Source: an optimization exercise on an open RTL-to-GDS flow (aim: small area). Production flows keep margins and buffers that such runs may drop.
RTL that was checked went through simulation tests only; none was proved equivalent to the original.
Some runs may be left out. An edit can pass the tests and still lose a function that they never use.
Only the layout flow was run in runs 2 to 6, 9, 10, 13 and 14; the RTL was not checked for function there.
Power and IR drop assume default switching activity.

## flow/design.v

```verilog
module pid_bank (
	input          clk,
	input          rst,
	input          sample,
	input  [7:0]   ch_reset,
	input  [7:0]   k1,
	input  [7:0]   k2,
	input  [7:0]   k3,
	input  [255:0] e_in,
	output [255:0] u_out
);
	reg [255:0] U, E, A, B;
	reg [6:0]   ph;
	reg         run, sw, s;
	reg         zE, zA, zB, uz;    
	reg [7:0]   cres;              
	reg [23:0]  kT, kR;
	reg signed [10:0] acc;
	assign u_out = U;
	wire [23:0] k     = {k3, k2, k1};
	wire        bnd   = (ph == 7'd127);
	wire        tick  = sample & ~rst;
	wire [2:0]  ch    = ph[6:4];
	wire        first = (ph[3:0] == 4'd0);
	wire        crm   = ~sw & cres[ch];           
	wire [1:0] tE = zE ? 2'b00 : E[1:0];
	wire [1:0] tA = zA ? 2'b00 : A[1:0];
	wire [1:0] tB = zB ? 2'b00 : B[1:0];
	wire [1:0] tU = (uz | crm) ? 2'b00 : U[1:0];
	wire [1:0] ts = s ? tB : tA;                  
	wire [1:0] to = s ? tA : tB;                  
	wire [1:0] xb  = sw ? ts : tE;
	wire [1:0] x1  = crm ? 2'b00 : (sw ? tE : ts);
	wire [1:0] x0  = crm ? 2'b00 : to;
	wire signed [8:0] d1 = {1'b0, kT[7:0]}   - {1'b0, kR[7:0]};
	wire signed [8:0] d2 = {1'b0, kR[15:8]}  - {1'b0, kT[15:8]};
	wire signed [8:0] d3 = {1'b0, kT[23:16]} - {1'b0, kR[23:16]};
	wire signed [2:0] sb = {1'b0, xb};
	wire signed [2:0] s0 = {1'b0, x0};
	wire signed [2:0] s1 = {1'b0, x1};
	wire signed [2:0] su = {1'b0, tU};
	wire signed [10:0] ai = first ? 11'sd0 : acc;
	wire signed [12:0] sum = su + ai + d1 * sb + d2 * s0 + d3 * s1;
	wire        pend  = run & bnd;                  
	wire [23:0] kR_n  = tick ? 24'd0 : (pend ? kT : kR);
	wire        uz_n  = pend ? 1'b0 : uz;
	wire        sw_n  = tick ? 1'b0 : (pend ? 1'b1 : sw);
	wire        need  = (k != kR_n) | uz_n | ~sw_n;
	wire swp = run & ~sw;
	wire [1:0] E_in = swp ? (s ? B[1:0] : A[1:0]) & {2{~cres[ch]}} : E[1:0];
	wire [1:0] A_in = (swp & ~s) ? E[1:0] : (A[1:0] & {2{~(swp & s & cres[ch])}});
	wire [1:0] B_in = (swp &  s) ? E[1:0] : (B[1:0] & {2{~(swp & ~s & cres[ch])}});
	always @(posedge clk) begin
		A <= {A_in, A[255:2]};
		B <= {B_in, B[255:2]};
		acc <= sum[12:2];
		if (run)
			U <= {sum[1:0], U[255:2]};
		if (tick)
			E <= e_in;
		else if (run)
			E <= {E_in, E[255:2]};
		if (bnd)
			kT <= k;
		if (tick)
			cres <= ch_reset;
		if (rst) begin
			ph  <= 7'd127;
			run <= 1'b0;
			sw  <= 1'b1;
			zE  <= 1'b1;
			zA  <= 1'b1;
			zB  <= 1'b1;
			uz  <= 1'b1;
			kR  <= 24'd0;
			s   <= 1'b0;
		end else begin
			ph  <= ph + 7'd1;
			kR  <= kR_n;
			uz  <= uz_n;
			sw  <= sw_n;
			if (tick) begin
				zE <= 1'b0;
				s  <= ~s;
			end else if (pend & ~sw) begin
				zE <= s ? zB : zA;
				if (s) zB <= zE; else zA <= zE;
			end
			if (bnd)
				run <= need;
		end
	end
endmodule
```

## flow/run.sh

```bash
#!/bin/bash
# synth_recipe.tcl (not shown) runs the flow's synth.tcl, then flattens the netlist and writes it again
# the make line also repeats each setting of config.mk as NAME=value (left out here)
make -C /OpenROAD-flow-scripts/flow DESIGN_CONFIG=/design/flow/config.mk WORK_HOME=/design/flow/orfs CLKGATE_MAP_FILE= SYNTH_SCRIPT=/design/flow/synth_recipe.tcl finish
```

## flow/config.mk

```make
export PLATFORM = sky130hd
export DESIGN_NAME = pid_bank
export DESIGN_NICKNAME = pid_bank
export VERILOG_FILES = /design/flow/design.v
export SDC_FILE = /design/flow/constraint.sdc
export NUM_CORES = 4
export LEC_CHECK = 0
export CAP_MARGIN = 20
export CORE_MARGIN = 2
export CORE_UTILIZATION = 40
export SLEW_MARGIN = 20
```

## flow/constraint.sdc

```tcl
create_clock -name core_clock -period 20.0 [get_ports {clk}]
set_input_delay 4.0000 -clock core_clock [delete_from_list [all_inputs] [get_ports {clk}]]
set_output_delay 4.0000 -clock core_clock [all_outputs]
set_load 0.01 [all_outputs]
```

==> results.py, run 1 <==
metrics = {
    "outcome": {
        "outcome": "no timing/DRC/antenna violations",
    },
    "clocking": {
        "path_clk_slew_ns": 0.06,
        "numCtsBuffers": 108,
        "clockRootBuffer": "clkbuf_16",
        "cts_hold_buffers": 0,
        "cts_setup_buffers": 0,
        "ctsResizeCount": 0,
        "insertion_delay_ns": 0.67,
    },
    "die": {
        "start_util": 0.404,
        "tap_cells": 1165,
        "boundaryPins": 547,
        "rows": 109,
    },
    "detailed_routing": {
        "via_per_inst": 4.61,
        "drt_pass1_iterations": 5,
        "drt-wirelength-per-cell_um": 17.3,
        "drt_first_iter_violations": 1406,
    },
    "sta": {
        "fin_skew_ns": 0.0367,
        "hold_ws_ns": 0.305,
        "rsz0062_at_grt": "no",
        "drv_slew": 0,
        "finalHoldViolCount": 0,
    },
    "grt": {
        "grt_pass1_vias": 20500,
        "gr-total-overflow": 0,
    },
    "placement": {
        "dp.cells": 4244,
        "port_buffers": 546,
        "place_congestion": 0.843,
    },
    "worst_setup_path": {
        "crit_buf_inv": 4,
        "crit_chain": "clkdlybuf4s50_1 > nand2b_4 > buf_4 > buf_4 > buf_4 > nand2_1 > nand2_1",
        "worstReg2RegEnd": "acc[9]",
        "worst_setup_path_start_kind": "primary input",
        "cp_slowest_cell": "buf_4",
        "crit_top_cell": "buf_4",
    },
    "synth": {
        "ys_warn_count": 1,
        "synth_seq_cells": 1105,
        "synth_top_area_frac": 0.458,
        "yosysMostFrequentCell": "nand2_1",
        "muxShareOfSynthArea": 0.00337,
        "synth_cell_types": 55,
        "synth_edf_count": 544,
    },
    "power": {
        "p_clk_frac": 0.392,
        "power_mw": 5.35,
        "p_leak_nw": 18.0,
        "comb_cell_power_mw": 0.565,
    },
    "flow_run": {
        "drv_cap": 0,
    },
    "cells_and_area": {
        "area_delta_synth_final_pct": 29.6,
        "layout-drive-gt1-share": 0.0674,
    },
    "min_path": {
        "hold_path_end": "B[152]",
    },
}
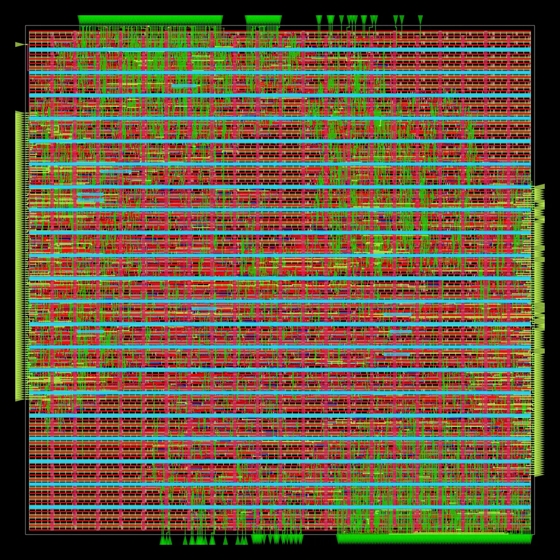
(run_1/top_view.png)
die area: 91600 um^2
total length of routed wires: 76900 um

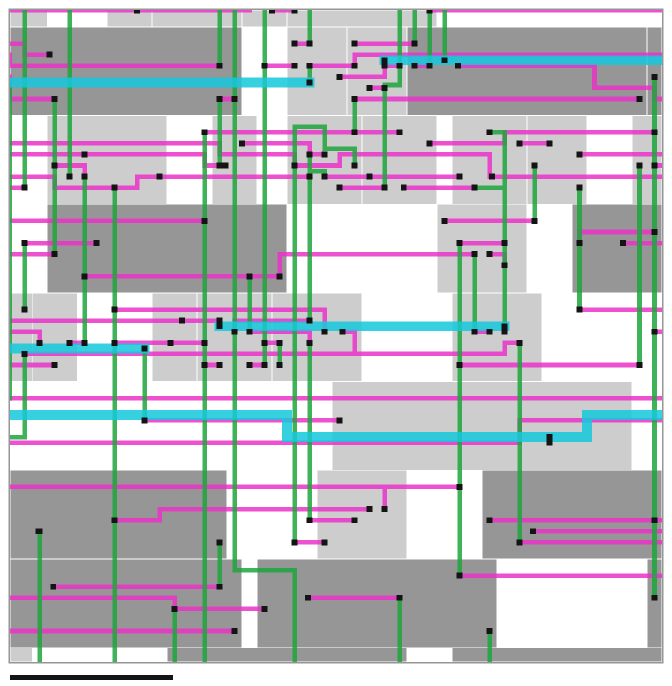
(run_1/closeup.png)
The bar under the picture is 5 um long. Window x 141 to 161, y 141 to 161 um. Cells in grey, sequential cells in the stronger grey; small squares are vias.
| colour | layer |
|---|---|
| cyan | M3 |
| magenta | M1 |
| green | M2 |
cells with their middle in the window: 23
netlist names of flops here include: A (4)
sequential cells in the window: 7
most frequent: dfxtp_1 (7), nor3b_1 (4)

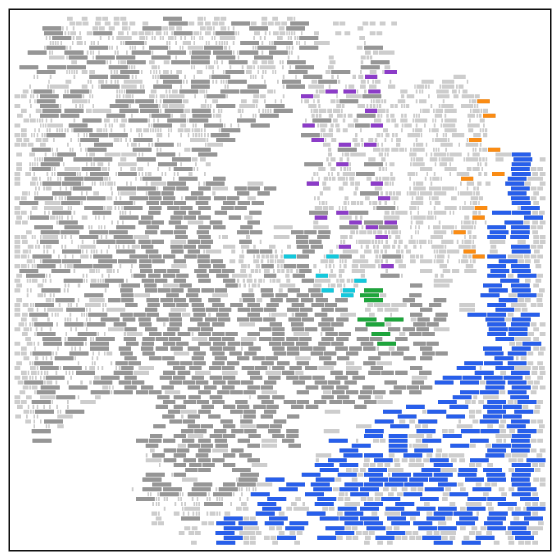
(run_1/ff_map.png)
| colour | name in the netlist | placed flops |
|---|---|---|
| cyan | ph | 7 |
| orange | acc | 11 |
| blue | U | 256 |
| green | cres | 8 |
| purple | kR | 24 |

==> run 2, diff against run 1 <==
--- a/flow/design.v
+++ b/flow/design.v
@@ -12,5 +12,5 @@
 	reg [255:0] U, E, A, B;
 	reg [6:0]   ph;
-	reg         run, sw, s;
+	reg         run, idl, sw, s;    
 	reg         zE, zA, zB, uz;    
 	reg [7:0]   cres;              
@@ -55,10 +55,6 @@
 		B <= {B_in, B[255:2]};
 		acc <= sum[12:2];
-		if (run)
-			U <= {sum[1:0], U[255:2]};
-		if (tick)
-			E <= e_in;
-		else if (run)
-			E <= {E_in, E[255:2]};
+		U <= ({256{run}} & {sum[1:0], U[255:2]}) | ({256{idl}} & U);
+		E <= ({256{tick}} & e_in) | ({256{run}} & {E_in, E[255:2]}) | ({256{~(tick|run)}} & E);
 		if (bnd)
 			kT <= k;
@@ -68,4 +64,5 @@
 			ph  <= 7'd127;
 			run <= 1'b0;
+			idl <= 1'b1;
 			sw  <= 1'b1;
 			zE  <= 1'b1;
@@ -87,6 +84,8 @@
 				if (s) zB <= zE; else zA <= zE;
 			end
-			if (bnd)
+			if (bnd) begin
 				run <= need;
+				idl <= ~need;
+			end
 		end
 	end
--- a/flow/config.mk
+++ b/flow/config.mk
@@ -9,3 +9,5 @@
 export CORE_MARGIN = 2
 export CORE_UTILIZATION = 40
+export CTS_BUF_LIST = sky130_fd_sc_hd__clkbuf_8
+export CTS_CLUSTER_SIZE = 30
 export SLEW_MARGIN = 20
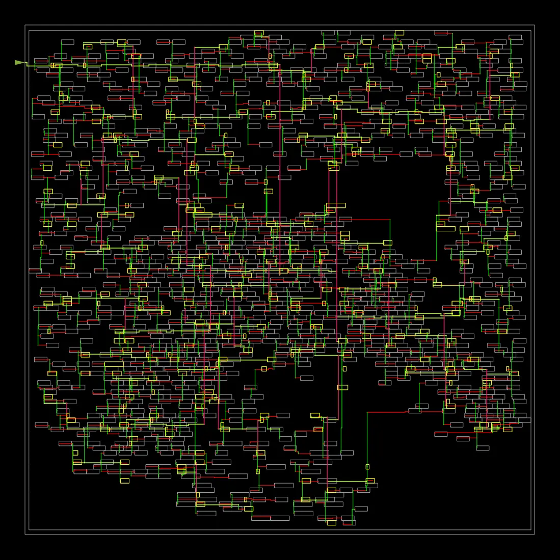
(run_2/clock_nets.png)
clock latency (worst-skew pair): 0.81 ns
Clk. pwr: 1.89 mW

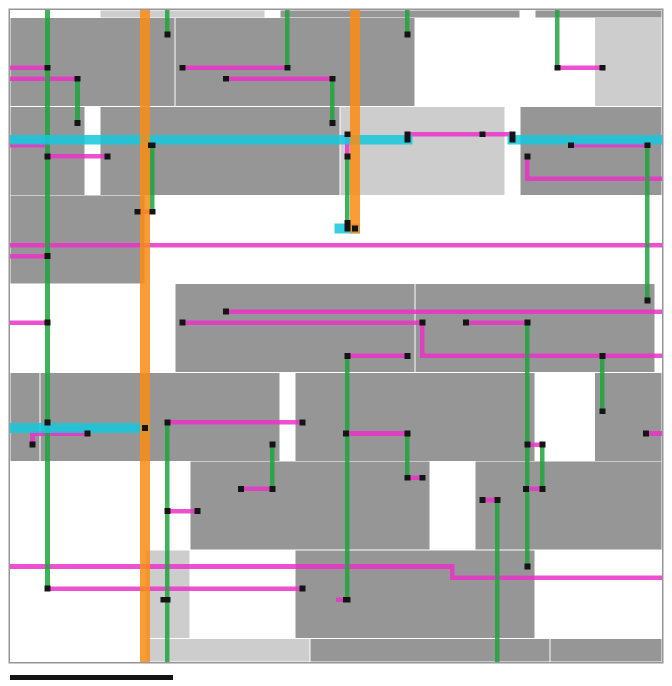
(run_2/closeup.png)
The bar under the picture is 5 um long. Window x 138 to 158, y 138 to 158 um. Cells in grey, sequential cells in the stronger grey; small squares are vias.
| colour | layer |
|---|---|
| cyan | M3 |
| magenta | M1 |
| orange | M4 |
| green | M2 |
sequential cells in the window: 12
netlist names of flops here include: A (12)
cells with their middle in the window: 14
most frequent: dfxtp_1 (12), clkbuf_8 (1), inv_1 (1)

==> run 2 against run 1 <==
Net effect:
- wire length up 6.3%
- largest cell class unchanged
- synthesized cell count up 15%
- utilization down 0.33 points
- sequential share of layout area down 8.9 points
- highest routed layer unchanged
- combinational power up 34%
- non-clock buffer count up 4
- area after synthesis down 3.8%
- via count up 13%
- first-iteration DRC count up 6.5%
- fmax down 7.7%
==> results.py, run 2 <==
metrics = {
    "outcome": {
        "outcome": "no timing/DRC/antenna violations",
    },
    "clocking": {
        "numCtsBuffers": 174,
        "path_clk_slew_ns": 0.06,
        "clockRootBuffer": "clkbuf_8",
        "cts_setup_buffers": 0,
        "cts_hold_buffers": 0,
        "ctsResizeCount": 0,
    },
    "worst_setup_path": {
        "worst_setup_path_start_kind": "primary input",
        "cp_slowest_cell": "nor2_4",
        "crit_chain": "clkdlybuf4s50_1 > nand2b_1 > inv_8 > nor2_4 > buf_12 > nand2_1 > nand2_1",
        "crit_buf_inv": 3,
        "crit_top_cell": "nand2_1",
    },
    "die": {
        "rows": 107,
        "tap_cells": 1144,
        "boundaryPins": 547,
        "start_util": 0.403,
        "die_area_um2": 88200,
    },
    "flow_run": {
        "drv_cap": 0,
    },
    "cells_and_area": {
        "layout-drive-gt1-share": 0.0795,
        "fill_cells": 7757,
        "area_delta_synth_final_pct": 29.0,
    },
    "sta": {
        "fin_skew_ns": 0.0533,
        "finalHoldViolCount": 0,
        "rsz0062_at_grt": "no",
        "hold_ws_ns": 0.293,
        "drv_slew": 0,
        "min_period_ns": 7.56,
    },
    "detailed_routing": {
        "drt_first_iter_violations": 1498,
        "drt_pass1_iterations": 7,
        "via_per_inst": 4.77,
        "drc": 0,
        "drt-wirelength-per-cell_um": 16.9,
    },
    "synth": {
        "muxShareOfSynthArea": 0.00310,
        "synth_seq_cells": 1106,
        "syn_avg_cell_area_um2": 11.5,
        "synth_cell_types": 62,
        "synthSimpleGateAreaFrac": 0.0891,
        "synth_top_area_frac": 0.626,
        "ys_warn_count": 1,
        "synth_area_leader_cell": "dfxtp_1",
        "yosysMostFrequentCell": "dfxtp_1",
    },
    "min_path": {
        "whs_path_depth": 0,
        "hold_path_end": "A[201]",
    },
    "grt": {
        "gr-total-overflow": 0,
        "grt_use_met3": 0.0635,
        "grt_pass1_vias": 22600,
    },
    "power": {
        "p_leak_nw": 18.6,
        "power.group.top": "sequential cells",
        "power_mw": 5.32,
        "comb_cell_power_mw": 0.757,
    },
    "placement": {
        "place_congestion": 0.825,
        "dp.cells": 4520,
    },
}
==> run 3, diff against run 2 <==
--- a/flow/config.mk
+++ b/flow/config.mk
@@ -9,5 +9,5 @@
 export CORE_MARGIN = 2
 export CORE_UTILIZATION = 40
-export CTS_BUF_LIST = sky130_fd_sc_hd__clkbuf_8
-export CTS_CLUSTER_SIZE = 30
+export CTS_BUF_LIST = sky130_fd_sc_hd__clkbuf_4
+export CTS_CLUSTER_SIZE = 20
 export SLEW_MARGIN = 20
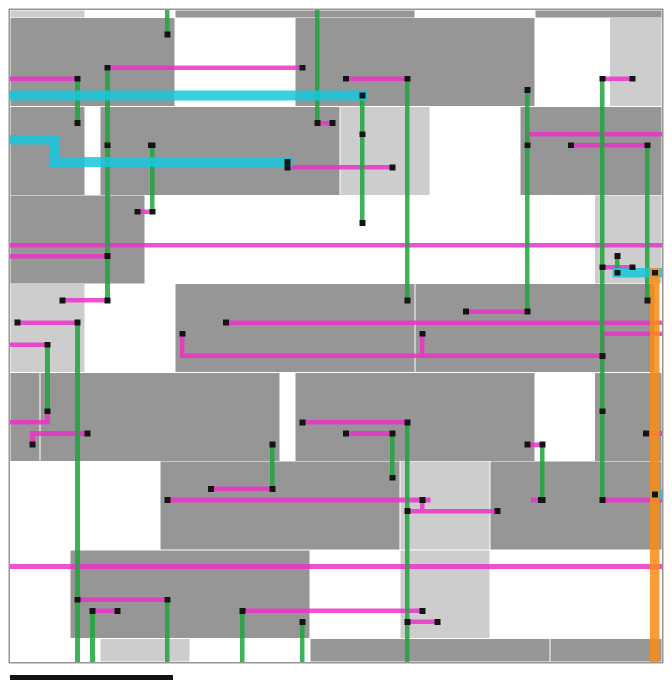
(run_3/closeup.png)
The bar under the picture is 5 um long. Window x 138 to 158, y 138 to 158 um. Cells in grey, sequential cells in the stronger grey; small squares are vias.

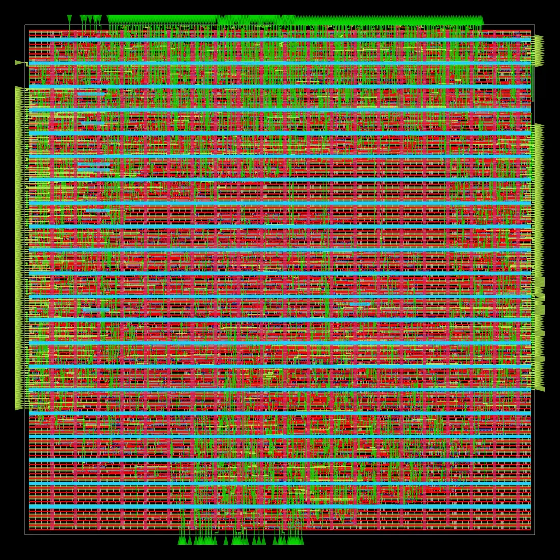
(run_3/top_view.png)
io pins: 547
die area: 88200 um^2

==> run 3 against run 2 <==
Net effect:
- largest power group unchanged
- first-iteration DRC count fell by 4.9%
- still clean
- sequential share of layout area about the same
- combinational power about the same
- non-clock buffer count did not move
- synthesized cell count unchanged
- register-to-register slack improved by 0.02 ns
- area after synthesis did not move
- power fell by 0.60%
- sequential cell count stayed put
- hold slack worse by 0.049 ns
- global-route usage increased by 0.18 points
- utilization is essentially flat
==> results.py, run 3 <==
metrics = {
    "outcome": {
        "outcome": "no timing/DRC/antenna violations",
    },
    "power": {
        "clock_power_mw": 1.86,
        "p_clk_frac": 0.352,
        "power.group.top": "sequential cells",
    },
    "sta": {
        "finalHoldViolCount": 0,
        "fin_skew_ns": 0.0846,
        "hold_ws_ns": 0.244,
        "min_period_ns": 7.24,
    },
    "clocking": {
        "numCtsBuffers": 298,
        "cts_setup_buffers": 0,
        "path_clk_slew_ns": 0.06,
        "insertion_delay_ns": 1.09,
        "cts_hold_buffers": 0,
    },
    "worst_setup_path": {
        "cp_slowest_cell": "nor2_4",
        "worstReg2RegEnd": "acc[9]",
        "path_max_fanout": 217,
        "endpoint_kind": "register",
        "worst_setup_path_start_kind": "primary input",
        "crit_buf_inv": 3,
        "crit_top_cell": "nand2_1",
    },
    "synth": {
        "synth_edf_count": 32,
        "ys_warn_count": 1,
        "synth_top_area_frac": 0.626,
        "yosysMostFrequentCell": "dfxtp_1",
        "synth_cell_types": 62,
        "syn_avg_cell_area_um2": 11.5,
        "synth_area_leader_cell": "dfxtp_1",
        "muxShareOfSynthArea": 0.00310,
        "synth_seq_cells": 1106,
        "synthSimpleGateAreaFrac": 0.0891,
    },
    "die": {
        "start_util": 0.403,
        "rows": 107,
        "core_area_um2": 85100,
    },
    "detailed_routing": {
        "routed_wl_um": 82400,
        "drt_first_iter_violations": 1424,
        "drc": 0,
        "drt_pass1_iterations": 7,
    },
    "min_path": {
        "hold_path_end": "A[165]",
    },
    "cells_and_area": {
        "fill_cells": 7856,
        "layout-drive-gt1-share": 0.128,
    },
    "placement": {
        "place_congestion": 0.825,
    },
    "grt": {
        "grt_use_met3": 0.0697,
        "grt_pass1_vias": 23700,
    },
    "flow_run": {
        "drv_cap": 0,
    },
}
==> run 4, diff against run 3 <==
==> flow/flow/run.sh (new file) <==
#!/bin/bash
# Layout flow: the standard flow (standard.sh) with one change: the
# ports are buffered with sky130_fd_sc_hd__buf_1 (buffer_ports -buffer_cell)
# instead of the cell buffer_ports picks by itself. Every port still gets its
# own buffer. The full output of the flow goes to standard.log here.
set -euo pipefail
export BUFFER_PORTS_ARGS="-buffer_cell sky130_fd_sc_hd__buf_1"
bash standard.sh > standard.log 2>&1
==> flow/standard.sh (new file) <==
#!/bin/bash
# synth_recipe.tcl (not shown) runs the flow's synth.tcl, then flattens the netlist and writes it again
# the make line also repeats each setting of config.mk as NAME=value (left out here)
make -C /OpenROAD-flow-scripts/flow DESIGN_CONFIG=/design/flow/config.mk WORK_HOME=/design/flow/orfs CLKGATE_MAP_FILE= SYNTH_SCRIPT=/design/flow/synth_recipe.tcl "${@:-finish}"
--- a/flow/config.mk
+++ b/flow/config.mk
@@ -9,5 +9,3 @@
 export CORE_MARGIN = 2
 export CORE_UTILIZATION = 40
-export CTS_BUF_LIST = sky130_fd_sc_hd__clkbuf_4
-export CTS_CLUSTER_SIZE = 20
 export SLEW_MARGIN = 20
removed: flow/run.sh
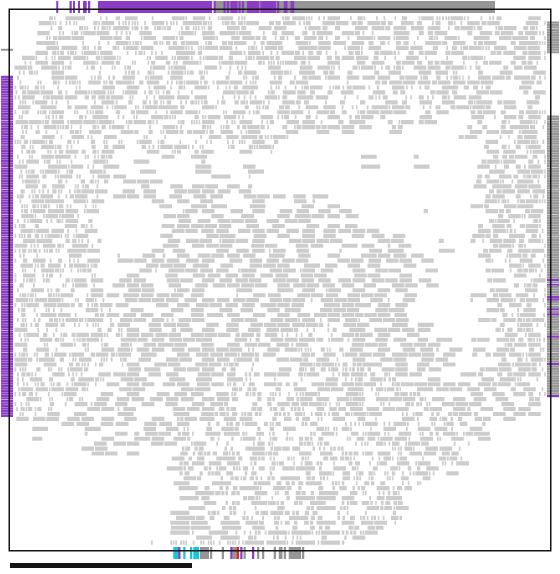
(run_4/pinout.png)
The bar under the picture is 100 um long. Pins as bars across the die edge, other pins in grey.
| colour | port | pins | direction | edge |
|---|---|---|---|---|
| red | rst | 1 | input | south |
| purple | e_in | 256 | input | 138 west, 105 north, 9 east, 4 south |
| cyan | ch_reset | 8 | input | south |
all pins by edge: 243 north, 139 west, 127 east, 38 south

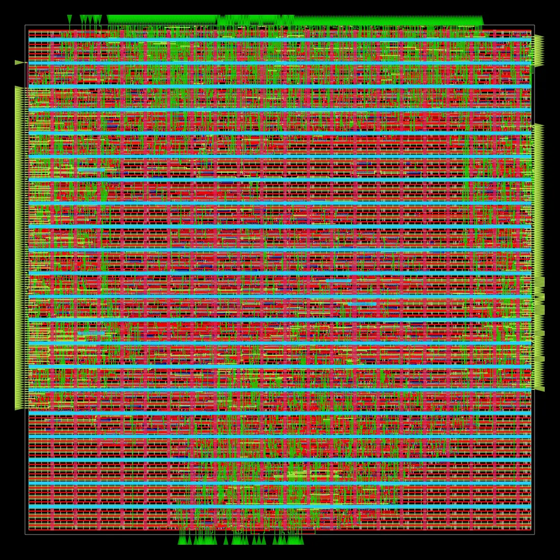
(run_4/top_view.png)
Die W: 297 um
Die H: 297 um
row cnt: 107

==> run 4 against run 3 <==
Net effect:
- design area down 7.0%
- critical path depth up 2
- die area unchanged
- power up 3.7%
- wire length down 5.2%
- utilization down 3.7 points
- count of clock-buffer cells in the layout down 293
- combinational power down 8.3%
- non-clock buffer count up 3
- sequential share of layout area up 3.8 points
- largest power group unchanged
==> results.py, run 4 <==
metrics = {
    "power": {
        "power.group.top": "sequential cells",
    },
    "worst_setup_path": {
        "crit_top_cell": "buf_4",
        "worstReg2RegEnd": "acc[9]",
        "crit_buf_inv": 5,
        "path_max_fanout": 101,
    },
    "synth": {
        "synth_edf_count": 32,
        "synth_cell_types": 62,
        "ys_warn_count": 1,
        "synth_top_area_frac": 0.626,
        "synth_seq_cells": 1106,
    },
    "detailed_routing": {
        "routed_wl_um": 78100,
        "drt-wirelength-per-cell_um": 16.5,
        "drt_first_iter_violations": 1564,
    },
    "flow_run": {
        "drv_cap": 0,
    },
    "grt": {
        "gr-total-overflow": 0,
    },
    "die": {
        "start_util": 0.403,
        "core_area_um2": 85100,
    },
    "clocking": {
        "cts_hold_buffers": 0,
        "clockRootBuffer": "clkbuf_16",
        "insertion_delay_ns": 0.66,
        "numCtsBuffers": 108,
    },
    "outcome": {
        "outcome": "no timing/DRC/antenna violations",
    },
    "placement": {
        "dp.cells": 4523,
    },
    "min_path": {
        "whs_path_depth": 0,
    },
    "sta": {
        "rsz0062_at_grt": "no",
    },
}
==> run 5, diff against run 4 <==
==> flow/flow/run.sh (replaced) <==
#!/bin/bash
# Layout flow: the standard flow (standard.sh) with two changes:
#  - the ports are buffered with sky130_fd_sc_hd__buf_1 (buffer_ports
#    -buffer_cell) instead of the cell buffer_ports picks by itself; every
#    port still gets its own buffer;
#  - clock tree synthesis clusters up to 30 registers per leaf buffer.
# The full output of the flow goes to standard.log here.
set -euo pipefail
export BUFFER_PORTS_ARGS="-buffer_cell sky130_fd_sc_hd__buf_1"
export CTS_ARGS="-sink_clustering_enable -repair_clock_nets -buf_list sky130_fd_sc_hd__clkbuf_16 -sink_clustering_size 30 -sink_clustering_max_diameter 60 -sink_buffer_max_cap_derate 1.0"
bash standard.sh > standard.log 2>&1
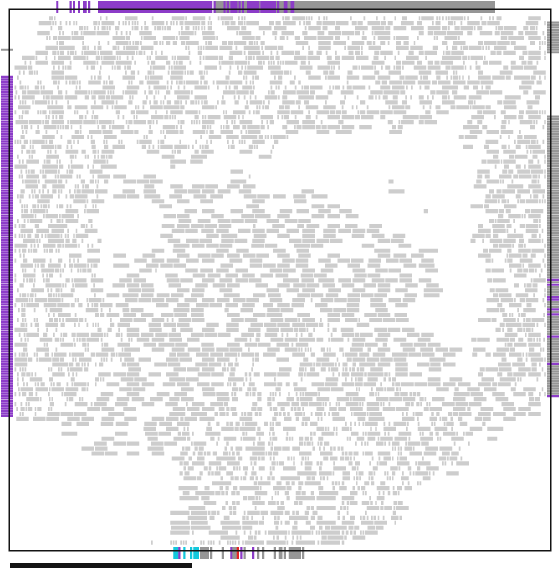
(run_5/pinout.png)
The bar under the picture is 100 um long. Pins as bars across the die edge, other pins in grey.
| colour | port | pins | direction | edge |
|---|---|---|---|---|
| red | rst | 1 | input | south |
| purple | e_in | 256 | input | 138 west, 105 north, 9 east, 4 south |
| cyan | ch_reset | 8 | input | south |
all pins by edge: 243 north, 139 west, 127 east, 38 south
IO Port Bufs: 546

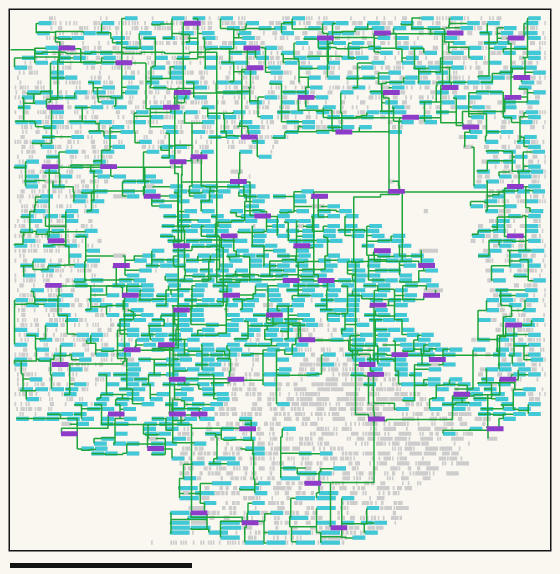
(run_5/clock_wires.png)
The bar under the picture is 100 um long.
[green] clock wires | length: 11500 um
[cyan] flip-flops | count: 1106
[purple] clock-net drivers | count: 73
routed clock nets: 74
clock latency (worst-skew pair): 0.64 ns
Clk. pwr: 1.65 mW
Clock power frac: 0.330

==> run 5 against run 4 <==
Net effect:
- via count shrank 1.5%
- highest routed layer unchanged
- largest cell class unchanged
- sequential share of layout area up 1.5 points
- largest power group unchanged
- sequential cell count stayed put
- cell count is 1.4% lower
- critical endpoint is now E[74]
==> results.py, run 5 <==
metrics = {
    "outcome": {
        "outcome": "no timing/DRC/antenna violations",
    },
    "flow_run": {
        "drv_cap": 0,
    },
    "power": {
        "power.group.top": "sequential cells",
        "power_mw": 5.01,
        "p_leak_nw": 16.5,
    },
    "synth": {
        "yosysMostFrequentCell": "dfxtp_1",
        "synth_top_area_frac": 0.626,
        "synth_edf_count": 32,
        "synth_area_leader_cell": "dfxtp_1",
        "synth_seq_cells": 1106,
        "ys_warn_count": 1,
        "muxShareOfSynthArea": 0.00310,
        "syn_avg_cell_area_um2": 11.5,
        "synthSimpleGateAreaFrac": 0.0891,
    },
    "clocking": {
        "cts_setup_buffers": 0,
        "ctsResizeCount": 0,
        "path_clk_slew_ns": 0.10,
        "numCtsBuffers": 73,
        "cts_hold_buffers": 0,
        "clockRootBuffer": "clkbuf_16",
    },
    "grt": {
        "gr-total-overflow": 0,
        "grt_pass1_vias": 21500,
        "grt_use_met3": 0.0500,
    },
    "worst_setup_path": {
        "crit_top_cell": "buf_4",
        "crit_buf_inv": 5,
        "crit_chain": "buf_1 > nand2b_1 > inv_8 > nor2_4 > buf_4 > buf_4 > buf_4 > nand2_1 > nand2_1",
        "worst_setup_path_start_kind": "primary input",
        "worstReg2RegEnd": "acc[9]",
        "cp_slowest_cell": "buf_4",
        "path_max_fanout": 101,
    },
    "min_path": {
        "whs_path_depth": 0,
    },
    "die": {
        "core_area_um2": 85100,
        "die_w_um": 297,
        "die_area_um2": 88200,
        "boundaryPins": 547,
        "tap_cells": 1144,
        "die_y_um": 297,
    },
    "detailed_routing": {
        "via_per_inst": 4.83,
        "drt-wirelength-per-cell_um": 16.5,
        "drc": 0,
    },
    "placement": {
        "place_congestion": 0.843,
        "dp.cells": 4523,
    },
    "sta": {
        "fin_skew_ns": 0.0371,
        "min_period_ns": 8.17,
        "rsz0062_at_grt": "no",
        "drv_slew": 0,
    },
    "cells_and_area": {
        "fill_cells": 7995,
        "layout-drive-gt1-share": 0.0498,
    },
}
==> run 6, diff against run 5 <==
==> flow/flow/run.sh (replaced) <==
#!/bin/bash
# Layout flow: the standard flow (standard.sh) with two changes:
#  - the ports are buffered with sky130_fd_sc_hd__buf_1 (buffer_ports
#    -buffer_cell) instead of the cell buffer_ports picks by itself; every
#    port still gets its own buffer;
#  - clock tree synthesis clusters up to 25 registers per leaf buffer.
# The full output of the flow goes to standard.log here.
set -euo pipefail
export BUFFER_PORTS_ARGS="-buffer_cell sky130_fd_sc_hd__buf_1"
export CTS_ARGS="-sink_clustering_enable -repair_clock_nets -buf_list sky130_fd_sc_hd__clkbuf_16 -sink_clustering_size 25 -sink_clustering_max_diameter 80 -sink_buffer_max_cap_derate 1.0"
bash standard.sh > standard.log 2>&1
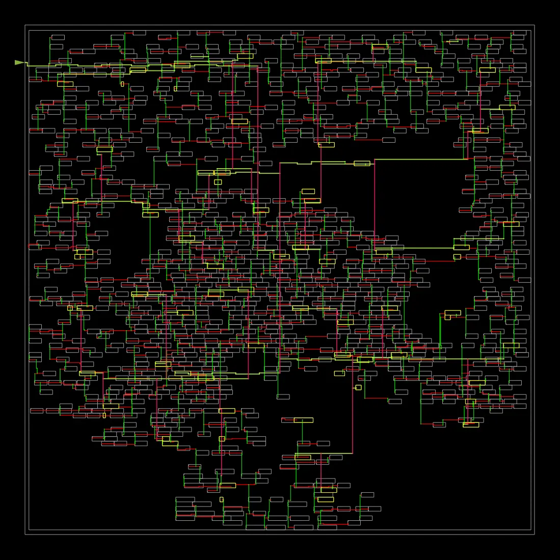
(run_6/clock_nets.png)
seq_cells: 1106
clock latency (worst-skew pair): 0.63 ns

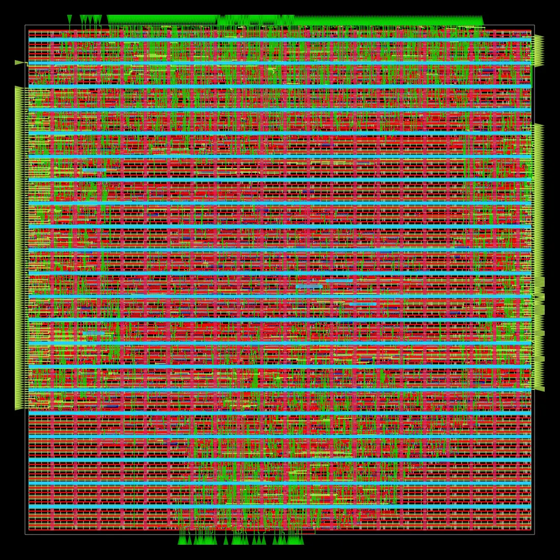
(run_6/top_view.png)
post-layout util: 0.457
total length of routed wires: 76200 um

==> run 6 against run 5 <==
Net effect:
- still clean
- utilization decreased by 1.3 points
- synthesized cell count stayed put
- area after synthesis unchanged
- sequential cell count unchanged
- worst setup slack improved by 0.11 ns
- count of clock-buffer cells in the layout fell by 18
- clock power down 26%
- global-route usage down 0.22 points
==> results.py, run 6 <==
metrics = {
    "outcome": {
        "outcome": "no timing/DRC/antenna violations",
    },
    "power": {
        "p_leak_nw": 16.0,
        "comb_cell_power_mw": 0.694,
        "p_clk_frac": 0.267,
        "power_mw": 4.58,
        "power.group.top": "sequential cells",
    },
    "clocking": {
        "clockRootBuffer": "clkbuf_16",
        "numCtsBuffers": 55,
        "cts_hold_buffers": 0,
        "path_clk_slew_ns": 0.10,
    },
    "detailed_routing": {
        "drt-wirelength-per-cell_um": 16.5,
        "drt_pass1_iterations": 7,
    },
    "worst_setup_path": {
        "endpoint_kind": "register",
        "worst_setup_path_start_kind": "primary input",
        "cp_slowest_cell": "buf_4",
        "crit_chain": "buf_1 > nand2b_1 > inv_8 > nor2_4 > buf_4 > buf_4 > buf_4 > nand2_1 > nand2_1",
        "worstReg2RegEnd": "acc[9]",
    },
    "cells_and_area": {
        "area_delta_synth_final_pct": 13.3,
    },
    "die": {
        "boundaryPins": 547,
        "core_area_um2": 85100,
        "die_w_um": 297,
        "die_y_um": 297,
    },
    "synth": {
        "synth_cell_types": 62,
        "ys_warn_count": 1,
        "yosysMostFrequentCell": "dfxtp_1",
        "muxShareOfSynthArea": 0.00310,
        "syn_avg_cell_area_um2": 11.5,
    },
    "sta": {
        "min_period_ns": 8.06,
        "hold_ws_ns": 0.323,
        "fin_skew_ns": 0.0249,
    },
    "flow_run": {
        "drv_cap": 0,
    },
    "grt": {
        "grt_pass1_vias": 21200,
    },
    "placement": {
        "place_congestion": 0.843,
    },
}
==> run 7, diff against run 6 <==
--- a/flow/design.v
+++ b/flow/design.v
@@ -16,5 +16,5 @@
 	reg [7:0]   cres;              
 	reg [23:0]  kT, kR;
-	reg signed [10:0] acc;
+	reg [10:0]  accb;              
 	assign u_out = U;
 	wire [23:0] k     = {k3, k2, k1};
@@ -36,10 +36,14 @@
 	wire signed [8:0] d2 = {1'b0, kR[15:8]}  - {1'b0, kT[15:8]};
 	wire signed [8:0] d3 = {1'b0, kT[23:16]} - {1'b0, kR[23:16]};
-	wire signed [2:0] sb = {1'b0, xb};
-	wire signed [2:0] s0 = {1'b0, x0};
-	wire signed [2:0] s1 = {1'b0, x1};
-	wire signed [2:0] su = {1'b0, tU};
-	wire signed [10:0] ai = first ? 11'sd0 : acc;
-	wire signed [12:0] sum = su + ai + d1 * sb + d2 * s0 + d3 * s1;
+	function [8:0] pp;
+		input [8:0] d;
+		input       x;
+		pp = x ? {~d[8], d[7:0]} : 9'h100;
+	endfunction
+	wire [10:0] ab = first ? 11'd1024 : accb;
+	wire [12:0] sum = tU + ab + 13'd768
+	                + pp(d1, xb[0]) + {pp(d1, xb[1]), 1'b0}
+	                + pp(d2, x0[0]) + {pp(d2, x0[1]), 1'b0}
+	                + pp(d3, x1[0]) + {pp(d3, x1[1]), 1'b0};
 	wire        pend  = run & bnd;                  
 	wire [23:0] kR_n  = tick ? 24'd0 : (pend ? kT : kR);
@@ -54,5 +58,5 @@
 		A <= {A_in, A[255:2]};
 		B <= {B_in, B[255:2]};
-		acc <= sum[12:2];
+		accb <= sum[12:2];
 		U <= ({256{run}} & {sum[1:0], U[255:2]}) | ({256{idl}} & U);
 		E <= ({256{tick}} & e_in) | ({256{run}} & {E_in, E[255:2]}) | ({256{~(tick|run)}} & E);
--- a/flow/config.mk
+++ b/flow/config.mk
@@ -8,4 +8,5 @@
 export CAP_MARGIN = 20
 export CORE_MARGIN = 2
-export CORE_UTILIZATION = 40
+export CORE_UTILIZATION = 60
+export PLACE_DENSITY = 0.7
 export SLEW_MARGIN = 20
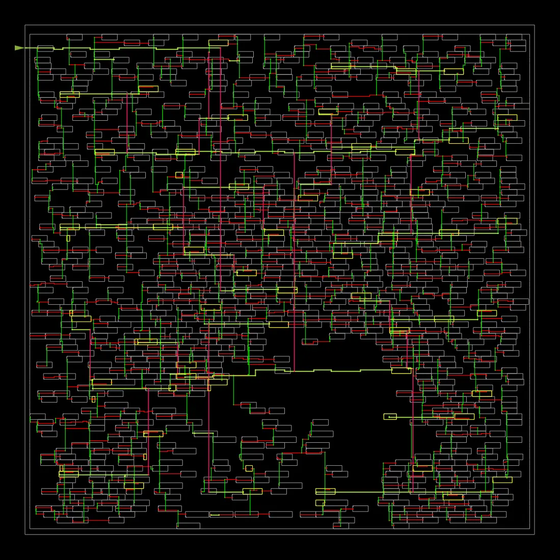
(run_7/clock_nets.png)
Clk. pwr: 1.10 mW
# clock sinks: 1106
TritonCTS Buffers: 50
clock buf count: 50

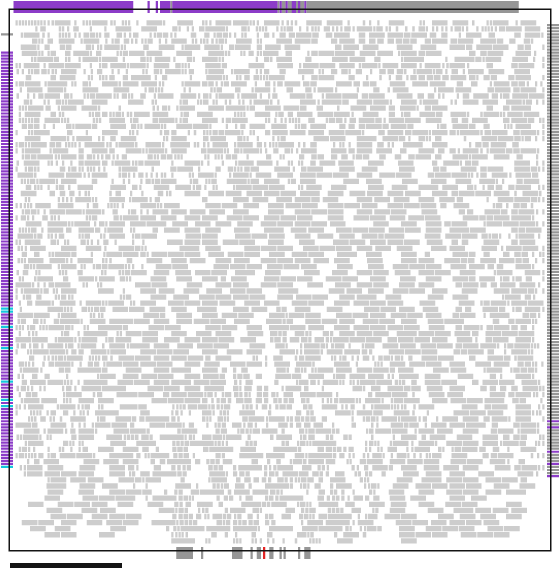
(run_7/pinout.png)
The bar under the picture is 50 um long. Pins as bars across the die edge, other pins in grey.
| colour | port | pins | direction | edge |
|---|---|---|---|---|
| purple | e_in | 256 | input | 129 west, 122 north, 5 east |
| cyan | ch_reset | 8 | input | west |
| red | rst | 1 | input | south |
all pins by edge: 234 north, 149 east, 138 west, 26 south
Die H: 241 um
Die W: 241 um

==> run 7 against run 6 <==
Net effect:
- still clean
- cell count fell by 10%
- register-to-register slack improved by 0.36 ns
- first-iteration DRC count rose by 22%
- non-clock buffer count fell by 2
- fmax rose by 29%
- clock skew rose by 0.0050 ns
- sequential share of layout area rose by 2.1 points
- worst setup slack improved by 1.8 ns
- critical path type is now register to register
- critical endpoint is now accb[10]
- largest cell class unchanged
- largest power group unchanged
- highest routed layer unchanged
==> results.py, run 7 <==
metrics = {
    "clocking": {
        "ctsResizeCount": 0,
        "clockRootBuffer": "clkbuf_16",
        "path_clk_slew_ns": 0.10,
        "cts_hold_buffers": 0,
        "insertion_delay_ns": 0.63,
    },
    "worst_setup_path": {
        "worst_ep_required_time_ns": 20.57,
        "worst_setup_path_start_kind": "register",
        "worstReg2RegEnd": "accb[10]",
        "cp_slowest_cell": "mux4_1",
        "crit_chain": "mux4_1 > mux2_2 > and2_1 > nor2b_1 > and2_1 > fa_1 > fa_1 > inv_1 > fa_1 > fa_1 > inv_1 > ha_1 > a21o_1 > a21oi_1 > o21bai_1 > a21oi_1 > o21ai_0 > or4_1 > nand3_1",
        "endpoint_kind": "register",
        "crit_buf_inv": 2,
        "crit_top_cell": "fa_1",
        "path_max_fanout": 7,
    },
    "synth": {
        "synth_seq_cells": 1106,
        "ys_warn_count": 1,
        "synth_area_leader_cell": "dfxtp_1",
        "synthSimpleGateAreaFrac": 0.0941,
        "muxShareOfSynthArea": 0.00267,
        "synth_cell_types": 55,
        "yosysMostFrequentCell": "dfxtp_1",
        "syn_avg_cell_area_um2": 11.5,
    },
    "cells_and_area": {
        "area_delta_synth_final_pct": 11.3,
        "fill_cells": 4395,
        "seq_cells": 1106,
        "utilization": 0.678,
        "inv_count": 111,
        "largest_class": "flip-flops and latches",
        "layout-drive-gt1-share": 0.0260,
    },
    "placement": {
        "dp.cells": 4073,
        "dp_slack_ns": 13.05,
        "place_congestion": 0.917,
    },
    "power": {
        "power.group.top": "sequential cells",
        "comb_cell_power_mw": 0.695,
        "power_mw": 4.44,
        "powerSeq_mw": 2.64,
        "p_clk_frac": 0.249,
        "p_leak_nw": 15.5,
    },
    "detailed_routing": {
        "drc": 0,
        "drt-wirelength-per-cell_um": 18.5,
        "routed_wl_um": 76800,
        "via_per_inst": 5.46,
    },
    "grt": {
        "gr-total-overflow": 0,
        "grt_pass1_vias": 21500,
        "grt_use_total": 0.253,
        "grt_use_met3": 0.0825,
    },
    "sta": {
        "rsz0062_at_grt": "no",
        "finalHoldViolCount": 0,
        "drv_slew": 0,
        "fin_skew_ns": 0.0300,
        "min_period_ns": 6.23,
    },
    "die": {
        "start_util": 0.609,
        "core_area_um2": 55300,
        "rows": 86,
        "die_area_um2": 58100,
        "boundaryPins": 547,
    },
    "flow_run": {
        "drv_cap": 0,
    },
    "min_path": {
        "hold_path_end": "B[94]",
        "whs_path_depth": 0,
    },
    "outcome": {
        "outcome": "no timing/DRC/antenna violations",
    },
}
==> run 8, diff against run 7 <==
==> flow/flow/run.sh (replaced) <==
#!/bin/bash
# Layout flow: the standard flow (standard.sh) with two changes:
#  - the ports are buffered with sky130_fd_sc_hd__buf_1 (buffer_ports
#    -buffer_cell) instead of the cell buffer_ports picks by itself; every
#    port still gets its own buffer;
#  - clock tree synthesis clusters up to 30 registers per leaf buffer.
# The full output of the flow goes to standard.log here.
set -euo pipefail
export BUFFER_PORTS_ARGS="-buffer_cell sky130_fd_sc_hd__buf_1"
export CTS_ARGS="-sink_clustering_enable -repair_clock_nets -buf_list sky130_fd_sc_hd__clkbuf_16 -sink_clustering_size 30 -sink_clustering_max_diameter 80 -sink_buffer_max_cap_derate 1.0"
bash standard.sh > standard.log 2>&1
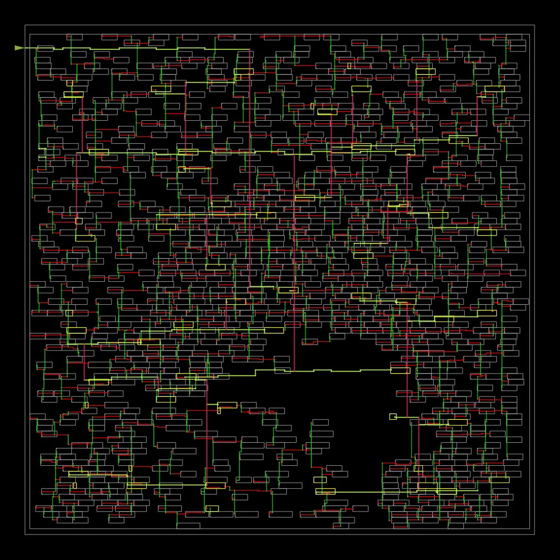
(run_8/clock_nets.png)
TritonCTS Buffers: 44
clock buf count: 45
clock latency (worst-skew pair): 0.62 ns
clock skew: 0.0366 ns

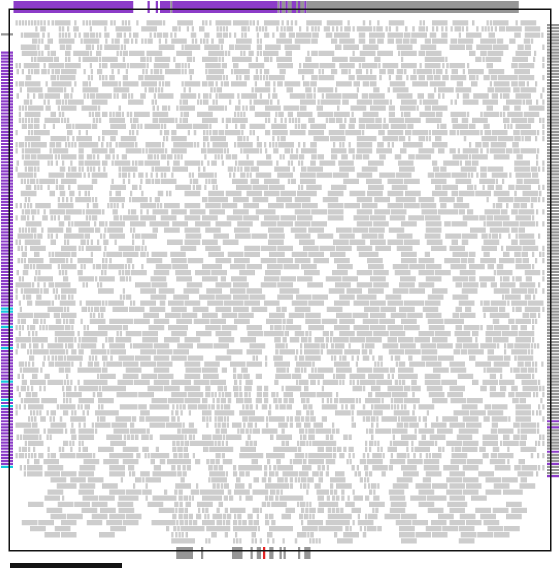
(run_8/pinout.png)
The bar under the picture is 50 um long. Pins as bars across the die edge, other pins in grey.
| colour | port | pins | direction | edge |
|---|---|---|---|---|
| purple | e_in | 256 | input | 129 west, 122 north, 5 east |
| red | rst | 1 | input | south |
| cyan | ch_reset | 8 | input | west |
all pins by edge: 234 north, 149 east, 138 west, 26 south

==> run 8 against run 7 <==
Net effect:
- still clean
- area after synthesis unchanged
- critical path type is now primary input to register
- non-clock buffer count is the same
- sequential cell count unchanged
- highest routed layer unchanged
- worst setup slack better by 0.060 ns
- combinational power hardly changed
- first-iteration DRC count rose by 8.8%
- count of clock-buffer cells in the layout fell by 5
- die area is the same
- critical endpoint is now E[213]
- via count up 0.23%
==> results.py, run 8 <==
metrics = {
    "worst_setup_path": {
        "endpoint_kind": "register",
        "crit_chain": "buf_1 > nand2b_1 > buf_4 > inv_8 > nor2_4 > buf_6 > nand2_1 > nand2_1",
        "path_max_fanout": 116,
        "crit_top_cell": "nand2_1",
        "worst_setup_path_start_kind": "primary input",
        "crit_buf_inv": 4,
        "worstReg2RegEnd": "accb[10]",
        "cp_slowest_cell": "buf_6",
    },
    "synth": {
        "syn_avg_cell_area_um2": 11.5,
        "yosysMostFrequentCell": "dfxtp_1",
        "synth_area_leader_cell": "dfxtp_1",
        "synth_seq_cells": 1106,
        "ys_warn_count": 1,
    },
    "sta": {
        "min_period_ns": 6.17,
        "drv_slew": 0,
        "rsz0062_at_grt": "no",
        "hold_ws_ns": 0.320,
        "finalHoldViolCount": 0,
    },
    "detailed_routing": {
        "drt_first_iter_violations": 1813,
        "drt-wirelength-per-cell_um": 18.4,
        "via_per_inst": 5.47,
    },
    "power": {
        "p_clk_frac": 0.242,
        "power_mw": 4.40,
        "p_leak_nw": 15.4,
        "powerSeq_mw": 2.64,
        "comb_cell_power_mw": 0.696,
    },
    "placement": {
        "port_buffers": 546,
        "dp_slack_ns": 13.05,
        "place_congestion": 0.917,
    },
    "grt": {
        "grt_use_total": 0.253,
    },
    "min_path": {
        "whs_path_depth": 0,
        "hold_path_end": "B[94]",
    },
    "clocking": {
        "ctsResizeCount": 0,
        "cts_setup_buffers": 0,
        "clockRootBuffer": "clkbuf_16",
    },
    "outcome": {
        "outcome": "no timing/DRC/antenna violations",
    },
    "cells_and_area": {
        "layout-drive-gt1-share": 0.0260,
        "largest_class": "flip-flops and latches",
        "fill_cells": 4405,
        "utilization": 0.677,
        "inv_count": 111,
    },
    "die": {
        "tap_cells": 748,
        "core_area_um2": 55300,
        "die_w_um": 241,
    },
    "flow_run": {
        "drv_cap": 0,
    },
}
==> run 9, diff against run 8 <==
==> flow/design.v (replaced) <==
module pid_bank (
	input          clk,
	input          rst,
	input          sample,
	input  [7:0]   ch_reset,
	input  [7:0]   k1,
	input  [7:0]   k2,
	input  [7:0]   k3,
	input  [255:0] e_in,
	output [255:0] u_out
);
	reg [255:0] U, E, A, B;
	reg [6:0]   ph;
	reg         run, idl;          
	reg         rt;                
	reg         clr;               
	reg [7:0]   cres;              
	reg [23:0]  kT, kR;
	reg [10:0]  accb;              
	assign u_out = U;
	wire [23:0] k     = {k3, k2, k1};
	wire        bnd   = (ph == 7'd127);
	wire        tick  = sample & ~rst;
	wire [2:0]  ch    = ph[6:4];
	wire        first = (ph[3:0] == 4'd0);
	wire        rot   = run & ~rt;                 
	wire        crm   = rot & cres[ch];           
	wire        mz    = clr | crm;
	wire [1:0] xb = clr ? 2'b00 : (rt ? A[1:0] : E[1:0]);
	wire [1:0] x0 = mz  ? 2'b00 : (rt ? B[1:0] : A[1:0]);
	wire [1:0] x1 = mz  ? 2'b00 : (rt ? E[1:0] : B[1:0]);
	wire [1:0] tU = mz  ? 2'b00 : U[1:0];
	wire [8:0] d1 = {1'b0, kT[7:0]}   - {1'b0, kR[7:0]};
	wire [8:0] d2 = {1'b0, kR[15:8]}  - {1'b0, kT[15:8]};
	wire [8:0] d3 = {1'b0, kT[23:16]} - {1'b0, kR[23:16]};
	function [8:0] pp;
		input [8:0] d;
		input       x;
		pp = x ? {~d[8], d[7:0]} : 9'h100;
	endfunction
	wire [10:0] ab = first ? 11'd1024 : accb;
	wire [12:0] sum = tU + ab + 13'd768
	                + pp(d1, xb[0]) + {pp(d1, xb[1]), 1'b0}
	                + pp(d2, x0[0]) + {pp(d2, x0[1]), 1'b0}
	                + pp(d3, x1[0]) + {pp(d3, x1[1]), 1'b0};
	wire        pend  = run & bnd;                  
	wire [23:0] kR_n  = tick ? 24'd0 : (pend ? kT : kR);
	wire        clr_n = clr & ~pend;
	wire        rt_n  = ~tick & (rt | pend);
	wire        need  = (k != kR_n) | clr_n | ~rt_n;
	wire [1:0] E_in = clr ? 2'b00 : (rot ? B[1:0] & {2{~crm}} : E[1:0]);
	wire [1:0] A_in = clr ? 2'b00 : (rot ? E[1:0] : A[1:0]);
	wire [1:0] B_in = clr ? 2'b00 : (rot ? A[1:0] & {2{~crm}} : B[1:0]);
	always @(posedge clk) begin
		A <= {A_in, A[255:2]};
		B <= {B_in, B[255:2]};
		accb <= sum[12:2];
		U <= ({256{run}} & {sum[1:0], U[255:2]}) | ({256{idl}} & U);
		E <= ({256{tick}} & e_in) | ({256{run}} & {E_in, E[255:2]}) | ({256{~(tick|run)}} & E);
		if (bnd)
			kT <= k;
		if (tick)
			cres <= ch_reset;
		if (rst) begin
			ph  <= 7'd127;
			run <= 1'b0;
			idl <= 1'b1;
			rt  <= 1'b1;
			clr <= 1'b1;
		end else begin
			ph  <= ph + 7'd1;
			kR  <= kR_n;
			rt  <= rt_n;
			if (bnd) begin
				clr <= clr_n;
				run <= need;
				idl <= ~need;
			end
		end
	end
endmodule
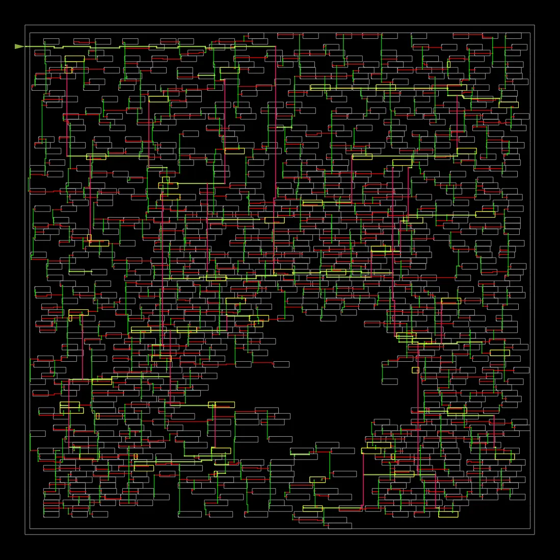
(run_9/clock_nets.png)
clock skew: 0.0303 ns
# clock sinks: 1102
Clk. pwr: 1.08 mW
seq_cells: 1102
clock latency (worst-skew pair): 0.59 ns

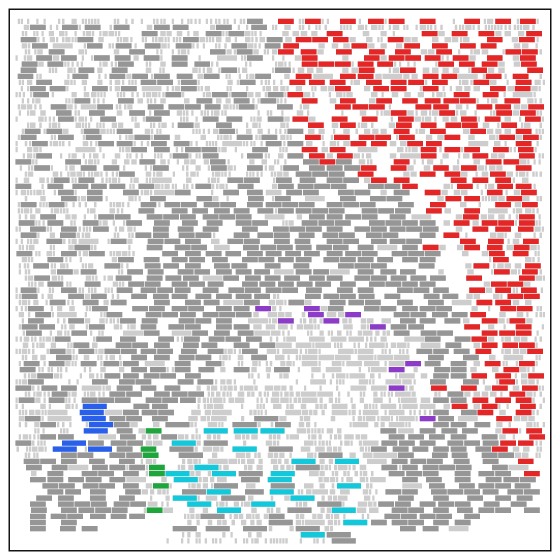
(run_9/ff_map.png)
sequential share of cell area: 0.606
P_seq: 2.67 mW

==> run 9 against run 8 <==
Net effect:
- hold slack lost 0.027 ns
- worst setup slack lost 0.68 ns
- cell count down 1.7%
- via count decreased by 2.2%
- clock skew decreased by 0.0064 ns
- critical path depth rose by 12
- global-route usage increased by 0.097 points
- first-iteration DRC count is 16% lower
- die area down 0.58%
- sequential share of layout area grew 0.59 points
- design area shrank 0.26%
- highest routed layer unchanged
- register-to-register slack got worse by 0.70 ns
- largest power group unchanged
==> results.py, run 9 <==
metrics = {
    "outcome": {
        "outcome": "no timing/DRC/antenna violations",
    },
    "flow_run": {
        "drv_cap": 0,
    },
    "die": {
        "die_y_um": 240,
        "rows": 86,
        "die_w_um": 240,
        "die_area_um2": 57800,
    },
    "clocking": {
        "cts_hold_buffers": 0,
        "clockRootBuffer": "clkbuf_16",
        "cts_setup_buffers": 0,
    },
    "sta": {
        "drv_slew": 0,
        "min_period_ns": 6.86,
        "rsz0062_at_grt": "no",
    },
    "synth": {
        "muxShareOfSynthArea": 0.00358,
        "synth_top_area_frac": 0.625,
        "ys_warn_count": 1,
        "synth_area_leader_cell": "dfxtp_1",
        "yosysMostFrequentCell": "dfxtp_1",
        "synthSimpleGateAreaFrac": 0.0917,
        "synth_cell_types": 53,
        "synth_edf_count": 56,
    },
    "worst_setup_path": {
        "crit_top_cell": "fa_1",
        "cp_slowest_cell": "or4b_2",
        "worst_setup_path_start_kind": "register",
        "worst_ep_required_time_ns": 20.54,
        "path_max_fanout": 10,
    },
    "grt": {
        "grt_pass1_vias": 21200,
        "gr-total-overflow": 0,
    },
    "placement": {
        "place_congestion": 0.899,
    },
    "cells_and_area": {
        "inv_count": 116,
        "area_delta_synth_final_pct": 11.4,
        "layout-drive-gt1-share": 0.0277,
    },
    "min_path": {
        "hold_path_end": "B[10]",
        "whs_path_depth": 0,
    },
    "detailed_routing": {
        "via_per_inst": 5.45,
        "drc": 0,
    },
}
==> run 10, diff against run 9 <==
==> flow/flow/run.sh (replaced) <==
#!/bin/bash
# Layout flow: the standard flow (standard.sh) with two changes:
#  - the ports are buffered with sky130_fd_sc_hd__buf_1 (buffer_ports
#    -buffer_cell) instead of the cell buffer_ports picks by itself; every
#    port still gets its own buffer;
#  - clock tree synthesis clusters up to 18 registers per leaf buffer.
# The full output of the flow goes to standard.log here.
set -euo pipefail
export BUFFER_PORTS_ARGS="-buffer_cell sky130_fd_sc_hd__buf_1"
export CTS_ARGS="-sink_clustering_enable -repair_clock_nets -buf_list sky130_fd_sc_hd__clkbuf_8 -sink_clustering_size 18 -sink_clustering_max_diameter 60 -sink_buffer_max_cap_derate 1.0"
bash standard.sh > standard.log 2>&1
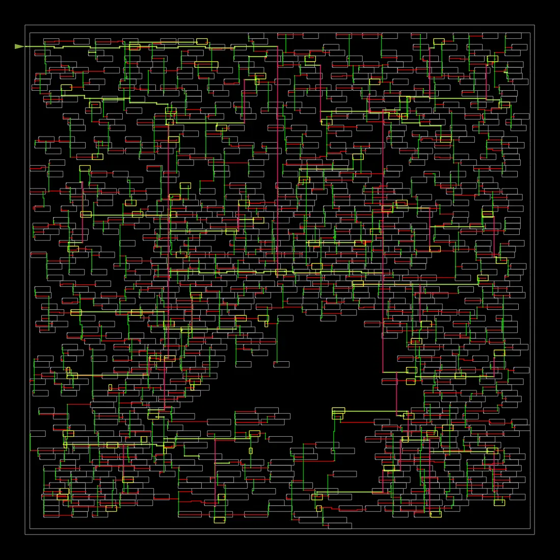
(run_10/clock_nets.png)
clock buf count: 77
TritonCTS Buffers: 73
clock latency (worst-skew pair): 0.68 ns

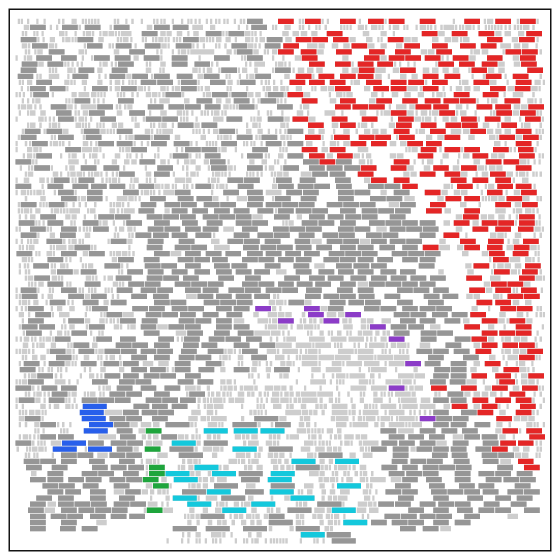
(run_10/ff_map.png)
| colour | name in the netlist | placed flops |
|---|---|---|
| red | U | 256 |
| blue | cres | 8 |
| green | ph | 7 |
| cyan | kR | 24 |
| purple | accb | 11 |
not coloured: 796
sequential share of cell area: 0.607
post-layout util: 0.675
Storage cell area: 22600 um^2

==> run 10 against run 9 <==
Net effect:
- still clean
- power is 1.2% lower
- clock skew grew 0.0047 ns
- area after synthesis unchanged
- global-route usage rose by 0.10 points
- die area stayed put
- sequential cell count is the same
- fmax is essentially flat
- critical path depth is 1 higher
- worst setup slack improved by 0.0057 ns
- utilization is 0.11 points lower
==> results.py, run 10 <==
metrics = {
    "outcome": {
        "outcome": "no timing/DRC/antenna violations",
    },
    "power": {
        "p_leak_nw": 15.6,
        "p_clk_frac": 0.233,
        "clock_power_mw": 1.03,
        "power.group.top": "sequential cells",
    },
    "placement": {
        "dp.cells": 4003,
        "place_congestion": 0.899,
        "dp_slack_ns": 12.97,
    },
    "synth": {
        "ys_warn_count": 1,
        "synth_top_area_frac": 0.625,
        "synth_edf_count": 56,
        "synthSimpleGateAreaFrac": 0.0917,
        "yosysMostFrequentCell": "dfxtp_1",
        "muxShareOfSynthArea": 0.00358,
    },
    "worst_setup_path": {
        "path_max_fanout": 10,
        "cp_slowest_cell": "or4b_2",
        "crit_top_cell": "fa_1",
        "worstReg2RegEnd": "accb[10]",
        "crit_buf_inv": 3,
        "worst_ep_required_time_ns": 20.60,
    },
    "sta": {
        "hold_ws_ns": 0.318,
        "fin_skew_ns": 0.0350,
        "min_period_ns": 6.85,
        "finalHoldViolCount": 0,
        "drv_slew": 0,
    },
    "detailed_routing": {
        "routed_wl_um": 75900,
        "drt_pass1_iterations": 8,
        "drt_first_iter_violations": 1514,
        "via_per_inst": 5.44,
        "drc": 0,
    },
    "cells_and_area": {
        "layout-drive-gt1-share": 0.0379,
        "largest_class": "flip-flops and latches",
        "area_delta_synth_final_pct": 11.3,
        "fill_cells": 4398,
    },
    "die": {
        "tap_cells": 748,
        "rows": 86,
        "core_area_um2": 55200,
        "die_w_um": 240,
    },
    "grt": {
        "grt_use_total": 0.255,
    },
    "clocking": {
        "cts_sinks": 1102,
    },
}
==> run 11, diff against run 10 <==
--- a/flow/design.v
+++ b/flow/design.v
@@ -45,8 +45,7 @@
 	                + pp(d3, x1[0]) + {pp(d3, x1[1]), 1'b0};
 	wire        pend  = run & bnd;                  
-	wire [23:0] kR_n  = tick ? 24'd0 : (pend ? kT : kR);
 	wire        clr_n = clr & ~pend;
 	wire        rt_n  = ~tick & (rt | pend);
-	wire        need  = (k != kR_n) | clr_n | ~rt_n;
+	wire        need  = (k != kT) | clr_n | ~rt_n;
 	wire [1:0] E_in = clr ? 2'b00 : (rot ? B[1:0] & {2{~crm}} : E[1:0]);
 	wire [1:0] A_in = clr ? 2'b00 : (rot ? E[1:0] : A[1:0]);
@@ -70,5 +69,8 @@
 		end else begin
 			ph  <= ph + 7'd1;
-			kR  <= kR_n;
+			if (tick)
+				kR <= 24'd0;
+			else if (pend)
+				kR <= kT;
 			rt  <= rt_n;
 			if (bnd) begin
--- a/flow/config.mk
+++ b/flow/config.mk
@@ -8,5 +8,5 @@
 export CAP_MARGIN = 20
 export CORE_MARGIN = 2
-export CORE_UTILIZATION = 60
-export PLACE_DENSITY = 0.7
+export CORE_UTILIZATION = 75
+export PLACE_DENSITY = 0.85
 export SLEW_MARGIN = 20
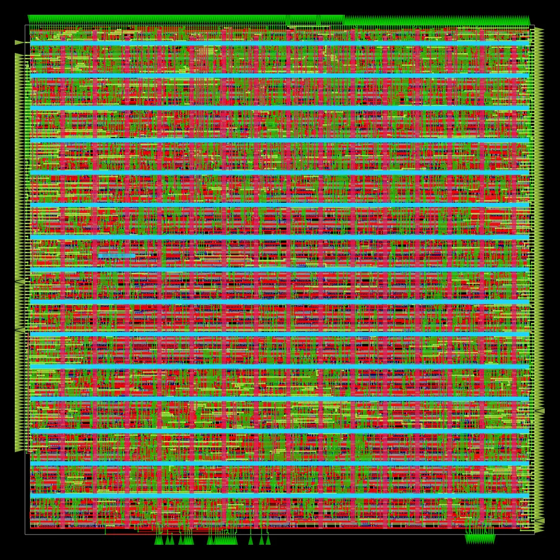
(run_11/top_view.png)
Die W: 214 um
total length of routed wires: 76600 um
row cnt: 77
Die H: 214 um
die area: 46000 um^2

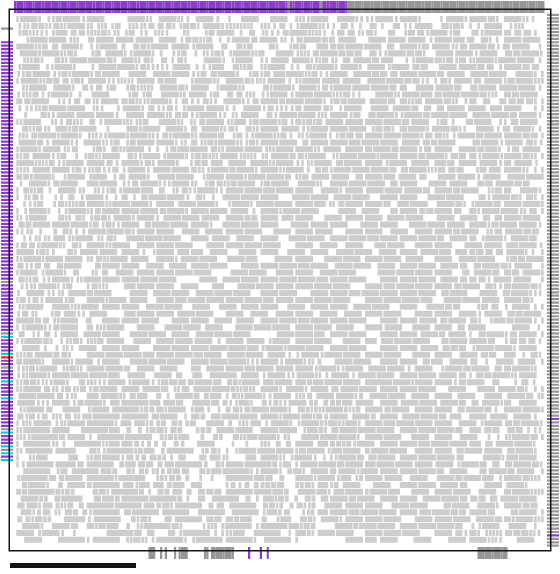
(run_11/pinout.png)
The bar under the picture is 50 um long. Pins as bars across the die edge, other pins in grey.
| colour | port | pins | direction | edge |
|---|---|---|---|---|
| cyan | ch_reset | 8 | input | west |
| purple | e_in | 256 | input | 142 north, 109 west, 3 south, 2 east |
| red | rst | 1 | input | west |
all pins by edge: 229 north, 156 east, 124 west, 38 south

==> run 11 against run 10 <==
Net effect:
- still clean on timing, DRC and antenna
- register-to-register slack improved by 0.25 ns
- global-route usage grew 7.2 points
- synthesized cell count down 2.4%
- via count is 0.23% lower
- cell count decreased by 5.4%
- fmax grew 3.8%
- utilization rose by 16 points
- wire length increased by 0.83%
- die area down 20%
- first-iteration DRC count increased by 43%
- clock power is essentially flat
- design area decreased by 1.3%
- critical path type unchanged
- highest routed layer unchanged
==> results.py, run 11 <==
metrics = {
    "synth": {
        "muxShareOfSynthArea": 0.00486,
        "yosysMostFrequentCell": "dfxtp_1",
        "synth_edf_count": 56,
        "synth_cell_types": 52,
        "synth_top_area_frac": 0.631,
        "synth_area_leader_cell": "dfxtp_1",
        "synthSimpleGateAreaFrac": 0.0883,
    },
    "cells_and_area": {
        "seq_area_frac": 0.615,
        "largest_class": "flip-flops and latches",
        "fill_cells": 2455,
    },
    "sta": {
        "finalHoldViolCount": 0,
        "min_period_ns": 6.60,
    },
    "die": {
        "core_area_um2": 43900,
        "tap_cells": 592,
    },
    "power": {
        "comb_cell_power_mw": 0.704,
        "p_clk_frac": 0.233,
        "powerSeq_mw": 2.65,
    },
    "grt": {
        "grt_use_met3": 0.0800,
        "grt_use_total": 0.327,
    },
    "worst_setup_path": {
        "crit_top_cell": "fa_1",
        "worst_setup_path_start_kind": "register",
    },
    "detailed_routing": {
        "drt_first_iter_violations": 2169,
        "via_per_inst": 5.74,
    },
    "clocking": {
        "clockRootBuffer": "clkbuf_8",
        "insertion_delay_ns": 0.68,
        "cts_setup_buffers": 0,
        "cts_sinks": 1102,
        "ctsResizeCount": 0,
        "path_clk_slew_ns": 0.10,
        "cts_hold_buffers": 0,
    },
    "min_path": {
        "hold_path_end": "A[115]",
    },
    "placement": {
        "dp.cells": 3785,
        "dp_slack_ns": 13.52,
        "port_buffers": 546,
    },
    "outcome": {
        "outcome": "no timing/DRC/antenna violations",
    },
}
==> run 12, diff against run 11 <==
--- a/flow/design.v
+++ b/flow/design.v
@@ -39,6 +39,6 @@
 		pp = x ? {~d[8], d[7:0]} : 9'h100;
 	endfunction
-	wire [10:0] ab = first ? 11'd1024 : accb;
-	wire [12:0] sum = tU + ab + 13'd768
+	wire [10:0] ab = first ? 11'd768 : accb;
+	wire [12:0] sum = tU + ab
 	                + pp(d1, xb[0]) + {pp(d1, xb[1]), 1'b0}
 	                + pp(d2, x0[0]) + {pp(d2, x0[1]), 1'b0}
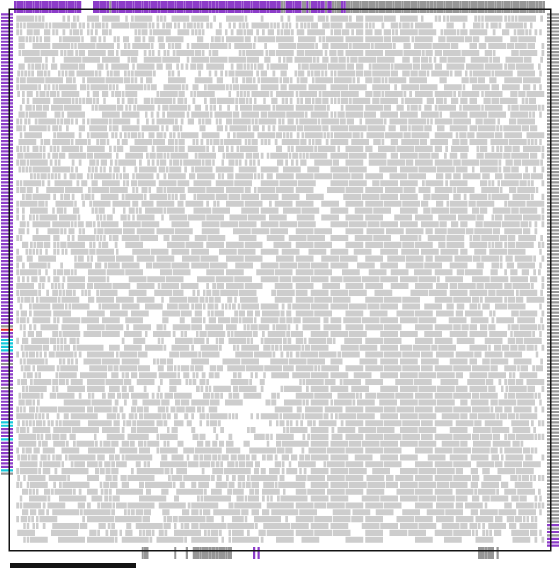
(run_12/pinout.png)
The bar under the picture is 50 um long. Pins as bars across the die edge, other pins in grey.
| colour | port | pins | direction | edge |
|---|---|---|---|---|
| red | rst | 1 | input | west |
| purple | e_in | 256 | input | 127 north, 122 west, 5 east, 2 south |
| cyan | ch_reset | 8 | input | west |
all pins by edge: 224 north, 156 east, 135 west, 32 south
Die W: 214 um
Die H: 214 um

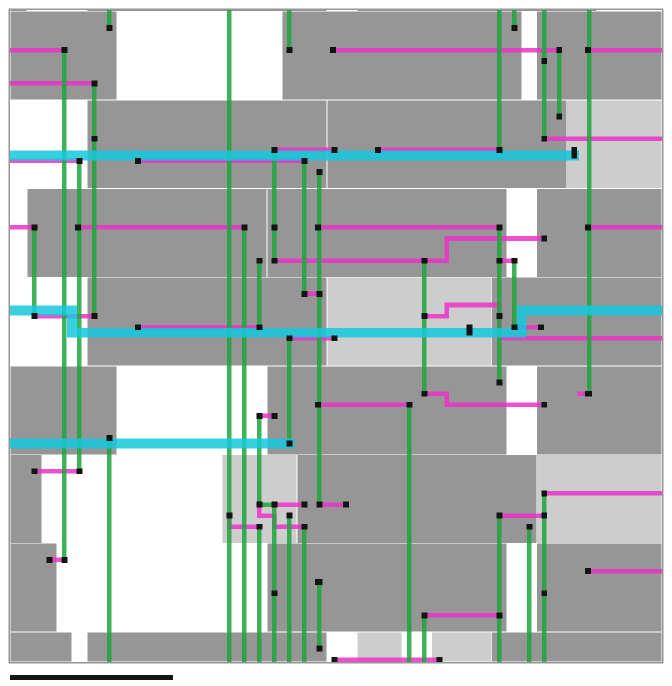
(run_12/closeup.png)
The bar under the picture is 5 um long. Window x 97 to 117, y 97 to 117 um. Cells in grey, sequential cells in the stronger grey; small squares are vias.
| colour | layer |
|---|---|
| cyan | M3 |
| magenta | M1 |
| green | M2 |
netlist names of flops here include: A (9), B (5)
most frequent: dfxtp_1 (14), clkbuf_8 (3), nor2b_1 (1)
cells with their middle in the window: 18
sequential cells in the window: 14

==> run 12 against run 11 <==
Net effect:
- largest power group unchanged
- clock skew rose by 0.0059 ns
- power decreased by 1.6%
- via count decreased by 0.85%
- register-to-register slack lost 0.05 ns
- hold slack got worse by 0.0097 ns
- worst setup slack worse by 0.049 ns
- critical path depth unchanged
==> results.py, run 12 <==
metrics = {
    "worst_setup_path": {
        "worst_setup_path_start_kind": "register",
        "worstReg2RegEnd": "accb[10]",
        "crit_buf_inv": 3,
        "endpoint_kind": "register",
        "cp_slowest_cell": "dfxtp_4",
        "crit_chain": "inv_1 > nor2_1 > a21oi_2 > nand2_1 > nor2_1 > fa_1 > inv_1 > fa_1 > fa_1 > fa_1 > inv_1 > ha_1 > fa_1 > a21oi_1 > o211ai_1 > or4_1 > a2111o_1 > o211ai_1",
    },
    "synth": {
        "synth_seq_cells": 1102,
        "synth_area_leader_cell": "dfxtp_1",
        "synthSimpleGateAreaFrac": 0.0896,
        "syn_avg_cell_area_um2": 11.9,
        "synth_edf_count": 56,
        "synth_top_area_frac": 0.632,
    },
    "sta": {
        "rsz0062_at_grt": "no",
        "fin_skew_ns": 0.0280,
        "hold_ws_ns": 0.313,
        "finalHoldViolCount": 0,
    },
    "detailed_routing": {
        "drt-wirelength-per-cell_um": 19.6,
        "drt_first_iter_violations": 2012,
        "via_per_inst": 5.72,
        "drt_pass1_iterations": 6,
    },
    "die": {
        "tap_cells": 592,
        "start_util": 0.754,
    },
    "power": {
        "p_leak_nw": 15.3,
        "comb_cell_power_mw": 0.668,
        "clock_power_mw": 0.985,
        "powerSeq_mw": 2.65,
    },
    "cells_and_area": {
        "area_delta_synth_final_pct": 10.6,
        "utilization": 0.834,
        "largest_class": "flip-flops and latches",
        "ff_latch_area_um2": 22600,
        "seq_area_frac": 0.617,
        "seq_cells": 1102,
    },
    "clocking": {
        "clockRootBuffer": "clkbuf_8",
        "cts_hold_buffers": 0,
        "path_clk_slew_ns": 0.11,
        "cts_setup_buffers": 0,
        "insertion_delay_ns": 0.66,
    },
    "grt": {
        "grt_use_met3": 0.0803,
        "grt_pass1_vias": 21600,
        "grt_use_total": 0.324,
    },
    "outcome": {
        "outcome": "no timing/DRC/antenna violations",
    },
    "min_path": {
        "whs_path_depth": 0,
        "hold_path_end": "A[216]",
    },
    "placement": {
        "port_buffers": 546,
        "dp_slack_ns": 13.37,
        "place_congestion": 0.985,
    },
}
==> run 13, diff against run 12 <==
--- a/flow/design.v
+++ b/flow/design.v
@@ -39,13 +39,14 @@
 		pp = x ? {~d[8], d[7:0]} : 9'h100;
 	endfunction
-	wire [10:0] ab = first ? 11'd768 : accb;
-	wire [12:0] sum = tU + ab
+	wire [10:0] ab = first ? 11'd1024 : accb;
+	wire [12:0] sum = tU + ab + 13'd768
 	                + pp(d1, xb[0]) + {pp(d1, xb[1]), 1'b0}
 	                + pp(d2, x0[0]) + {pp(d2, x0[1]), 1'b0}
 	                + pp(d3, x1[0]) + {pp(d3, x1[1]), 1'b0};
 	wire        pend  = run & bnd;                  
+	wire [23:0] kR_n  = tick ? 24'd0 : (pend ? kT : kR);
 	wire        clr_n = clr & ~pend;
 	wire        rt_n  = ~tick & (rt | pend);
-	wire        need  = (k != kT) | clr_n | ~rt_n;
+	wire        need  = (k != kR_n) | clr_n | ~rt_n;
 	wire [1:0] E_in = clr ? 2'b00 : (rot ? B[1:0] & {2{~crm}} : E[1:0]);
 	wire [1:0] A_in = clr ? 2'b00 : (rot ? E[1:0] : A[1:0]);
@@ -69,8 +70,5 @@
 		end else begin
 			ph  <= ph + 7'd1;
-			if (tick)
-				kR <= 24'd0;
-			else if (pend)
-				kR <= kT;
+			kR  <= kR_n;
 			rt  <= rt_n;
 			if (bnd) begin
==> flow/flow/run.sh (replaced) <==
#!/bin/bash
# Layout flow: the standard flow (standard.sh) with two changes:
#  - the ports are buffered with sky130_fd_sc_hd__buf_1 (buffer_ports
#    -buffer_cell) instead of the cell buffer_ports picks by itself; every
#    port still gets its own buffer;
#  - clock tree synthesis clusters up to 20 registers per leaf buffer.
# The full output of the flow goes to standard.log here.
set -euo pipefail
export BUFFER_PORTS_ARGS="-buffer_cell sky130_fd_sc_hd__buf_1"
export CTS_ARGS="-sink_clustering_enable -repair_clock_nets -buf_list sky130_fd_sc_hd__clkbuf_8 -sink_clustering_size 20 -sink_clustering_max_diameter 60 -sink_buffer_max_cap_derate 1.0"
bash standard.sh > standard.log 2>&1
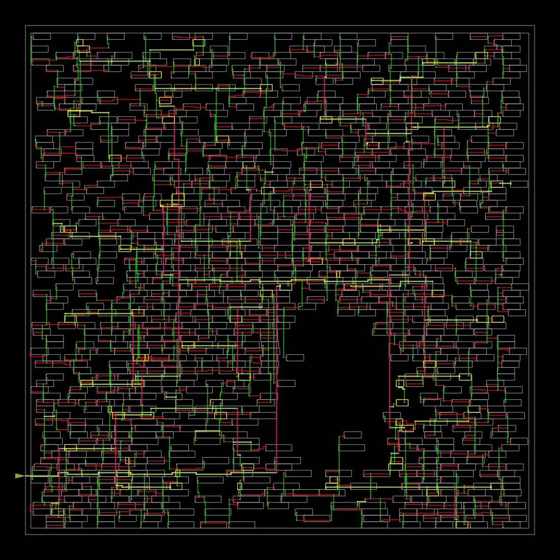
(run_13/clock_nets.png)
TritonCTS Buffers: 66
clock skew: 0.0284 ns

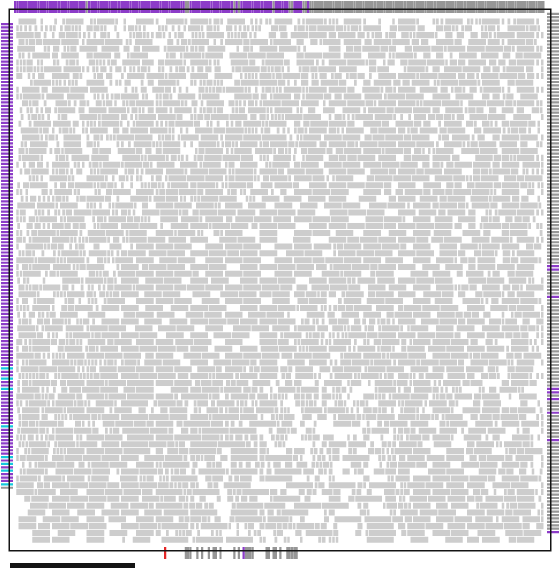
(run_13/pinout.png)
The bar under the picture is 50 um long. Pins as bars across the die edge, other pins in grey.
Die W: 215 um
Die H: 215 um

==> run 13 against run 12 <==
Net effect:
- count of clock-buffer cells in the layout fell by 6
- combinational power rose by 13%
- global-route usage rose by 2.4 points
- worst setup slack got worse by 0.23 ns
- via count rose by 5.3%
- critical path type unchanged
- sequential power barely moved
- sequential share of layout area fell by 0.47 points
- cell count rose by 1.8%
- fmax fell by 3.3%
- critical endpoint unchanged
- area after synthesis rose by 1.1%
==> results.py, run 13 <==
metrics = {
    "outcome": {
        "outcome": "no timing/DRC/antenna violations",
    },
    "sta": {
        "rsz0062_at_grt": "no",
        "drv_slew": 0,
        "finalHoldViolCount": 0,
    },
    "die": {
        "rows": 77,
        "start_util": 0.759,
        "tap_cells": 592,
    },
    "clocking": {
        "cts_sinks": 1102,
        "ctsResizeCount": 0,
        "cts_setup_buffers": 0,
        "cts_hold_buffers": 0,
    },
    "power": {
        "comb_cell_power_mw": 0.758,
        "p_clk_frac": 0.219,
        "power.group.top": "sequential cells",
        "power_mw": 4.40,
    },
    "worst_setup_path": {
        "crit_buf_inv": 3,
        "worst_setup_path_start_kind": "register",
        "worstReg2RegEnd": "accb[10]",
        "worst_ep_required_time_ns": 20.60,
        "endpoint_kind": "register",
        "cp_slowest_cell": "or4b_2",
    },
    "synth": {
        "syn_avg_cell_area_um2": 11.7,
        "muxShareOfSynthArea": 0.00358,
        "synth_cell_types": 53,
        "synth_top_area_frac": 0.625,
        "synth_edf_count": 56,
        "synth_seq_cells": 1102,
        "synth_area_leader_cell": "dfxtp_1",
    },
    "cells_and_area": {
        "utilization": 0.837,
        "largest_class": "flip-flops and latches",
        "inv_count": 116,
        "seq_area_frac": 0.613,
        "layout-drive-gt1-share": 0.0347,
    },
    "min_path": {
        "hold_path_end": "A[120]",
    },
    "detailed_routing": {
        "via_per_inst": 5.91,
        "drc": 0,
    },
    "placement": {
        "dp_slack_ns": 13.06,
    },
    "grt": {
        "grt_use_total": 0.348,
        "gr-total-overflow": 0,
    },
    "flow_run": {
        "drv_cap": 0,
    },
}
==> run 14, diff against run 13 <==
==> flow/flow/run.sh (replaced) <==
#!/bin/bash
# Layout flow: the standard flow (standard.sh) with two changes:
#  - the ports are buffered with sky130_fd_sc_hd__buf_1 (buffer_ports
#    -buffer_cell) instead of the cell buffer_ports picks by itself; every
#    port still gets its own buffer;
#  - clock tree synthesis clusters up to 10 registers per leaf buffer.
# The full output of the flow goes to standard.log here.
set -euo pipefail
export BUFFER_PORTS_ARGS="-buffer_cell sky130_fd_sc_hd__buf_1"
export CTS_ARGS="-sink_clustering_enable -repair_clock_nets -buf_list sky130_fd_sc_hd__clkbuf_4 -sink_clustering_size 10 -sink_clustering_max_diameter 40 -sink_buffer_max_cap_derate 1.0"
bash standard.sh > standard.log 2>&1
--- a/flow/config.mk
+++ b/flow/config.mk
@@ -8,5 +8,5 @@
 export CAP_MARGIN = 20
 export CORE_MARGIN = 2
-export CORE_UTILIZATION = 75
-export PLACE_DENSITY = 0.85
+export CORE_UTILIZATION = 60
+export PLACE_DENSITY = 0.7
 export SLEW_MARGIN = 20
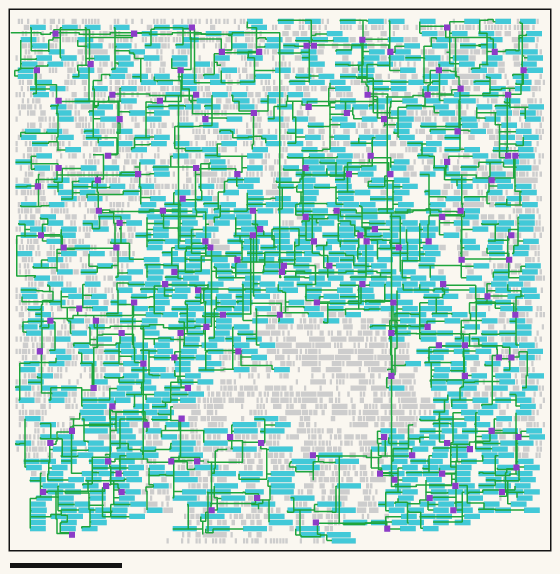
(run_14/clock_wires.png)
The bar under the picture is 50 um long.
[green] clock wires | length: 11200 um
[cyan] flip-flops | count: 1102
[purple] clock-net drivers | count: 141
flops lie: widely spread
routed clock nets: 142

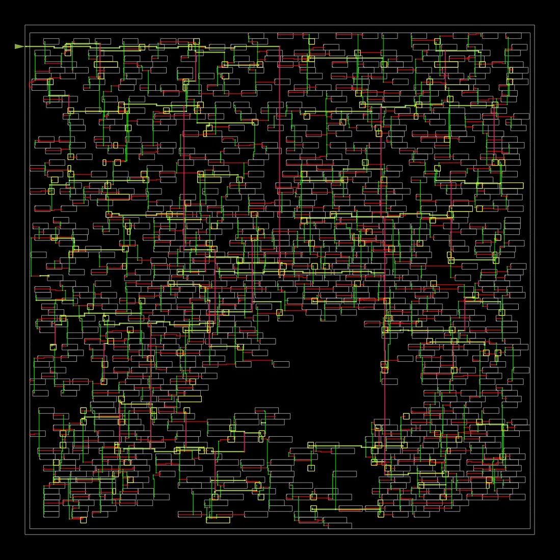
(run_14/clock_nets.png)
Clk. pwr: 1.21 mW
clock skew: 0.0474 ns
clock buf count: 156
clock latency (worst-skew pair): 0.99 ns

==> run 14 against run 13 <==
Net effect:
- still clean on timing, DRC and antenna
- clock skew grew 0.019 ns
- area after synthesis unchanged
- via count shrank 2.4%
- largest cell class unchanged
==> results.py, run 14 <==
metrics = {
    "power": {
        "p_clk_frac": 0.264,
        "comb_cell_power_mw": 0.715,
        "power.group.top": "sequential cells",
    },
    "synth": {
        "synth_area_leader_cell": "dfxtp_1",
        "syn_avg_cell_area_um2": 11.7,
        "synth_top_area_frac": 0.625,
        "synth_edf_count": 56,
        "synth_cell_types": 53,
        "muxShareOfSynthArea": 0.00358,
        "ys_warn_count": 1,
    },
    "worst_setup_path": {
        "cp_slowest_cell": "or4b_2",
        "worstReg2RegEnd": "accb[10]",
        "endpoint_kind": "register",
        "path_max_fanout": 10,
        "worst_setup_path_start_kind": "register",
        "crit_buf_inv": 3,
        "crit_chain": "mux4_2 > mux2i_1 > nor2_1 > nor2_1 > nand2_1 > or2_2 > fa_1 > inv_1 > fa_1 > inv_1 > fa_1 > fa_1 > inv_1 > ha_1 > a21o_1 > a21oi_1 > o21bai_1 > a21oi_1 > o21ai_0 > or4b_2 > nand4b_1",
        "worst_ep_required_time_ns": 20.93,
        "crit_top_cell": "fa_1",
    },
    "placement": {
        "port_buffers": 546,
        "place_congestion": 0.899,
        "dp.cells": 4003,
    },
    "grt": {
        "gr-total-overflow": 0,
        "grt_pass1_vias": 22100,
        "grt_use_met3": 0.0958,
    },
    "clocking": {
        "path_clk_slew_ns": 0.11,
        "ctsResizeCount": 0,
        "clockRootBuffer": "clkbuf_4",
        "cts_hold_buffers": 0,
        "cts_sinks": 1102,
        "cts_setup_buffers": 0,
    },
    "sta": {
        "rsz0062_at_grt": "no",
        "drv_slew": 0,
        "hold_ws_ns": 0.311,
        "min_period_ns": 6.84,
    },
    "cells_and_area": {
        "seq_cells": 1102,
        "fill_cells": 4364,
        "inv_count": 116,
        "largest_class": "flip-flops and latches",
        "ff_latch_area_um2": 22600,
        "seq_area_frac": 0.600,
        "utilization": 0.684,
        "layout-drive-gt1-share": 0.0668,
        "area_delta_synth_final_pct": 12.6,
    },
    "die": {
        "die_y_um": 240,
        "start_util": 0.607,
        "die_w_um": 240,
        "rows": 86,
    },
    "detailed_routing": {
        "routed_wl_um": 77000,
        "via_per_inst": 5.39,
        "drt-wirelength-per-cell_um": 18.2,
        "drt_pass1_iterations": 6,
        "drt_first_iter_violations": 1500,
    },
    "min_path": {
        "hold_path_end": "B[93]",
        "whs_path_depth": 0,
    },
    "outcome": {
        "outcome": "no timing/DRC/antenna violations",
    },
}
==> run 15, diff against run 14 <==
--- a/flow/design.v
+++ b/flow/design.v
@@ -45,8 +45,7 @@
 	                + pp(d3, x1[0]) + {pp(d3, x1[1]), 1'b0};
 	wire        pend  = run & bnd;                  
-	wire [23:0] kR_n  = tick ? 24'd0 : (pend ? kT : kR);
 	wire        clr_n = clr & ~pend;
 	wire        rt_n  = ~tick & (rt | pend);
-	wire        need  = (k != kR_n) | clr_n | ~rt_n;
+	wire        need  = (k != kT) | clr_n | ~rt_n;
 	wire [1:0] E_in = clr ? 2'b00 : (rot ? B[1:0] & {2{~crm}} : E[1:0]);
 	wire [1:0] A_in = clr ? 2'b00 : (rot ? E[1:0] : A[1:0]);
@@ -70,5 +69,8 @@
 		end else begin
 			ph  <= ph + 7'd1;
-			kR  <= kR_n;
+			if (tick)
+				kR <= 24'd0;
+			else if (pend)
+				kR <= kT;
 			rt  <= rt_n;
 			if (bnd) begin
==> flow/run.sh (new file) <==
#!/bin/bash
# synth_recipe.tcl (not shown) runs the flow's synth.tcl, then flattens the netlist and writes it again
# the make line also repeats each setting of config.mk as NAME=value (left out here)
make -C /OpenROAD-flow-scripts/flow DESIGN_CONFIG=/design/flow/config.mk WORK_HOME=/design/flow/orfs CLKGATE_MAP_FILE= SYNTH_SCRIPT=/design/flow/synth_recipe.tcl finish
--- a/flow/config.mk
+++ b/flow/config.mk
@@ -8,5 +8,5 @@
 export CAP_MARGIN = 20
 export CORE_MARGIN = 2
-export CORE_UTILIZATION = 60
-export PLACE_DENSITY = 0.7
+export CORE_UTILIZATION = 75
+export PLACE_DENSITY = 0.85
 export SLEW_MARGIN = 20
removed: flow/flow/run.sh
removed: flow/standard.sh
==> run 15 against run 14 <==
Net effect:
- the flow now stops in clock tree synthesis (4_1_cts)
- synthesized cell count down 2.4%
- area after synthesis down 0.90%
==> results.py, run 15 <==
metrics = {
    "outcome": {
        "outcome": "stopped before the end",
        "haltStage": "clock tree synthesis (4_1_cts)",
        "error_line": "[ERROR DPL-0033] detailed placement checks failed during check placement.",
    },
    "synth": {
        "syn_inst": 2791,
        "synth_ff_type": "dfxtp_1",
        "muxShareOfSynthArea": 0.00486,
        "netlist_area_um2": 33200,
        "synth_common_cells": "1046 x dfxtp_1, 532 x nand2_1, 256 x a22oi_1",
        "synth_edf_count": 56,
        "synth-compound-area-share": 0.137,
        "synth_nets": 3180,
        "synth_area_leader_cell": "dfxtp_1",
        "synth_seq_cells": 1102,
        "synth_seq_area_share": 0.681,
        "synthArstFlopShare": 0,
        "synth_top_area_frac": 0.631,
        "ys_warn_count": 1,
        "synth_cell_types": 52,
        "synthSimpleGateAreaFrac": 0.0883,
        "synth_area_leaders": "dfxtp_1 63%, a22o_1 6.7%, nand2_1 6.0%, a22oi_1 5.8%, edfxtp_1 5.1%",
        "synth_xor_area_frac": 0.0116,
        "yosysMostFrequentCell": "dfxtp_1",
        "synth_top_family_by_area": "compound AO/OA/AOI/OAI gates",
        "synthAdderAreaFrac": 0.0480,
        "syn_avg_cell_area_um2": 11.9,
    },
    "clocking": {
        "cts_sinks": 1102,
        "clockRootBuffer": "clkbuf_16",
        "numCtsBuffers": 95,
        "clk_path_buf_depth": 3,
        "ctsResizeCount": 0,
        "h-tree-depth": 3,
        "cts_hold_buffers": 0,
        "cts_setup_buffers": 0,
    },
    "die": {
        "boundaryPins": 547,
        "start_util": 0.756,
        "die_y_um": 214,
        "die_w_um": 214,
        "rows": 77,
    },
    "placement": {
        "dp.cells": 3789,
        "hpwlAfterDp_um": 64600,
        "dp_slack_ns": 11.70,
        "placed_cell_area_um2": 39000,
        "place_congestion": 0.963,
        "port_buffers": 546,
    },
}
==> run 16, diff against run 15 <==
--- a/flow/config.mk
+++ b/flow/config.mk
@@ -8,5 +8,5 @@
 export CAP_MARGIN = 20
 export CORE_MARGIN = 2
-export CORE_UTILIZATION = 75
-export PLACE_DENSITY = 0.85
+export CORE_UTILIZATION = 55
+export PLACE_DENSITY = 0.7
 export SLEW_MARGIN = 20
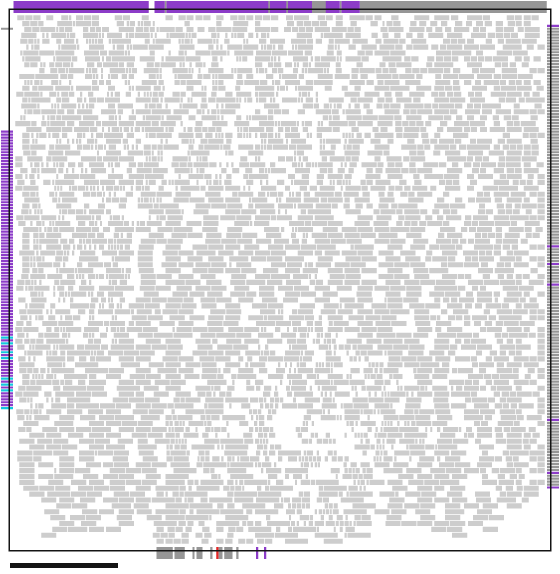
(run_16/pinout.png)
The bar under the picture is 50 um long. Pins as bars across the die edge, other pins in grey.
| colour | port | pins | direction | edge |
|---|---|---|---|---|
| red | rst | 1 | input | south |
| purple | e_in | 256 | input | 160 north, 87 west, 7 east, 2 south |
| cyan | ch_reset | 8 | input | west |
Die H: 250 um
Die W: 250 um

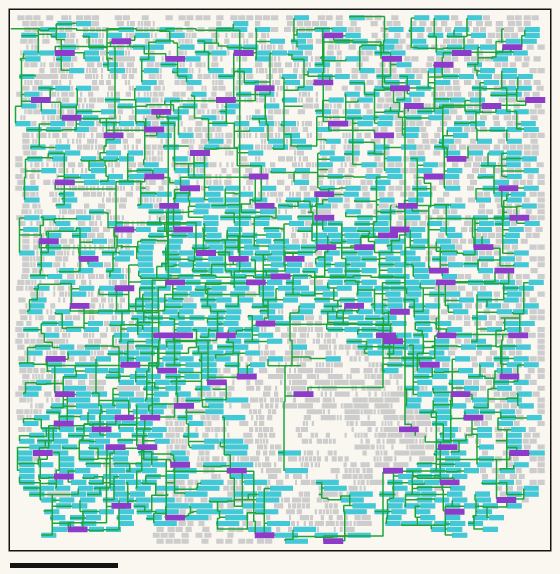
(run_16/clock_wires.png)
The bar under the picture is 50 um long.
[purple] clock-net drivers | count: 101
[green] clock wires | length: 11100 um
[cyan] flip-flops | count: 1102
routed clock nets: 102
flops lie: widely spread

==> run 16 against run 15 <==
Net effect:
- now clean on timing, DRC and antenna
- synthesized cell count stayed put
- area after synthesis stayed put
==> results.py, run 16 <==
metrics = {
    "worst_setup_path": {
        "endpoint_kind": "register",
        "path_max_fanout": 12,
        "crit_chain": "mux4_2 > mux2_2 > a21oi_2 > nand2_1 > or3_1 > fa_1 > inv_1 > fa_1 > fa_1 > inv_1 > fa_1 > inv_1 > ha_1 > nand3_1 > o211ai_1 > or4_1 > a2111o_1 > o311ai_0",
        "crit_top_cell": "fa_1",
        "worstReg2RegEnd": "accb[10]",
        "crit_buf_inv": 3,
        "worst_setup_path_start_kind": "register",
    },
    "synth": {
        "yosysMostFrequentCell": "dfxtp_1",
        "synth_edf_count": 56,
        "synthAdderAreaFrac": 0.0480,
        "ys_warn_count": 1,
        "syn_inst": 2791,
        "synth_seq_area_share": 0.681,
        "synth_nets": 3180,
        "synth_common_cells": "1046 x dfxtp_1, 532 x nand2_1, 256 x a22oi_1",
        "muxShareOfSynthArea": 0.00486,
        "netlist_area_um2": 33200,
        "synth_area_leaders": "dfxtp_1 63%, a22o_1 6.7%, nand2_1 6.0%, a22oi_1 5.8%, edfxtp_1 5.1%",
        "synthSimpleGateAreaFrac": 0.0883,
        "synth_area_leader_cell": "dfxtp_1",
        "synth_ff_type": "dfxtp_1",
        "synth_cell_types": 52,
    },
    "die": {
        "rows": 90,
        "boundaryPins": 547,
        "core_area_um2": 60000,
    },
    "cells_and_area": {
        "largest_class": "flip-flops and latches",
        "n_clock_buffer": 143,
        "seq_area_frac": 0.529,
        "fill_cells": 4246,
        "ff_latch_area_um2": 22600,
    },
    "power": {
        "power.group.top": "sequential cells",
        "power_mw": 5.39,
        "comb_cell_power_mw": 0.742,
        "p_clk_frac": 0.370,
        "clock_power_mw": 1.99,
        "p_leak_nw": 17.9,
    },
    "grt": {
        "grt_use_total": 0.249,
        "grt_use_met3": 0.0641,
    },
    "detailed_routing": {
        "via_per_inst": 5.28,
        "routed_wl_um": 79200,
        "drc": 0,
        "drt-wirelength-per-cell_um": 18.9,
    },
    "sta": {
        "finalHoldViolCount": 0,
        "min_period_ns": 6.52,
        "hold_ws_ns": 0.312,
    },
    "clocking": {
        "insertion_delay_ns": 0.65,
        "path_clk_slew_ns": 0.07,
        "clk_path_buf_depth": 3,
        "ctsResizeCount": 0,
        "numCtsBuffers": 101,
        "cts_setup_buffers": 0,
    },
    "min_path": {
        "hold_path_end": "A[1]",
        "whs_path_depth": 0,
    },
    "outcome": {
        "outcome": "no timing/DRC/antenna violations",
    },
    "placement": {
        "place_congestion": 0.913,
        "dp_slack_ns": 12.95,
        "port_buffers": 546,
    },
    "flow_run": {
        "drv_cap": 0,
    },
}
==> run 17, diff against run 16 <==
--- a/flow/design.v
+++ b/flow/design.v
@@ -39,6 +39,6 @@
 		pp = x ? {~d[8], d[7:0]} : 9'h100;
 	endfunction
-	wire [10:0] ab = first ? 11'd1024 : accb;
-	wire [12:0] sum = tU + ab + 13'd768
+	wire [10:0] ab = first ? 11'd768 : accb;
+	wire [12:0] sum = tU + ab
 	                + pp(d1, xb[0]) + {pp(d1, xb[1]), 1'b0}
 	                + pp(d2, x0[0]) + {pp(d2, x0[1]), 1'b0}
==> flow/flow/run.sh (new file) <==
#!/bin/bash
# Layout flow: the standard flow (standard.sh) with two changes:
#  - the ports are buffered with sky130_fd_sc_hd__buf_1 (buffer_ports
#    -buffer_cell) instead of the cell buffer_ports picks by itself; every
#    port still gets its own buffer;
#  - clock tree synthesis clusters up to 30 registers per leaf buffer.
# The full output of the flow goes to standard.log here.
set -euo pipefail
export BUFFER_PORTS_ARGS="-buffer_cell sky130_fd_sc_hd__buf_1"
export CTS_ARGS="-sink_clustering_enable -repair_clock_nets -buf_list sky130_fd_sc_hd__clkbuf_16 -sink_clustering_size 30 -sink_clustering_max_diameter 70 -sink_buffer_max_cap_derate 1.0"
bash standard.sh > standard.log 2>&1
==> flow/standard.sh (new file) <==
#!/bin/bash
# synth_recipe.tcl (not shown) runs the flow's synth.tcl, then flattens the netlist and writes it again
# the make line also repeats each setting of config.mk as NAME=value (left out here)
make -C /OpenROAD-flow-scripts/flow DESIGN_CONFIG=/design/flow/config.mk WORK_HOME=/design/flow/orfs CLKGATE_MAP_FILE= SYNTH_SCRIPT=/design/flow/synth_recipe.tcl "${@:-finish}"
--- a/flow/config.mk
+++ b/flow/config.mk
@@ -8,5 +8,5 @@
 export CAP_MARGIN = 20
 export CORE_MARGIN = 2
-export CORE_UTILIZATION = 55
-export PLACE_DENSITY = 0.7
+export CORE_UTILIZATION = 75
+export PLACE_DENSITY = 0.85
 export SLEW_MARGIN = 20
removed: flow/run.sh
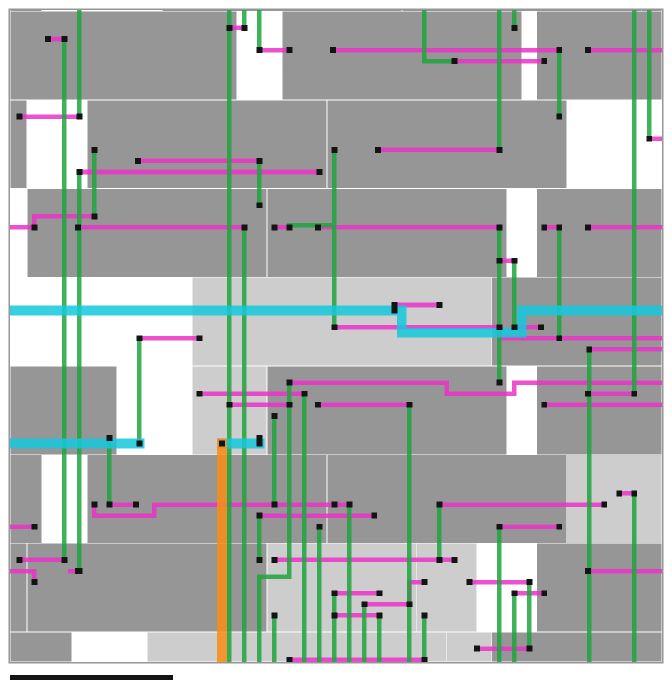
(run_17/closeup.png)
The bar under the picture is 5 um long. Window x 97 to 117, y 97 to 117 um. Cells in grey, sequential cells in the stronger grey; small squares are vias.

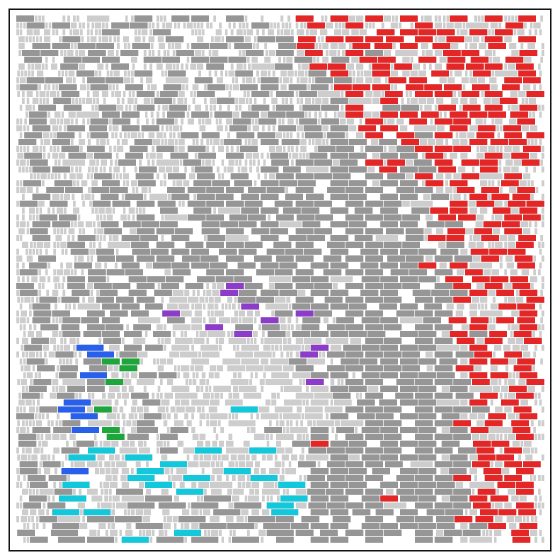
(run_17/ff_map.png)
post-layout util: 0.839
P_seq: 2.65 mW
sequential share of cell area: 0.614

==> run 17 against run 16 <==
Net effect:
- utilization increased by 13 points
- critical path depth stayed put
- critical endpoint unchanged
- clock power fell by 45%
- non-clock buffer count fell by 3
- area after synthesis decreased by 0.20%
- combinational power is 7.4% lower
- still clean on timing, DRC and antenna
- sequential cell count stayed put
- highest routed layer unchanged
- hold slack better by 0.0070 ns
- first-iteration DRC count grew 23%
==> results.py, run 17 <==
metrics = {
    "clocking": {
        "path_clk_slew_ns": 0.11,
        "numCtsBuffers": 45,
        "cts_hold_buffers": 0,
        "insertion_delay_ns": 0.63,
    },
    "worst_setup_path": {
        "worstReg2RegEnd": "accb[10]",
        "crit_top_cell": "fa_1",
        "crit_buf_inv": 2,
        "worst_setup_path_start_kind": "register",
        "cp_slowest_cell": "mux4_1",
        "endpoint_kind": "register",
    },
    "cells_and_area": {
        "layout-drive-gt1-share": 0.0268,
        "seq_cells": 1102,
        "fill_cells": 2375,
        "ff_latch_area_um2": 22600,
        "area_delta_synth_final_pct": 11.2,
    },
    "synth": {
        "synth_seq_cells": 1102,
        "syn_avg_cell_area_um2": 11.9,
        "synth_edf_count": 56,
        "synth_top_area_frac": 0.632,
        "synth_area_leaders": "dfxtp_1 63%, a22o_1 6.8%, nand2_1 6.0%, a22oi_1 5.8%, edfxtp_1 5.1%",
        "yosysMostFrequentCell": "dfxtp_1",
        "synth_seq_area_share": 0.683,
        "syn_inst": 2780,
        "synth_top_family_by_area": "compound AO/OA/AOI/OAI gates",
    },
    "sta": {
        "min_period_ns": 6.37,
        "rsz0062_at_grt": "no",
        "finalHoldViolCount": 0,
        "hold_ws_ns": 0.319,
    },
    "power": {
        "p_leak_nw": 15.4,
        "comb_cell_power_mw": 0.687,
        "power.group.top": "sequential cells",
        "clock_power_mw": 1.09,
    },
    "die": {
        "tap_cells": 592,
        "die_area_um2": 45900,
        "start_util": 0.754,
        "die_w_um": 214,
    },
    "detailed_routing": {
        "routed_wl_um": 79100,
        "drt-wirelength-per-cell_um": 20.5,
        "drt_pass1_iterations": 7,
        "drt_first_iter_violations": 2040,
    },
    "outcome": {
        "outcome": "no timing/DRC/antenna violations",
    },
    "flow_run": {
        "drv_cap": 0,
    },
    "placement": {
        "placed_cell_area_um2": 35500,
        "hpwlAfterDp_um": 53600,
    },
    "grt": {
        "grt_use_total": 0.335,
    },
    "min_path": {
        "hold_path_end": "A[182]",
    },
}
==> run 18, diff against run 17 <==
==> flow/flow/run.sh (replaced) <==
#!/bin/bash
# Layout flow: the standard flow (standard.sh) with two changes:
#  - the ports are buffered with sky130_fd_sc_hd__buf_1 (buffer_ports
#    -buffer_cell) instead of the cell buffer_ports picks by itself; every
#    port still gets its own buffer;
#  - clock tree synthesis clusters up to 20 registers per leaf buffer.
# The full output of the flow goes to standard.log here.
set -euo pipefail
export BUFFER_PORTS_ARGS="-buffer_cell sky130_fd_sc_hd__buf_1"
export CTS_ARGS="-sink_clustering_enable -repair_clock_nets -buf_list sky130_fd_sc_hd__clkbuf_8 -sink_clustering_size 20 -sink_clustering_max_diameter 50 -sink_buffer_max_cap_derate 1.0"
bash standard.sh > standard.log 2>&1
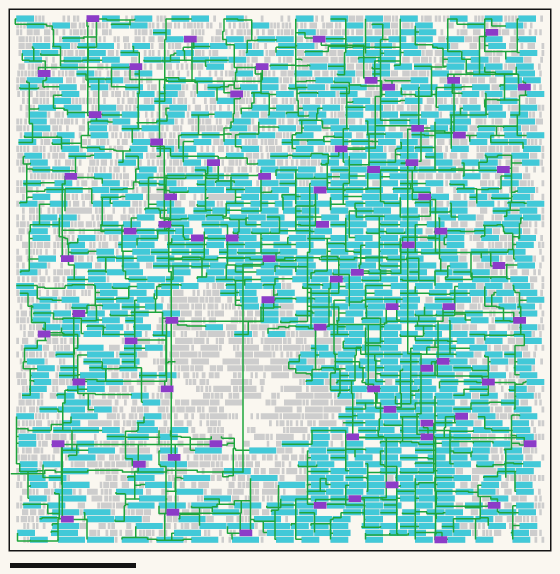
(run_18/clock_wires.png)
The bar under the picture is 50 um long.
Clk. pwr: 1.08 mW
clock skew: 0.0345 ns
Clock power frac: 0.245

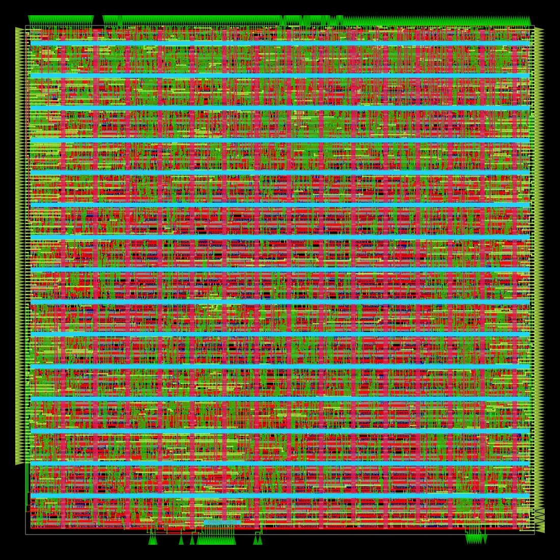
(run_18/top_view.png)
post-layout util: 0.839
total length of routed wires: 77200 um
Die H: 214 um

==> run 18 against run 17 <==
Net effect:
- power decreased by 0.32%
- hold slack improved by 0.0016 ns
- non-clock buffer count unchanged
- cell count increased by 0.88%
- synthesized cell count unchanged
- clock power about the same
- count of clock-buffer cells in the layout increased by 28
- critical path type unchanged
- highest routed layer unchanged
==> results.py, run 18 <==
metrics = {
    "min_path": {
        "whs_path_depth": 0,
        "hold_path_end": "A[182]",
    },
    "placement": {
        "port_buffers": 546,
        "placed_cell_area_um2": 35500,
        "dp.cells": 3774,
        "hpwlAfterDp_um": 53600,
    },
    "synth": {
        "synth_top_family_by_area": "compound AO/OA/AOI/OAI gates",
        "synth_area_leaders": "dfxtp_1 63%, a22o_1 6.8%, nand2_1 6.0%, a22oi_1 5.8%, edfxtp_1 5.1%",
        "synth_xor_area_frac": 0.0124,
        "synth_seq_cells": 1102,
        "synthSimpleGateAreaFrac": 0.0896,
        "synth_area_leader_cell": "dfxtp_1",
        "netlist_area_um2": 33100,
        "syn_inst": 2780,
        "synth_cell_types": 52,
    },
    "detailed_routing": {
        "via_per_inst": 5.74,
        "drc": 0,
    },
    "clocking": {
        "path_clk_slew_ns": 0.12,
        "cts_sinks": 1102,
        "numCtsBuffers": 71,
        "insertion_delay_ns": 0.67,
        "cts_hold_buffers": 0,
        "clockRootBuffer": "clkbuf_8",
    },
    "sta": {
        "hold_ws_ns": 0.321,
        "finalHoldViolCount": 0,
        "rsz0062_at_grt": "no",
    },
    "power": {
        "powerSeq_mw": 2.64,
        "p_leak_nw": 15.4,
        "comb_cell_power_mw": 0.685,
    },
    "cells_and_area": {
        "largest_class": "flip-flops and latches",
        "n_clock_buffer": 73,
        "seq_cells": 1102,
        "layout-drive-gt1-share": 0.0384,
        "inv_count": 86,
    },
    "die": {
        "boundaryPins": 547,
        "start_util": 0.754,
        "die_w_um": 214,
        "rows": 77,
        "tap_cells": 592,
    },
    "grt": {
        "grt_pass1_vias": 21700,
        "grt_use_met3": 0.0820,
    },
    "worst_setup_path": {
        "worst_ep_required_time_ns": 20.57,
        "path_max_fanout": 11,
        "crit_top_cell": "fa_1",
    },
    "flow_run": {
        "drv_cap": 0,
    },
    "outcome": {
        "outcome": "no timing/DRC/antenna violations",
    },
}

==> notes/layouts.md <==
Pictures saved along the way, in no particular order.

Register map, names as in the netlist.
image #1
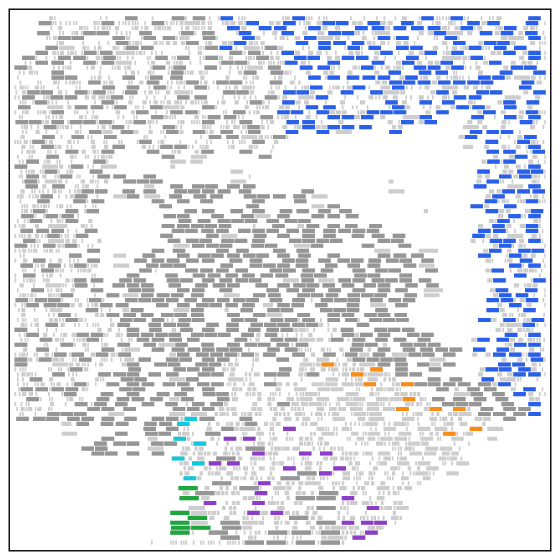
image #2
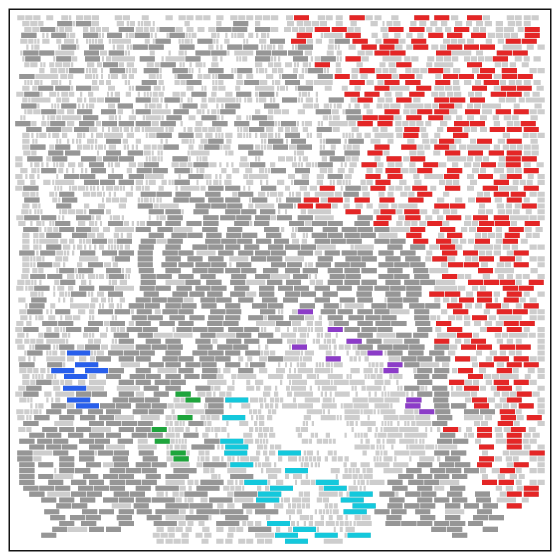
image #3
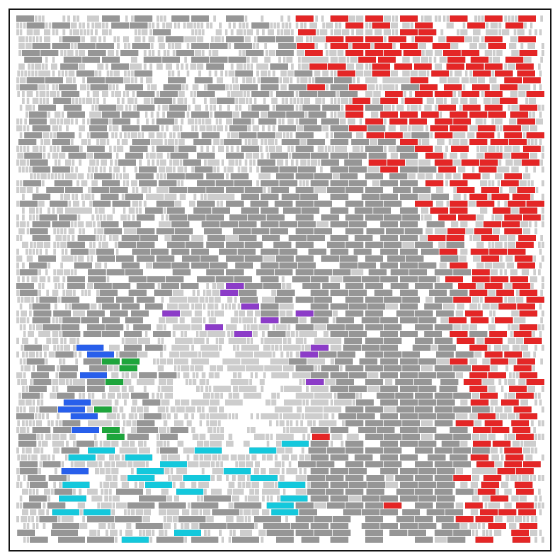
image #4
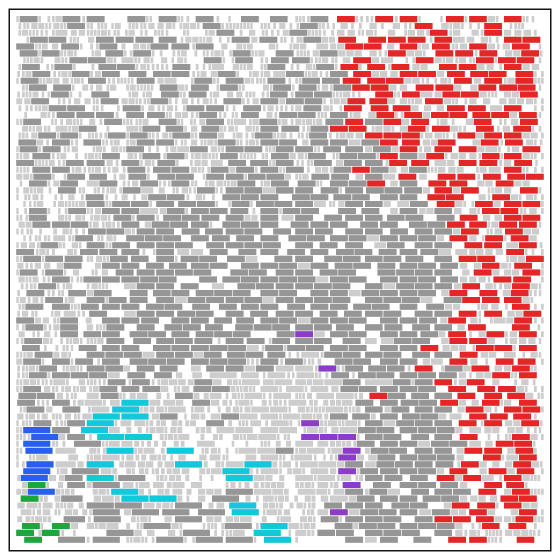
- image #2 = run 16
- image #1 = run 5
- image #3 = run 18
- image #4 = run 11

Key to image #2:
| colour | name in the netlist | placed flops |
|---|---|---|
| cyan | kR | 24 |
| purple | accb | 11 |
| red | U | 256 |
| green | ph | 7 |
| blue | cres | 8 |


==> notes/layouts.md <==
Pictures saved along the way, in no particular order.

I/O pins on the die edge.
panel A
The bar under the picture is 50 um long. Pins as bars across the die edge, other pins in grey.
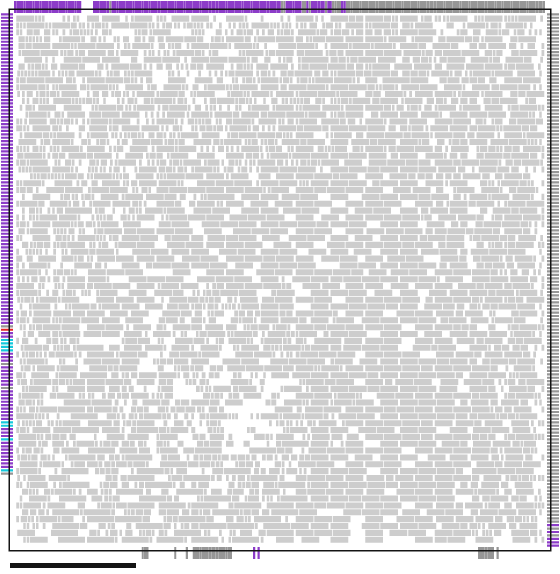
panel B
The bar under the picture is 100 um long. Pins as bars across the die edge, other pins in grey.
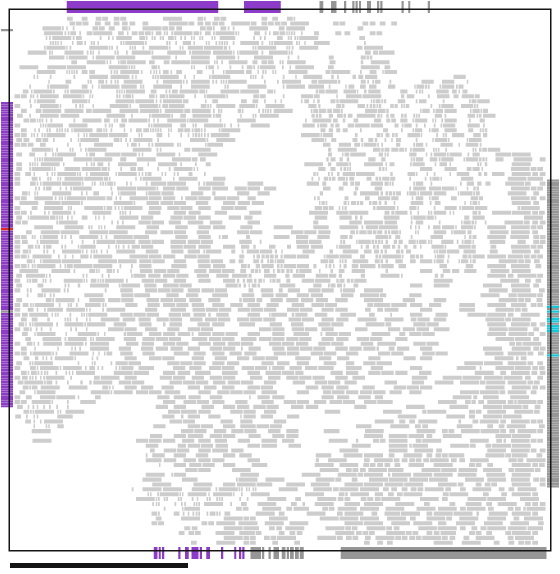
panel C
The bar under the picture is 100 um long. Pins as bars across the die edge, other pins in grey.
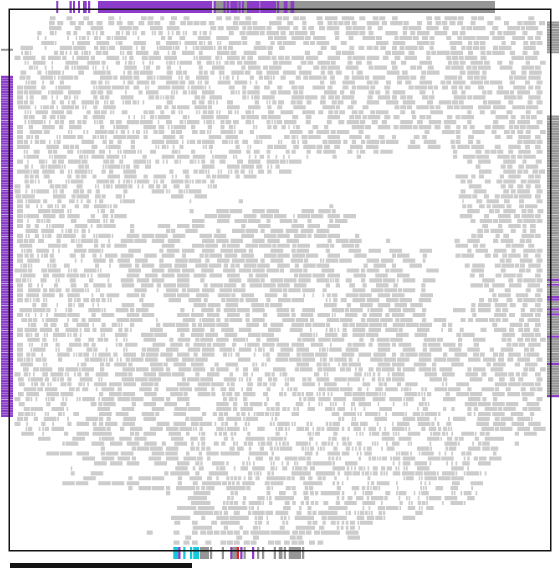
- smallest die: panel A
| picture | from |
|---|---|
| panel B | run 1 |
| panel C | run 3 |
| panel A | run 18 |

Key to panel C:
| colour | port | pins | direction | edge |
|---|---|---|---|---|
| purple | e_in | 256 | input | 138 west, 105 north, 9 east, 4 south |
| red | rst | 1 | input | south |
| cyan | ch_reset | 8 | input | south |
all pins by edge: 243 north, 139 west, 127 east, 38 south

==> re-timing with driven ports <==
The results above use ideal ports. As a check the final layouts listed here were re-extracted and re-timed, cells and wires unchanged.
Step 1 (the two cells are an assumption about what drives the block):
set clk [get_ports {clk}]
set_driving_cell -lib_cell sky130_fd_sc_hd__clkbuf_16 $clk
set_driving_cell -lib_cell sky130_fd_sc_hd__buf_2 [delete_from_list [all_inputs] $clk]
Step 2 times the ports against the registers' clock, not the clock port: input delays grow and output delays shrink by t, the midpoint of the rising clock arrivals with the driver on.
Three values: ideal ports, drivers, drivers and shift; two values: the first two.
run	t (ns)	setup slack, ns	worst setup path after step 2	slew at the worst register clock pin (ns)
run 1	0.723	13.022 / 12.965 / 12.242	input to register	0.07 / 0.07
run 2	0.853	12.439 / 12.478 / 11.625	input to register	0.07 / 0.07
run 3	1.107	12.760 / 12.796 / 11.690	input to register	0.07 / 0.07
run 4	0.712	11.888 / 11.928 / 11.217	input to register	0.07 / 0.07
run 5	0.692	11.834 / 11.875 / 11.184	input to register	0.10 / 0.10
run 6	0.684	11.941 / 11.981 / 11.296	input to register	0.10 / 0.10
run 7	0.682	13.768 / 13.768 / 13.169	input to register	0.10 / 0.10
run 8	0.672	13.828 / 13.841 / 13.196	input to register	0.12 / 0.12
run 9	0.651	13.144 / 13.144 / 12.952	input to register	0.12 / 0.12
run 10	0.724	13.150 / 13.150 / 12.970	input to register	0.12 / 0.12
run 11	0.729	13.402 / 13.402 / 13.315	input to register	0.11 / 0.11
run 12	0.695	13.352 / 13.352 / 13.352	register to register	0.11 / 0.11
run 13	0.710	13.124 / 13.124 / 13.007	input to register	0.12 / 0.12
run 14	1.029	13.157 / 13.157 / 12.763	input to register	0.12 / 0.12
run 16	0.701	13.484 / 13.484 / 12.862	input to register	0.07 / 0.07
run 17	0.671	13.635 / 13.635 / 13.468	input to register	0.11 / 0.11
run 18	0.706	13.545 / 13.545 / 13.507	input to register	0.12 / 0.12
After both steps every run listed still meets setup and hold. The setup slack of run 3, which loses most, moves by +0.036 ns with the drivers and by -1.070 ns with both steps.
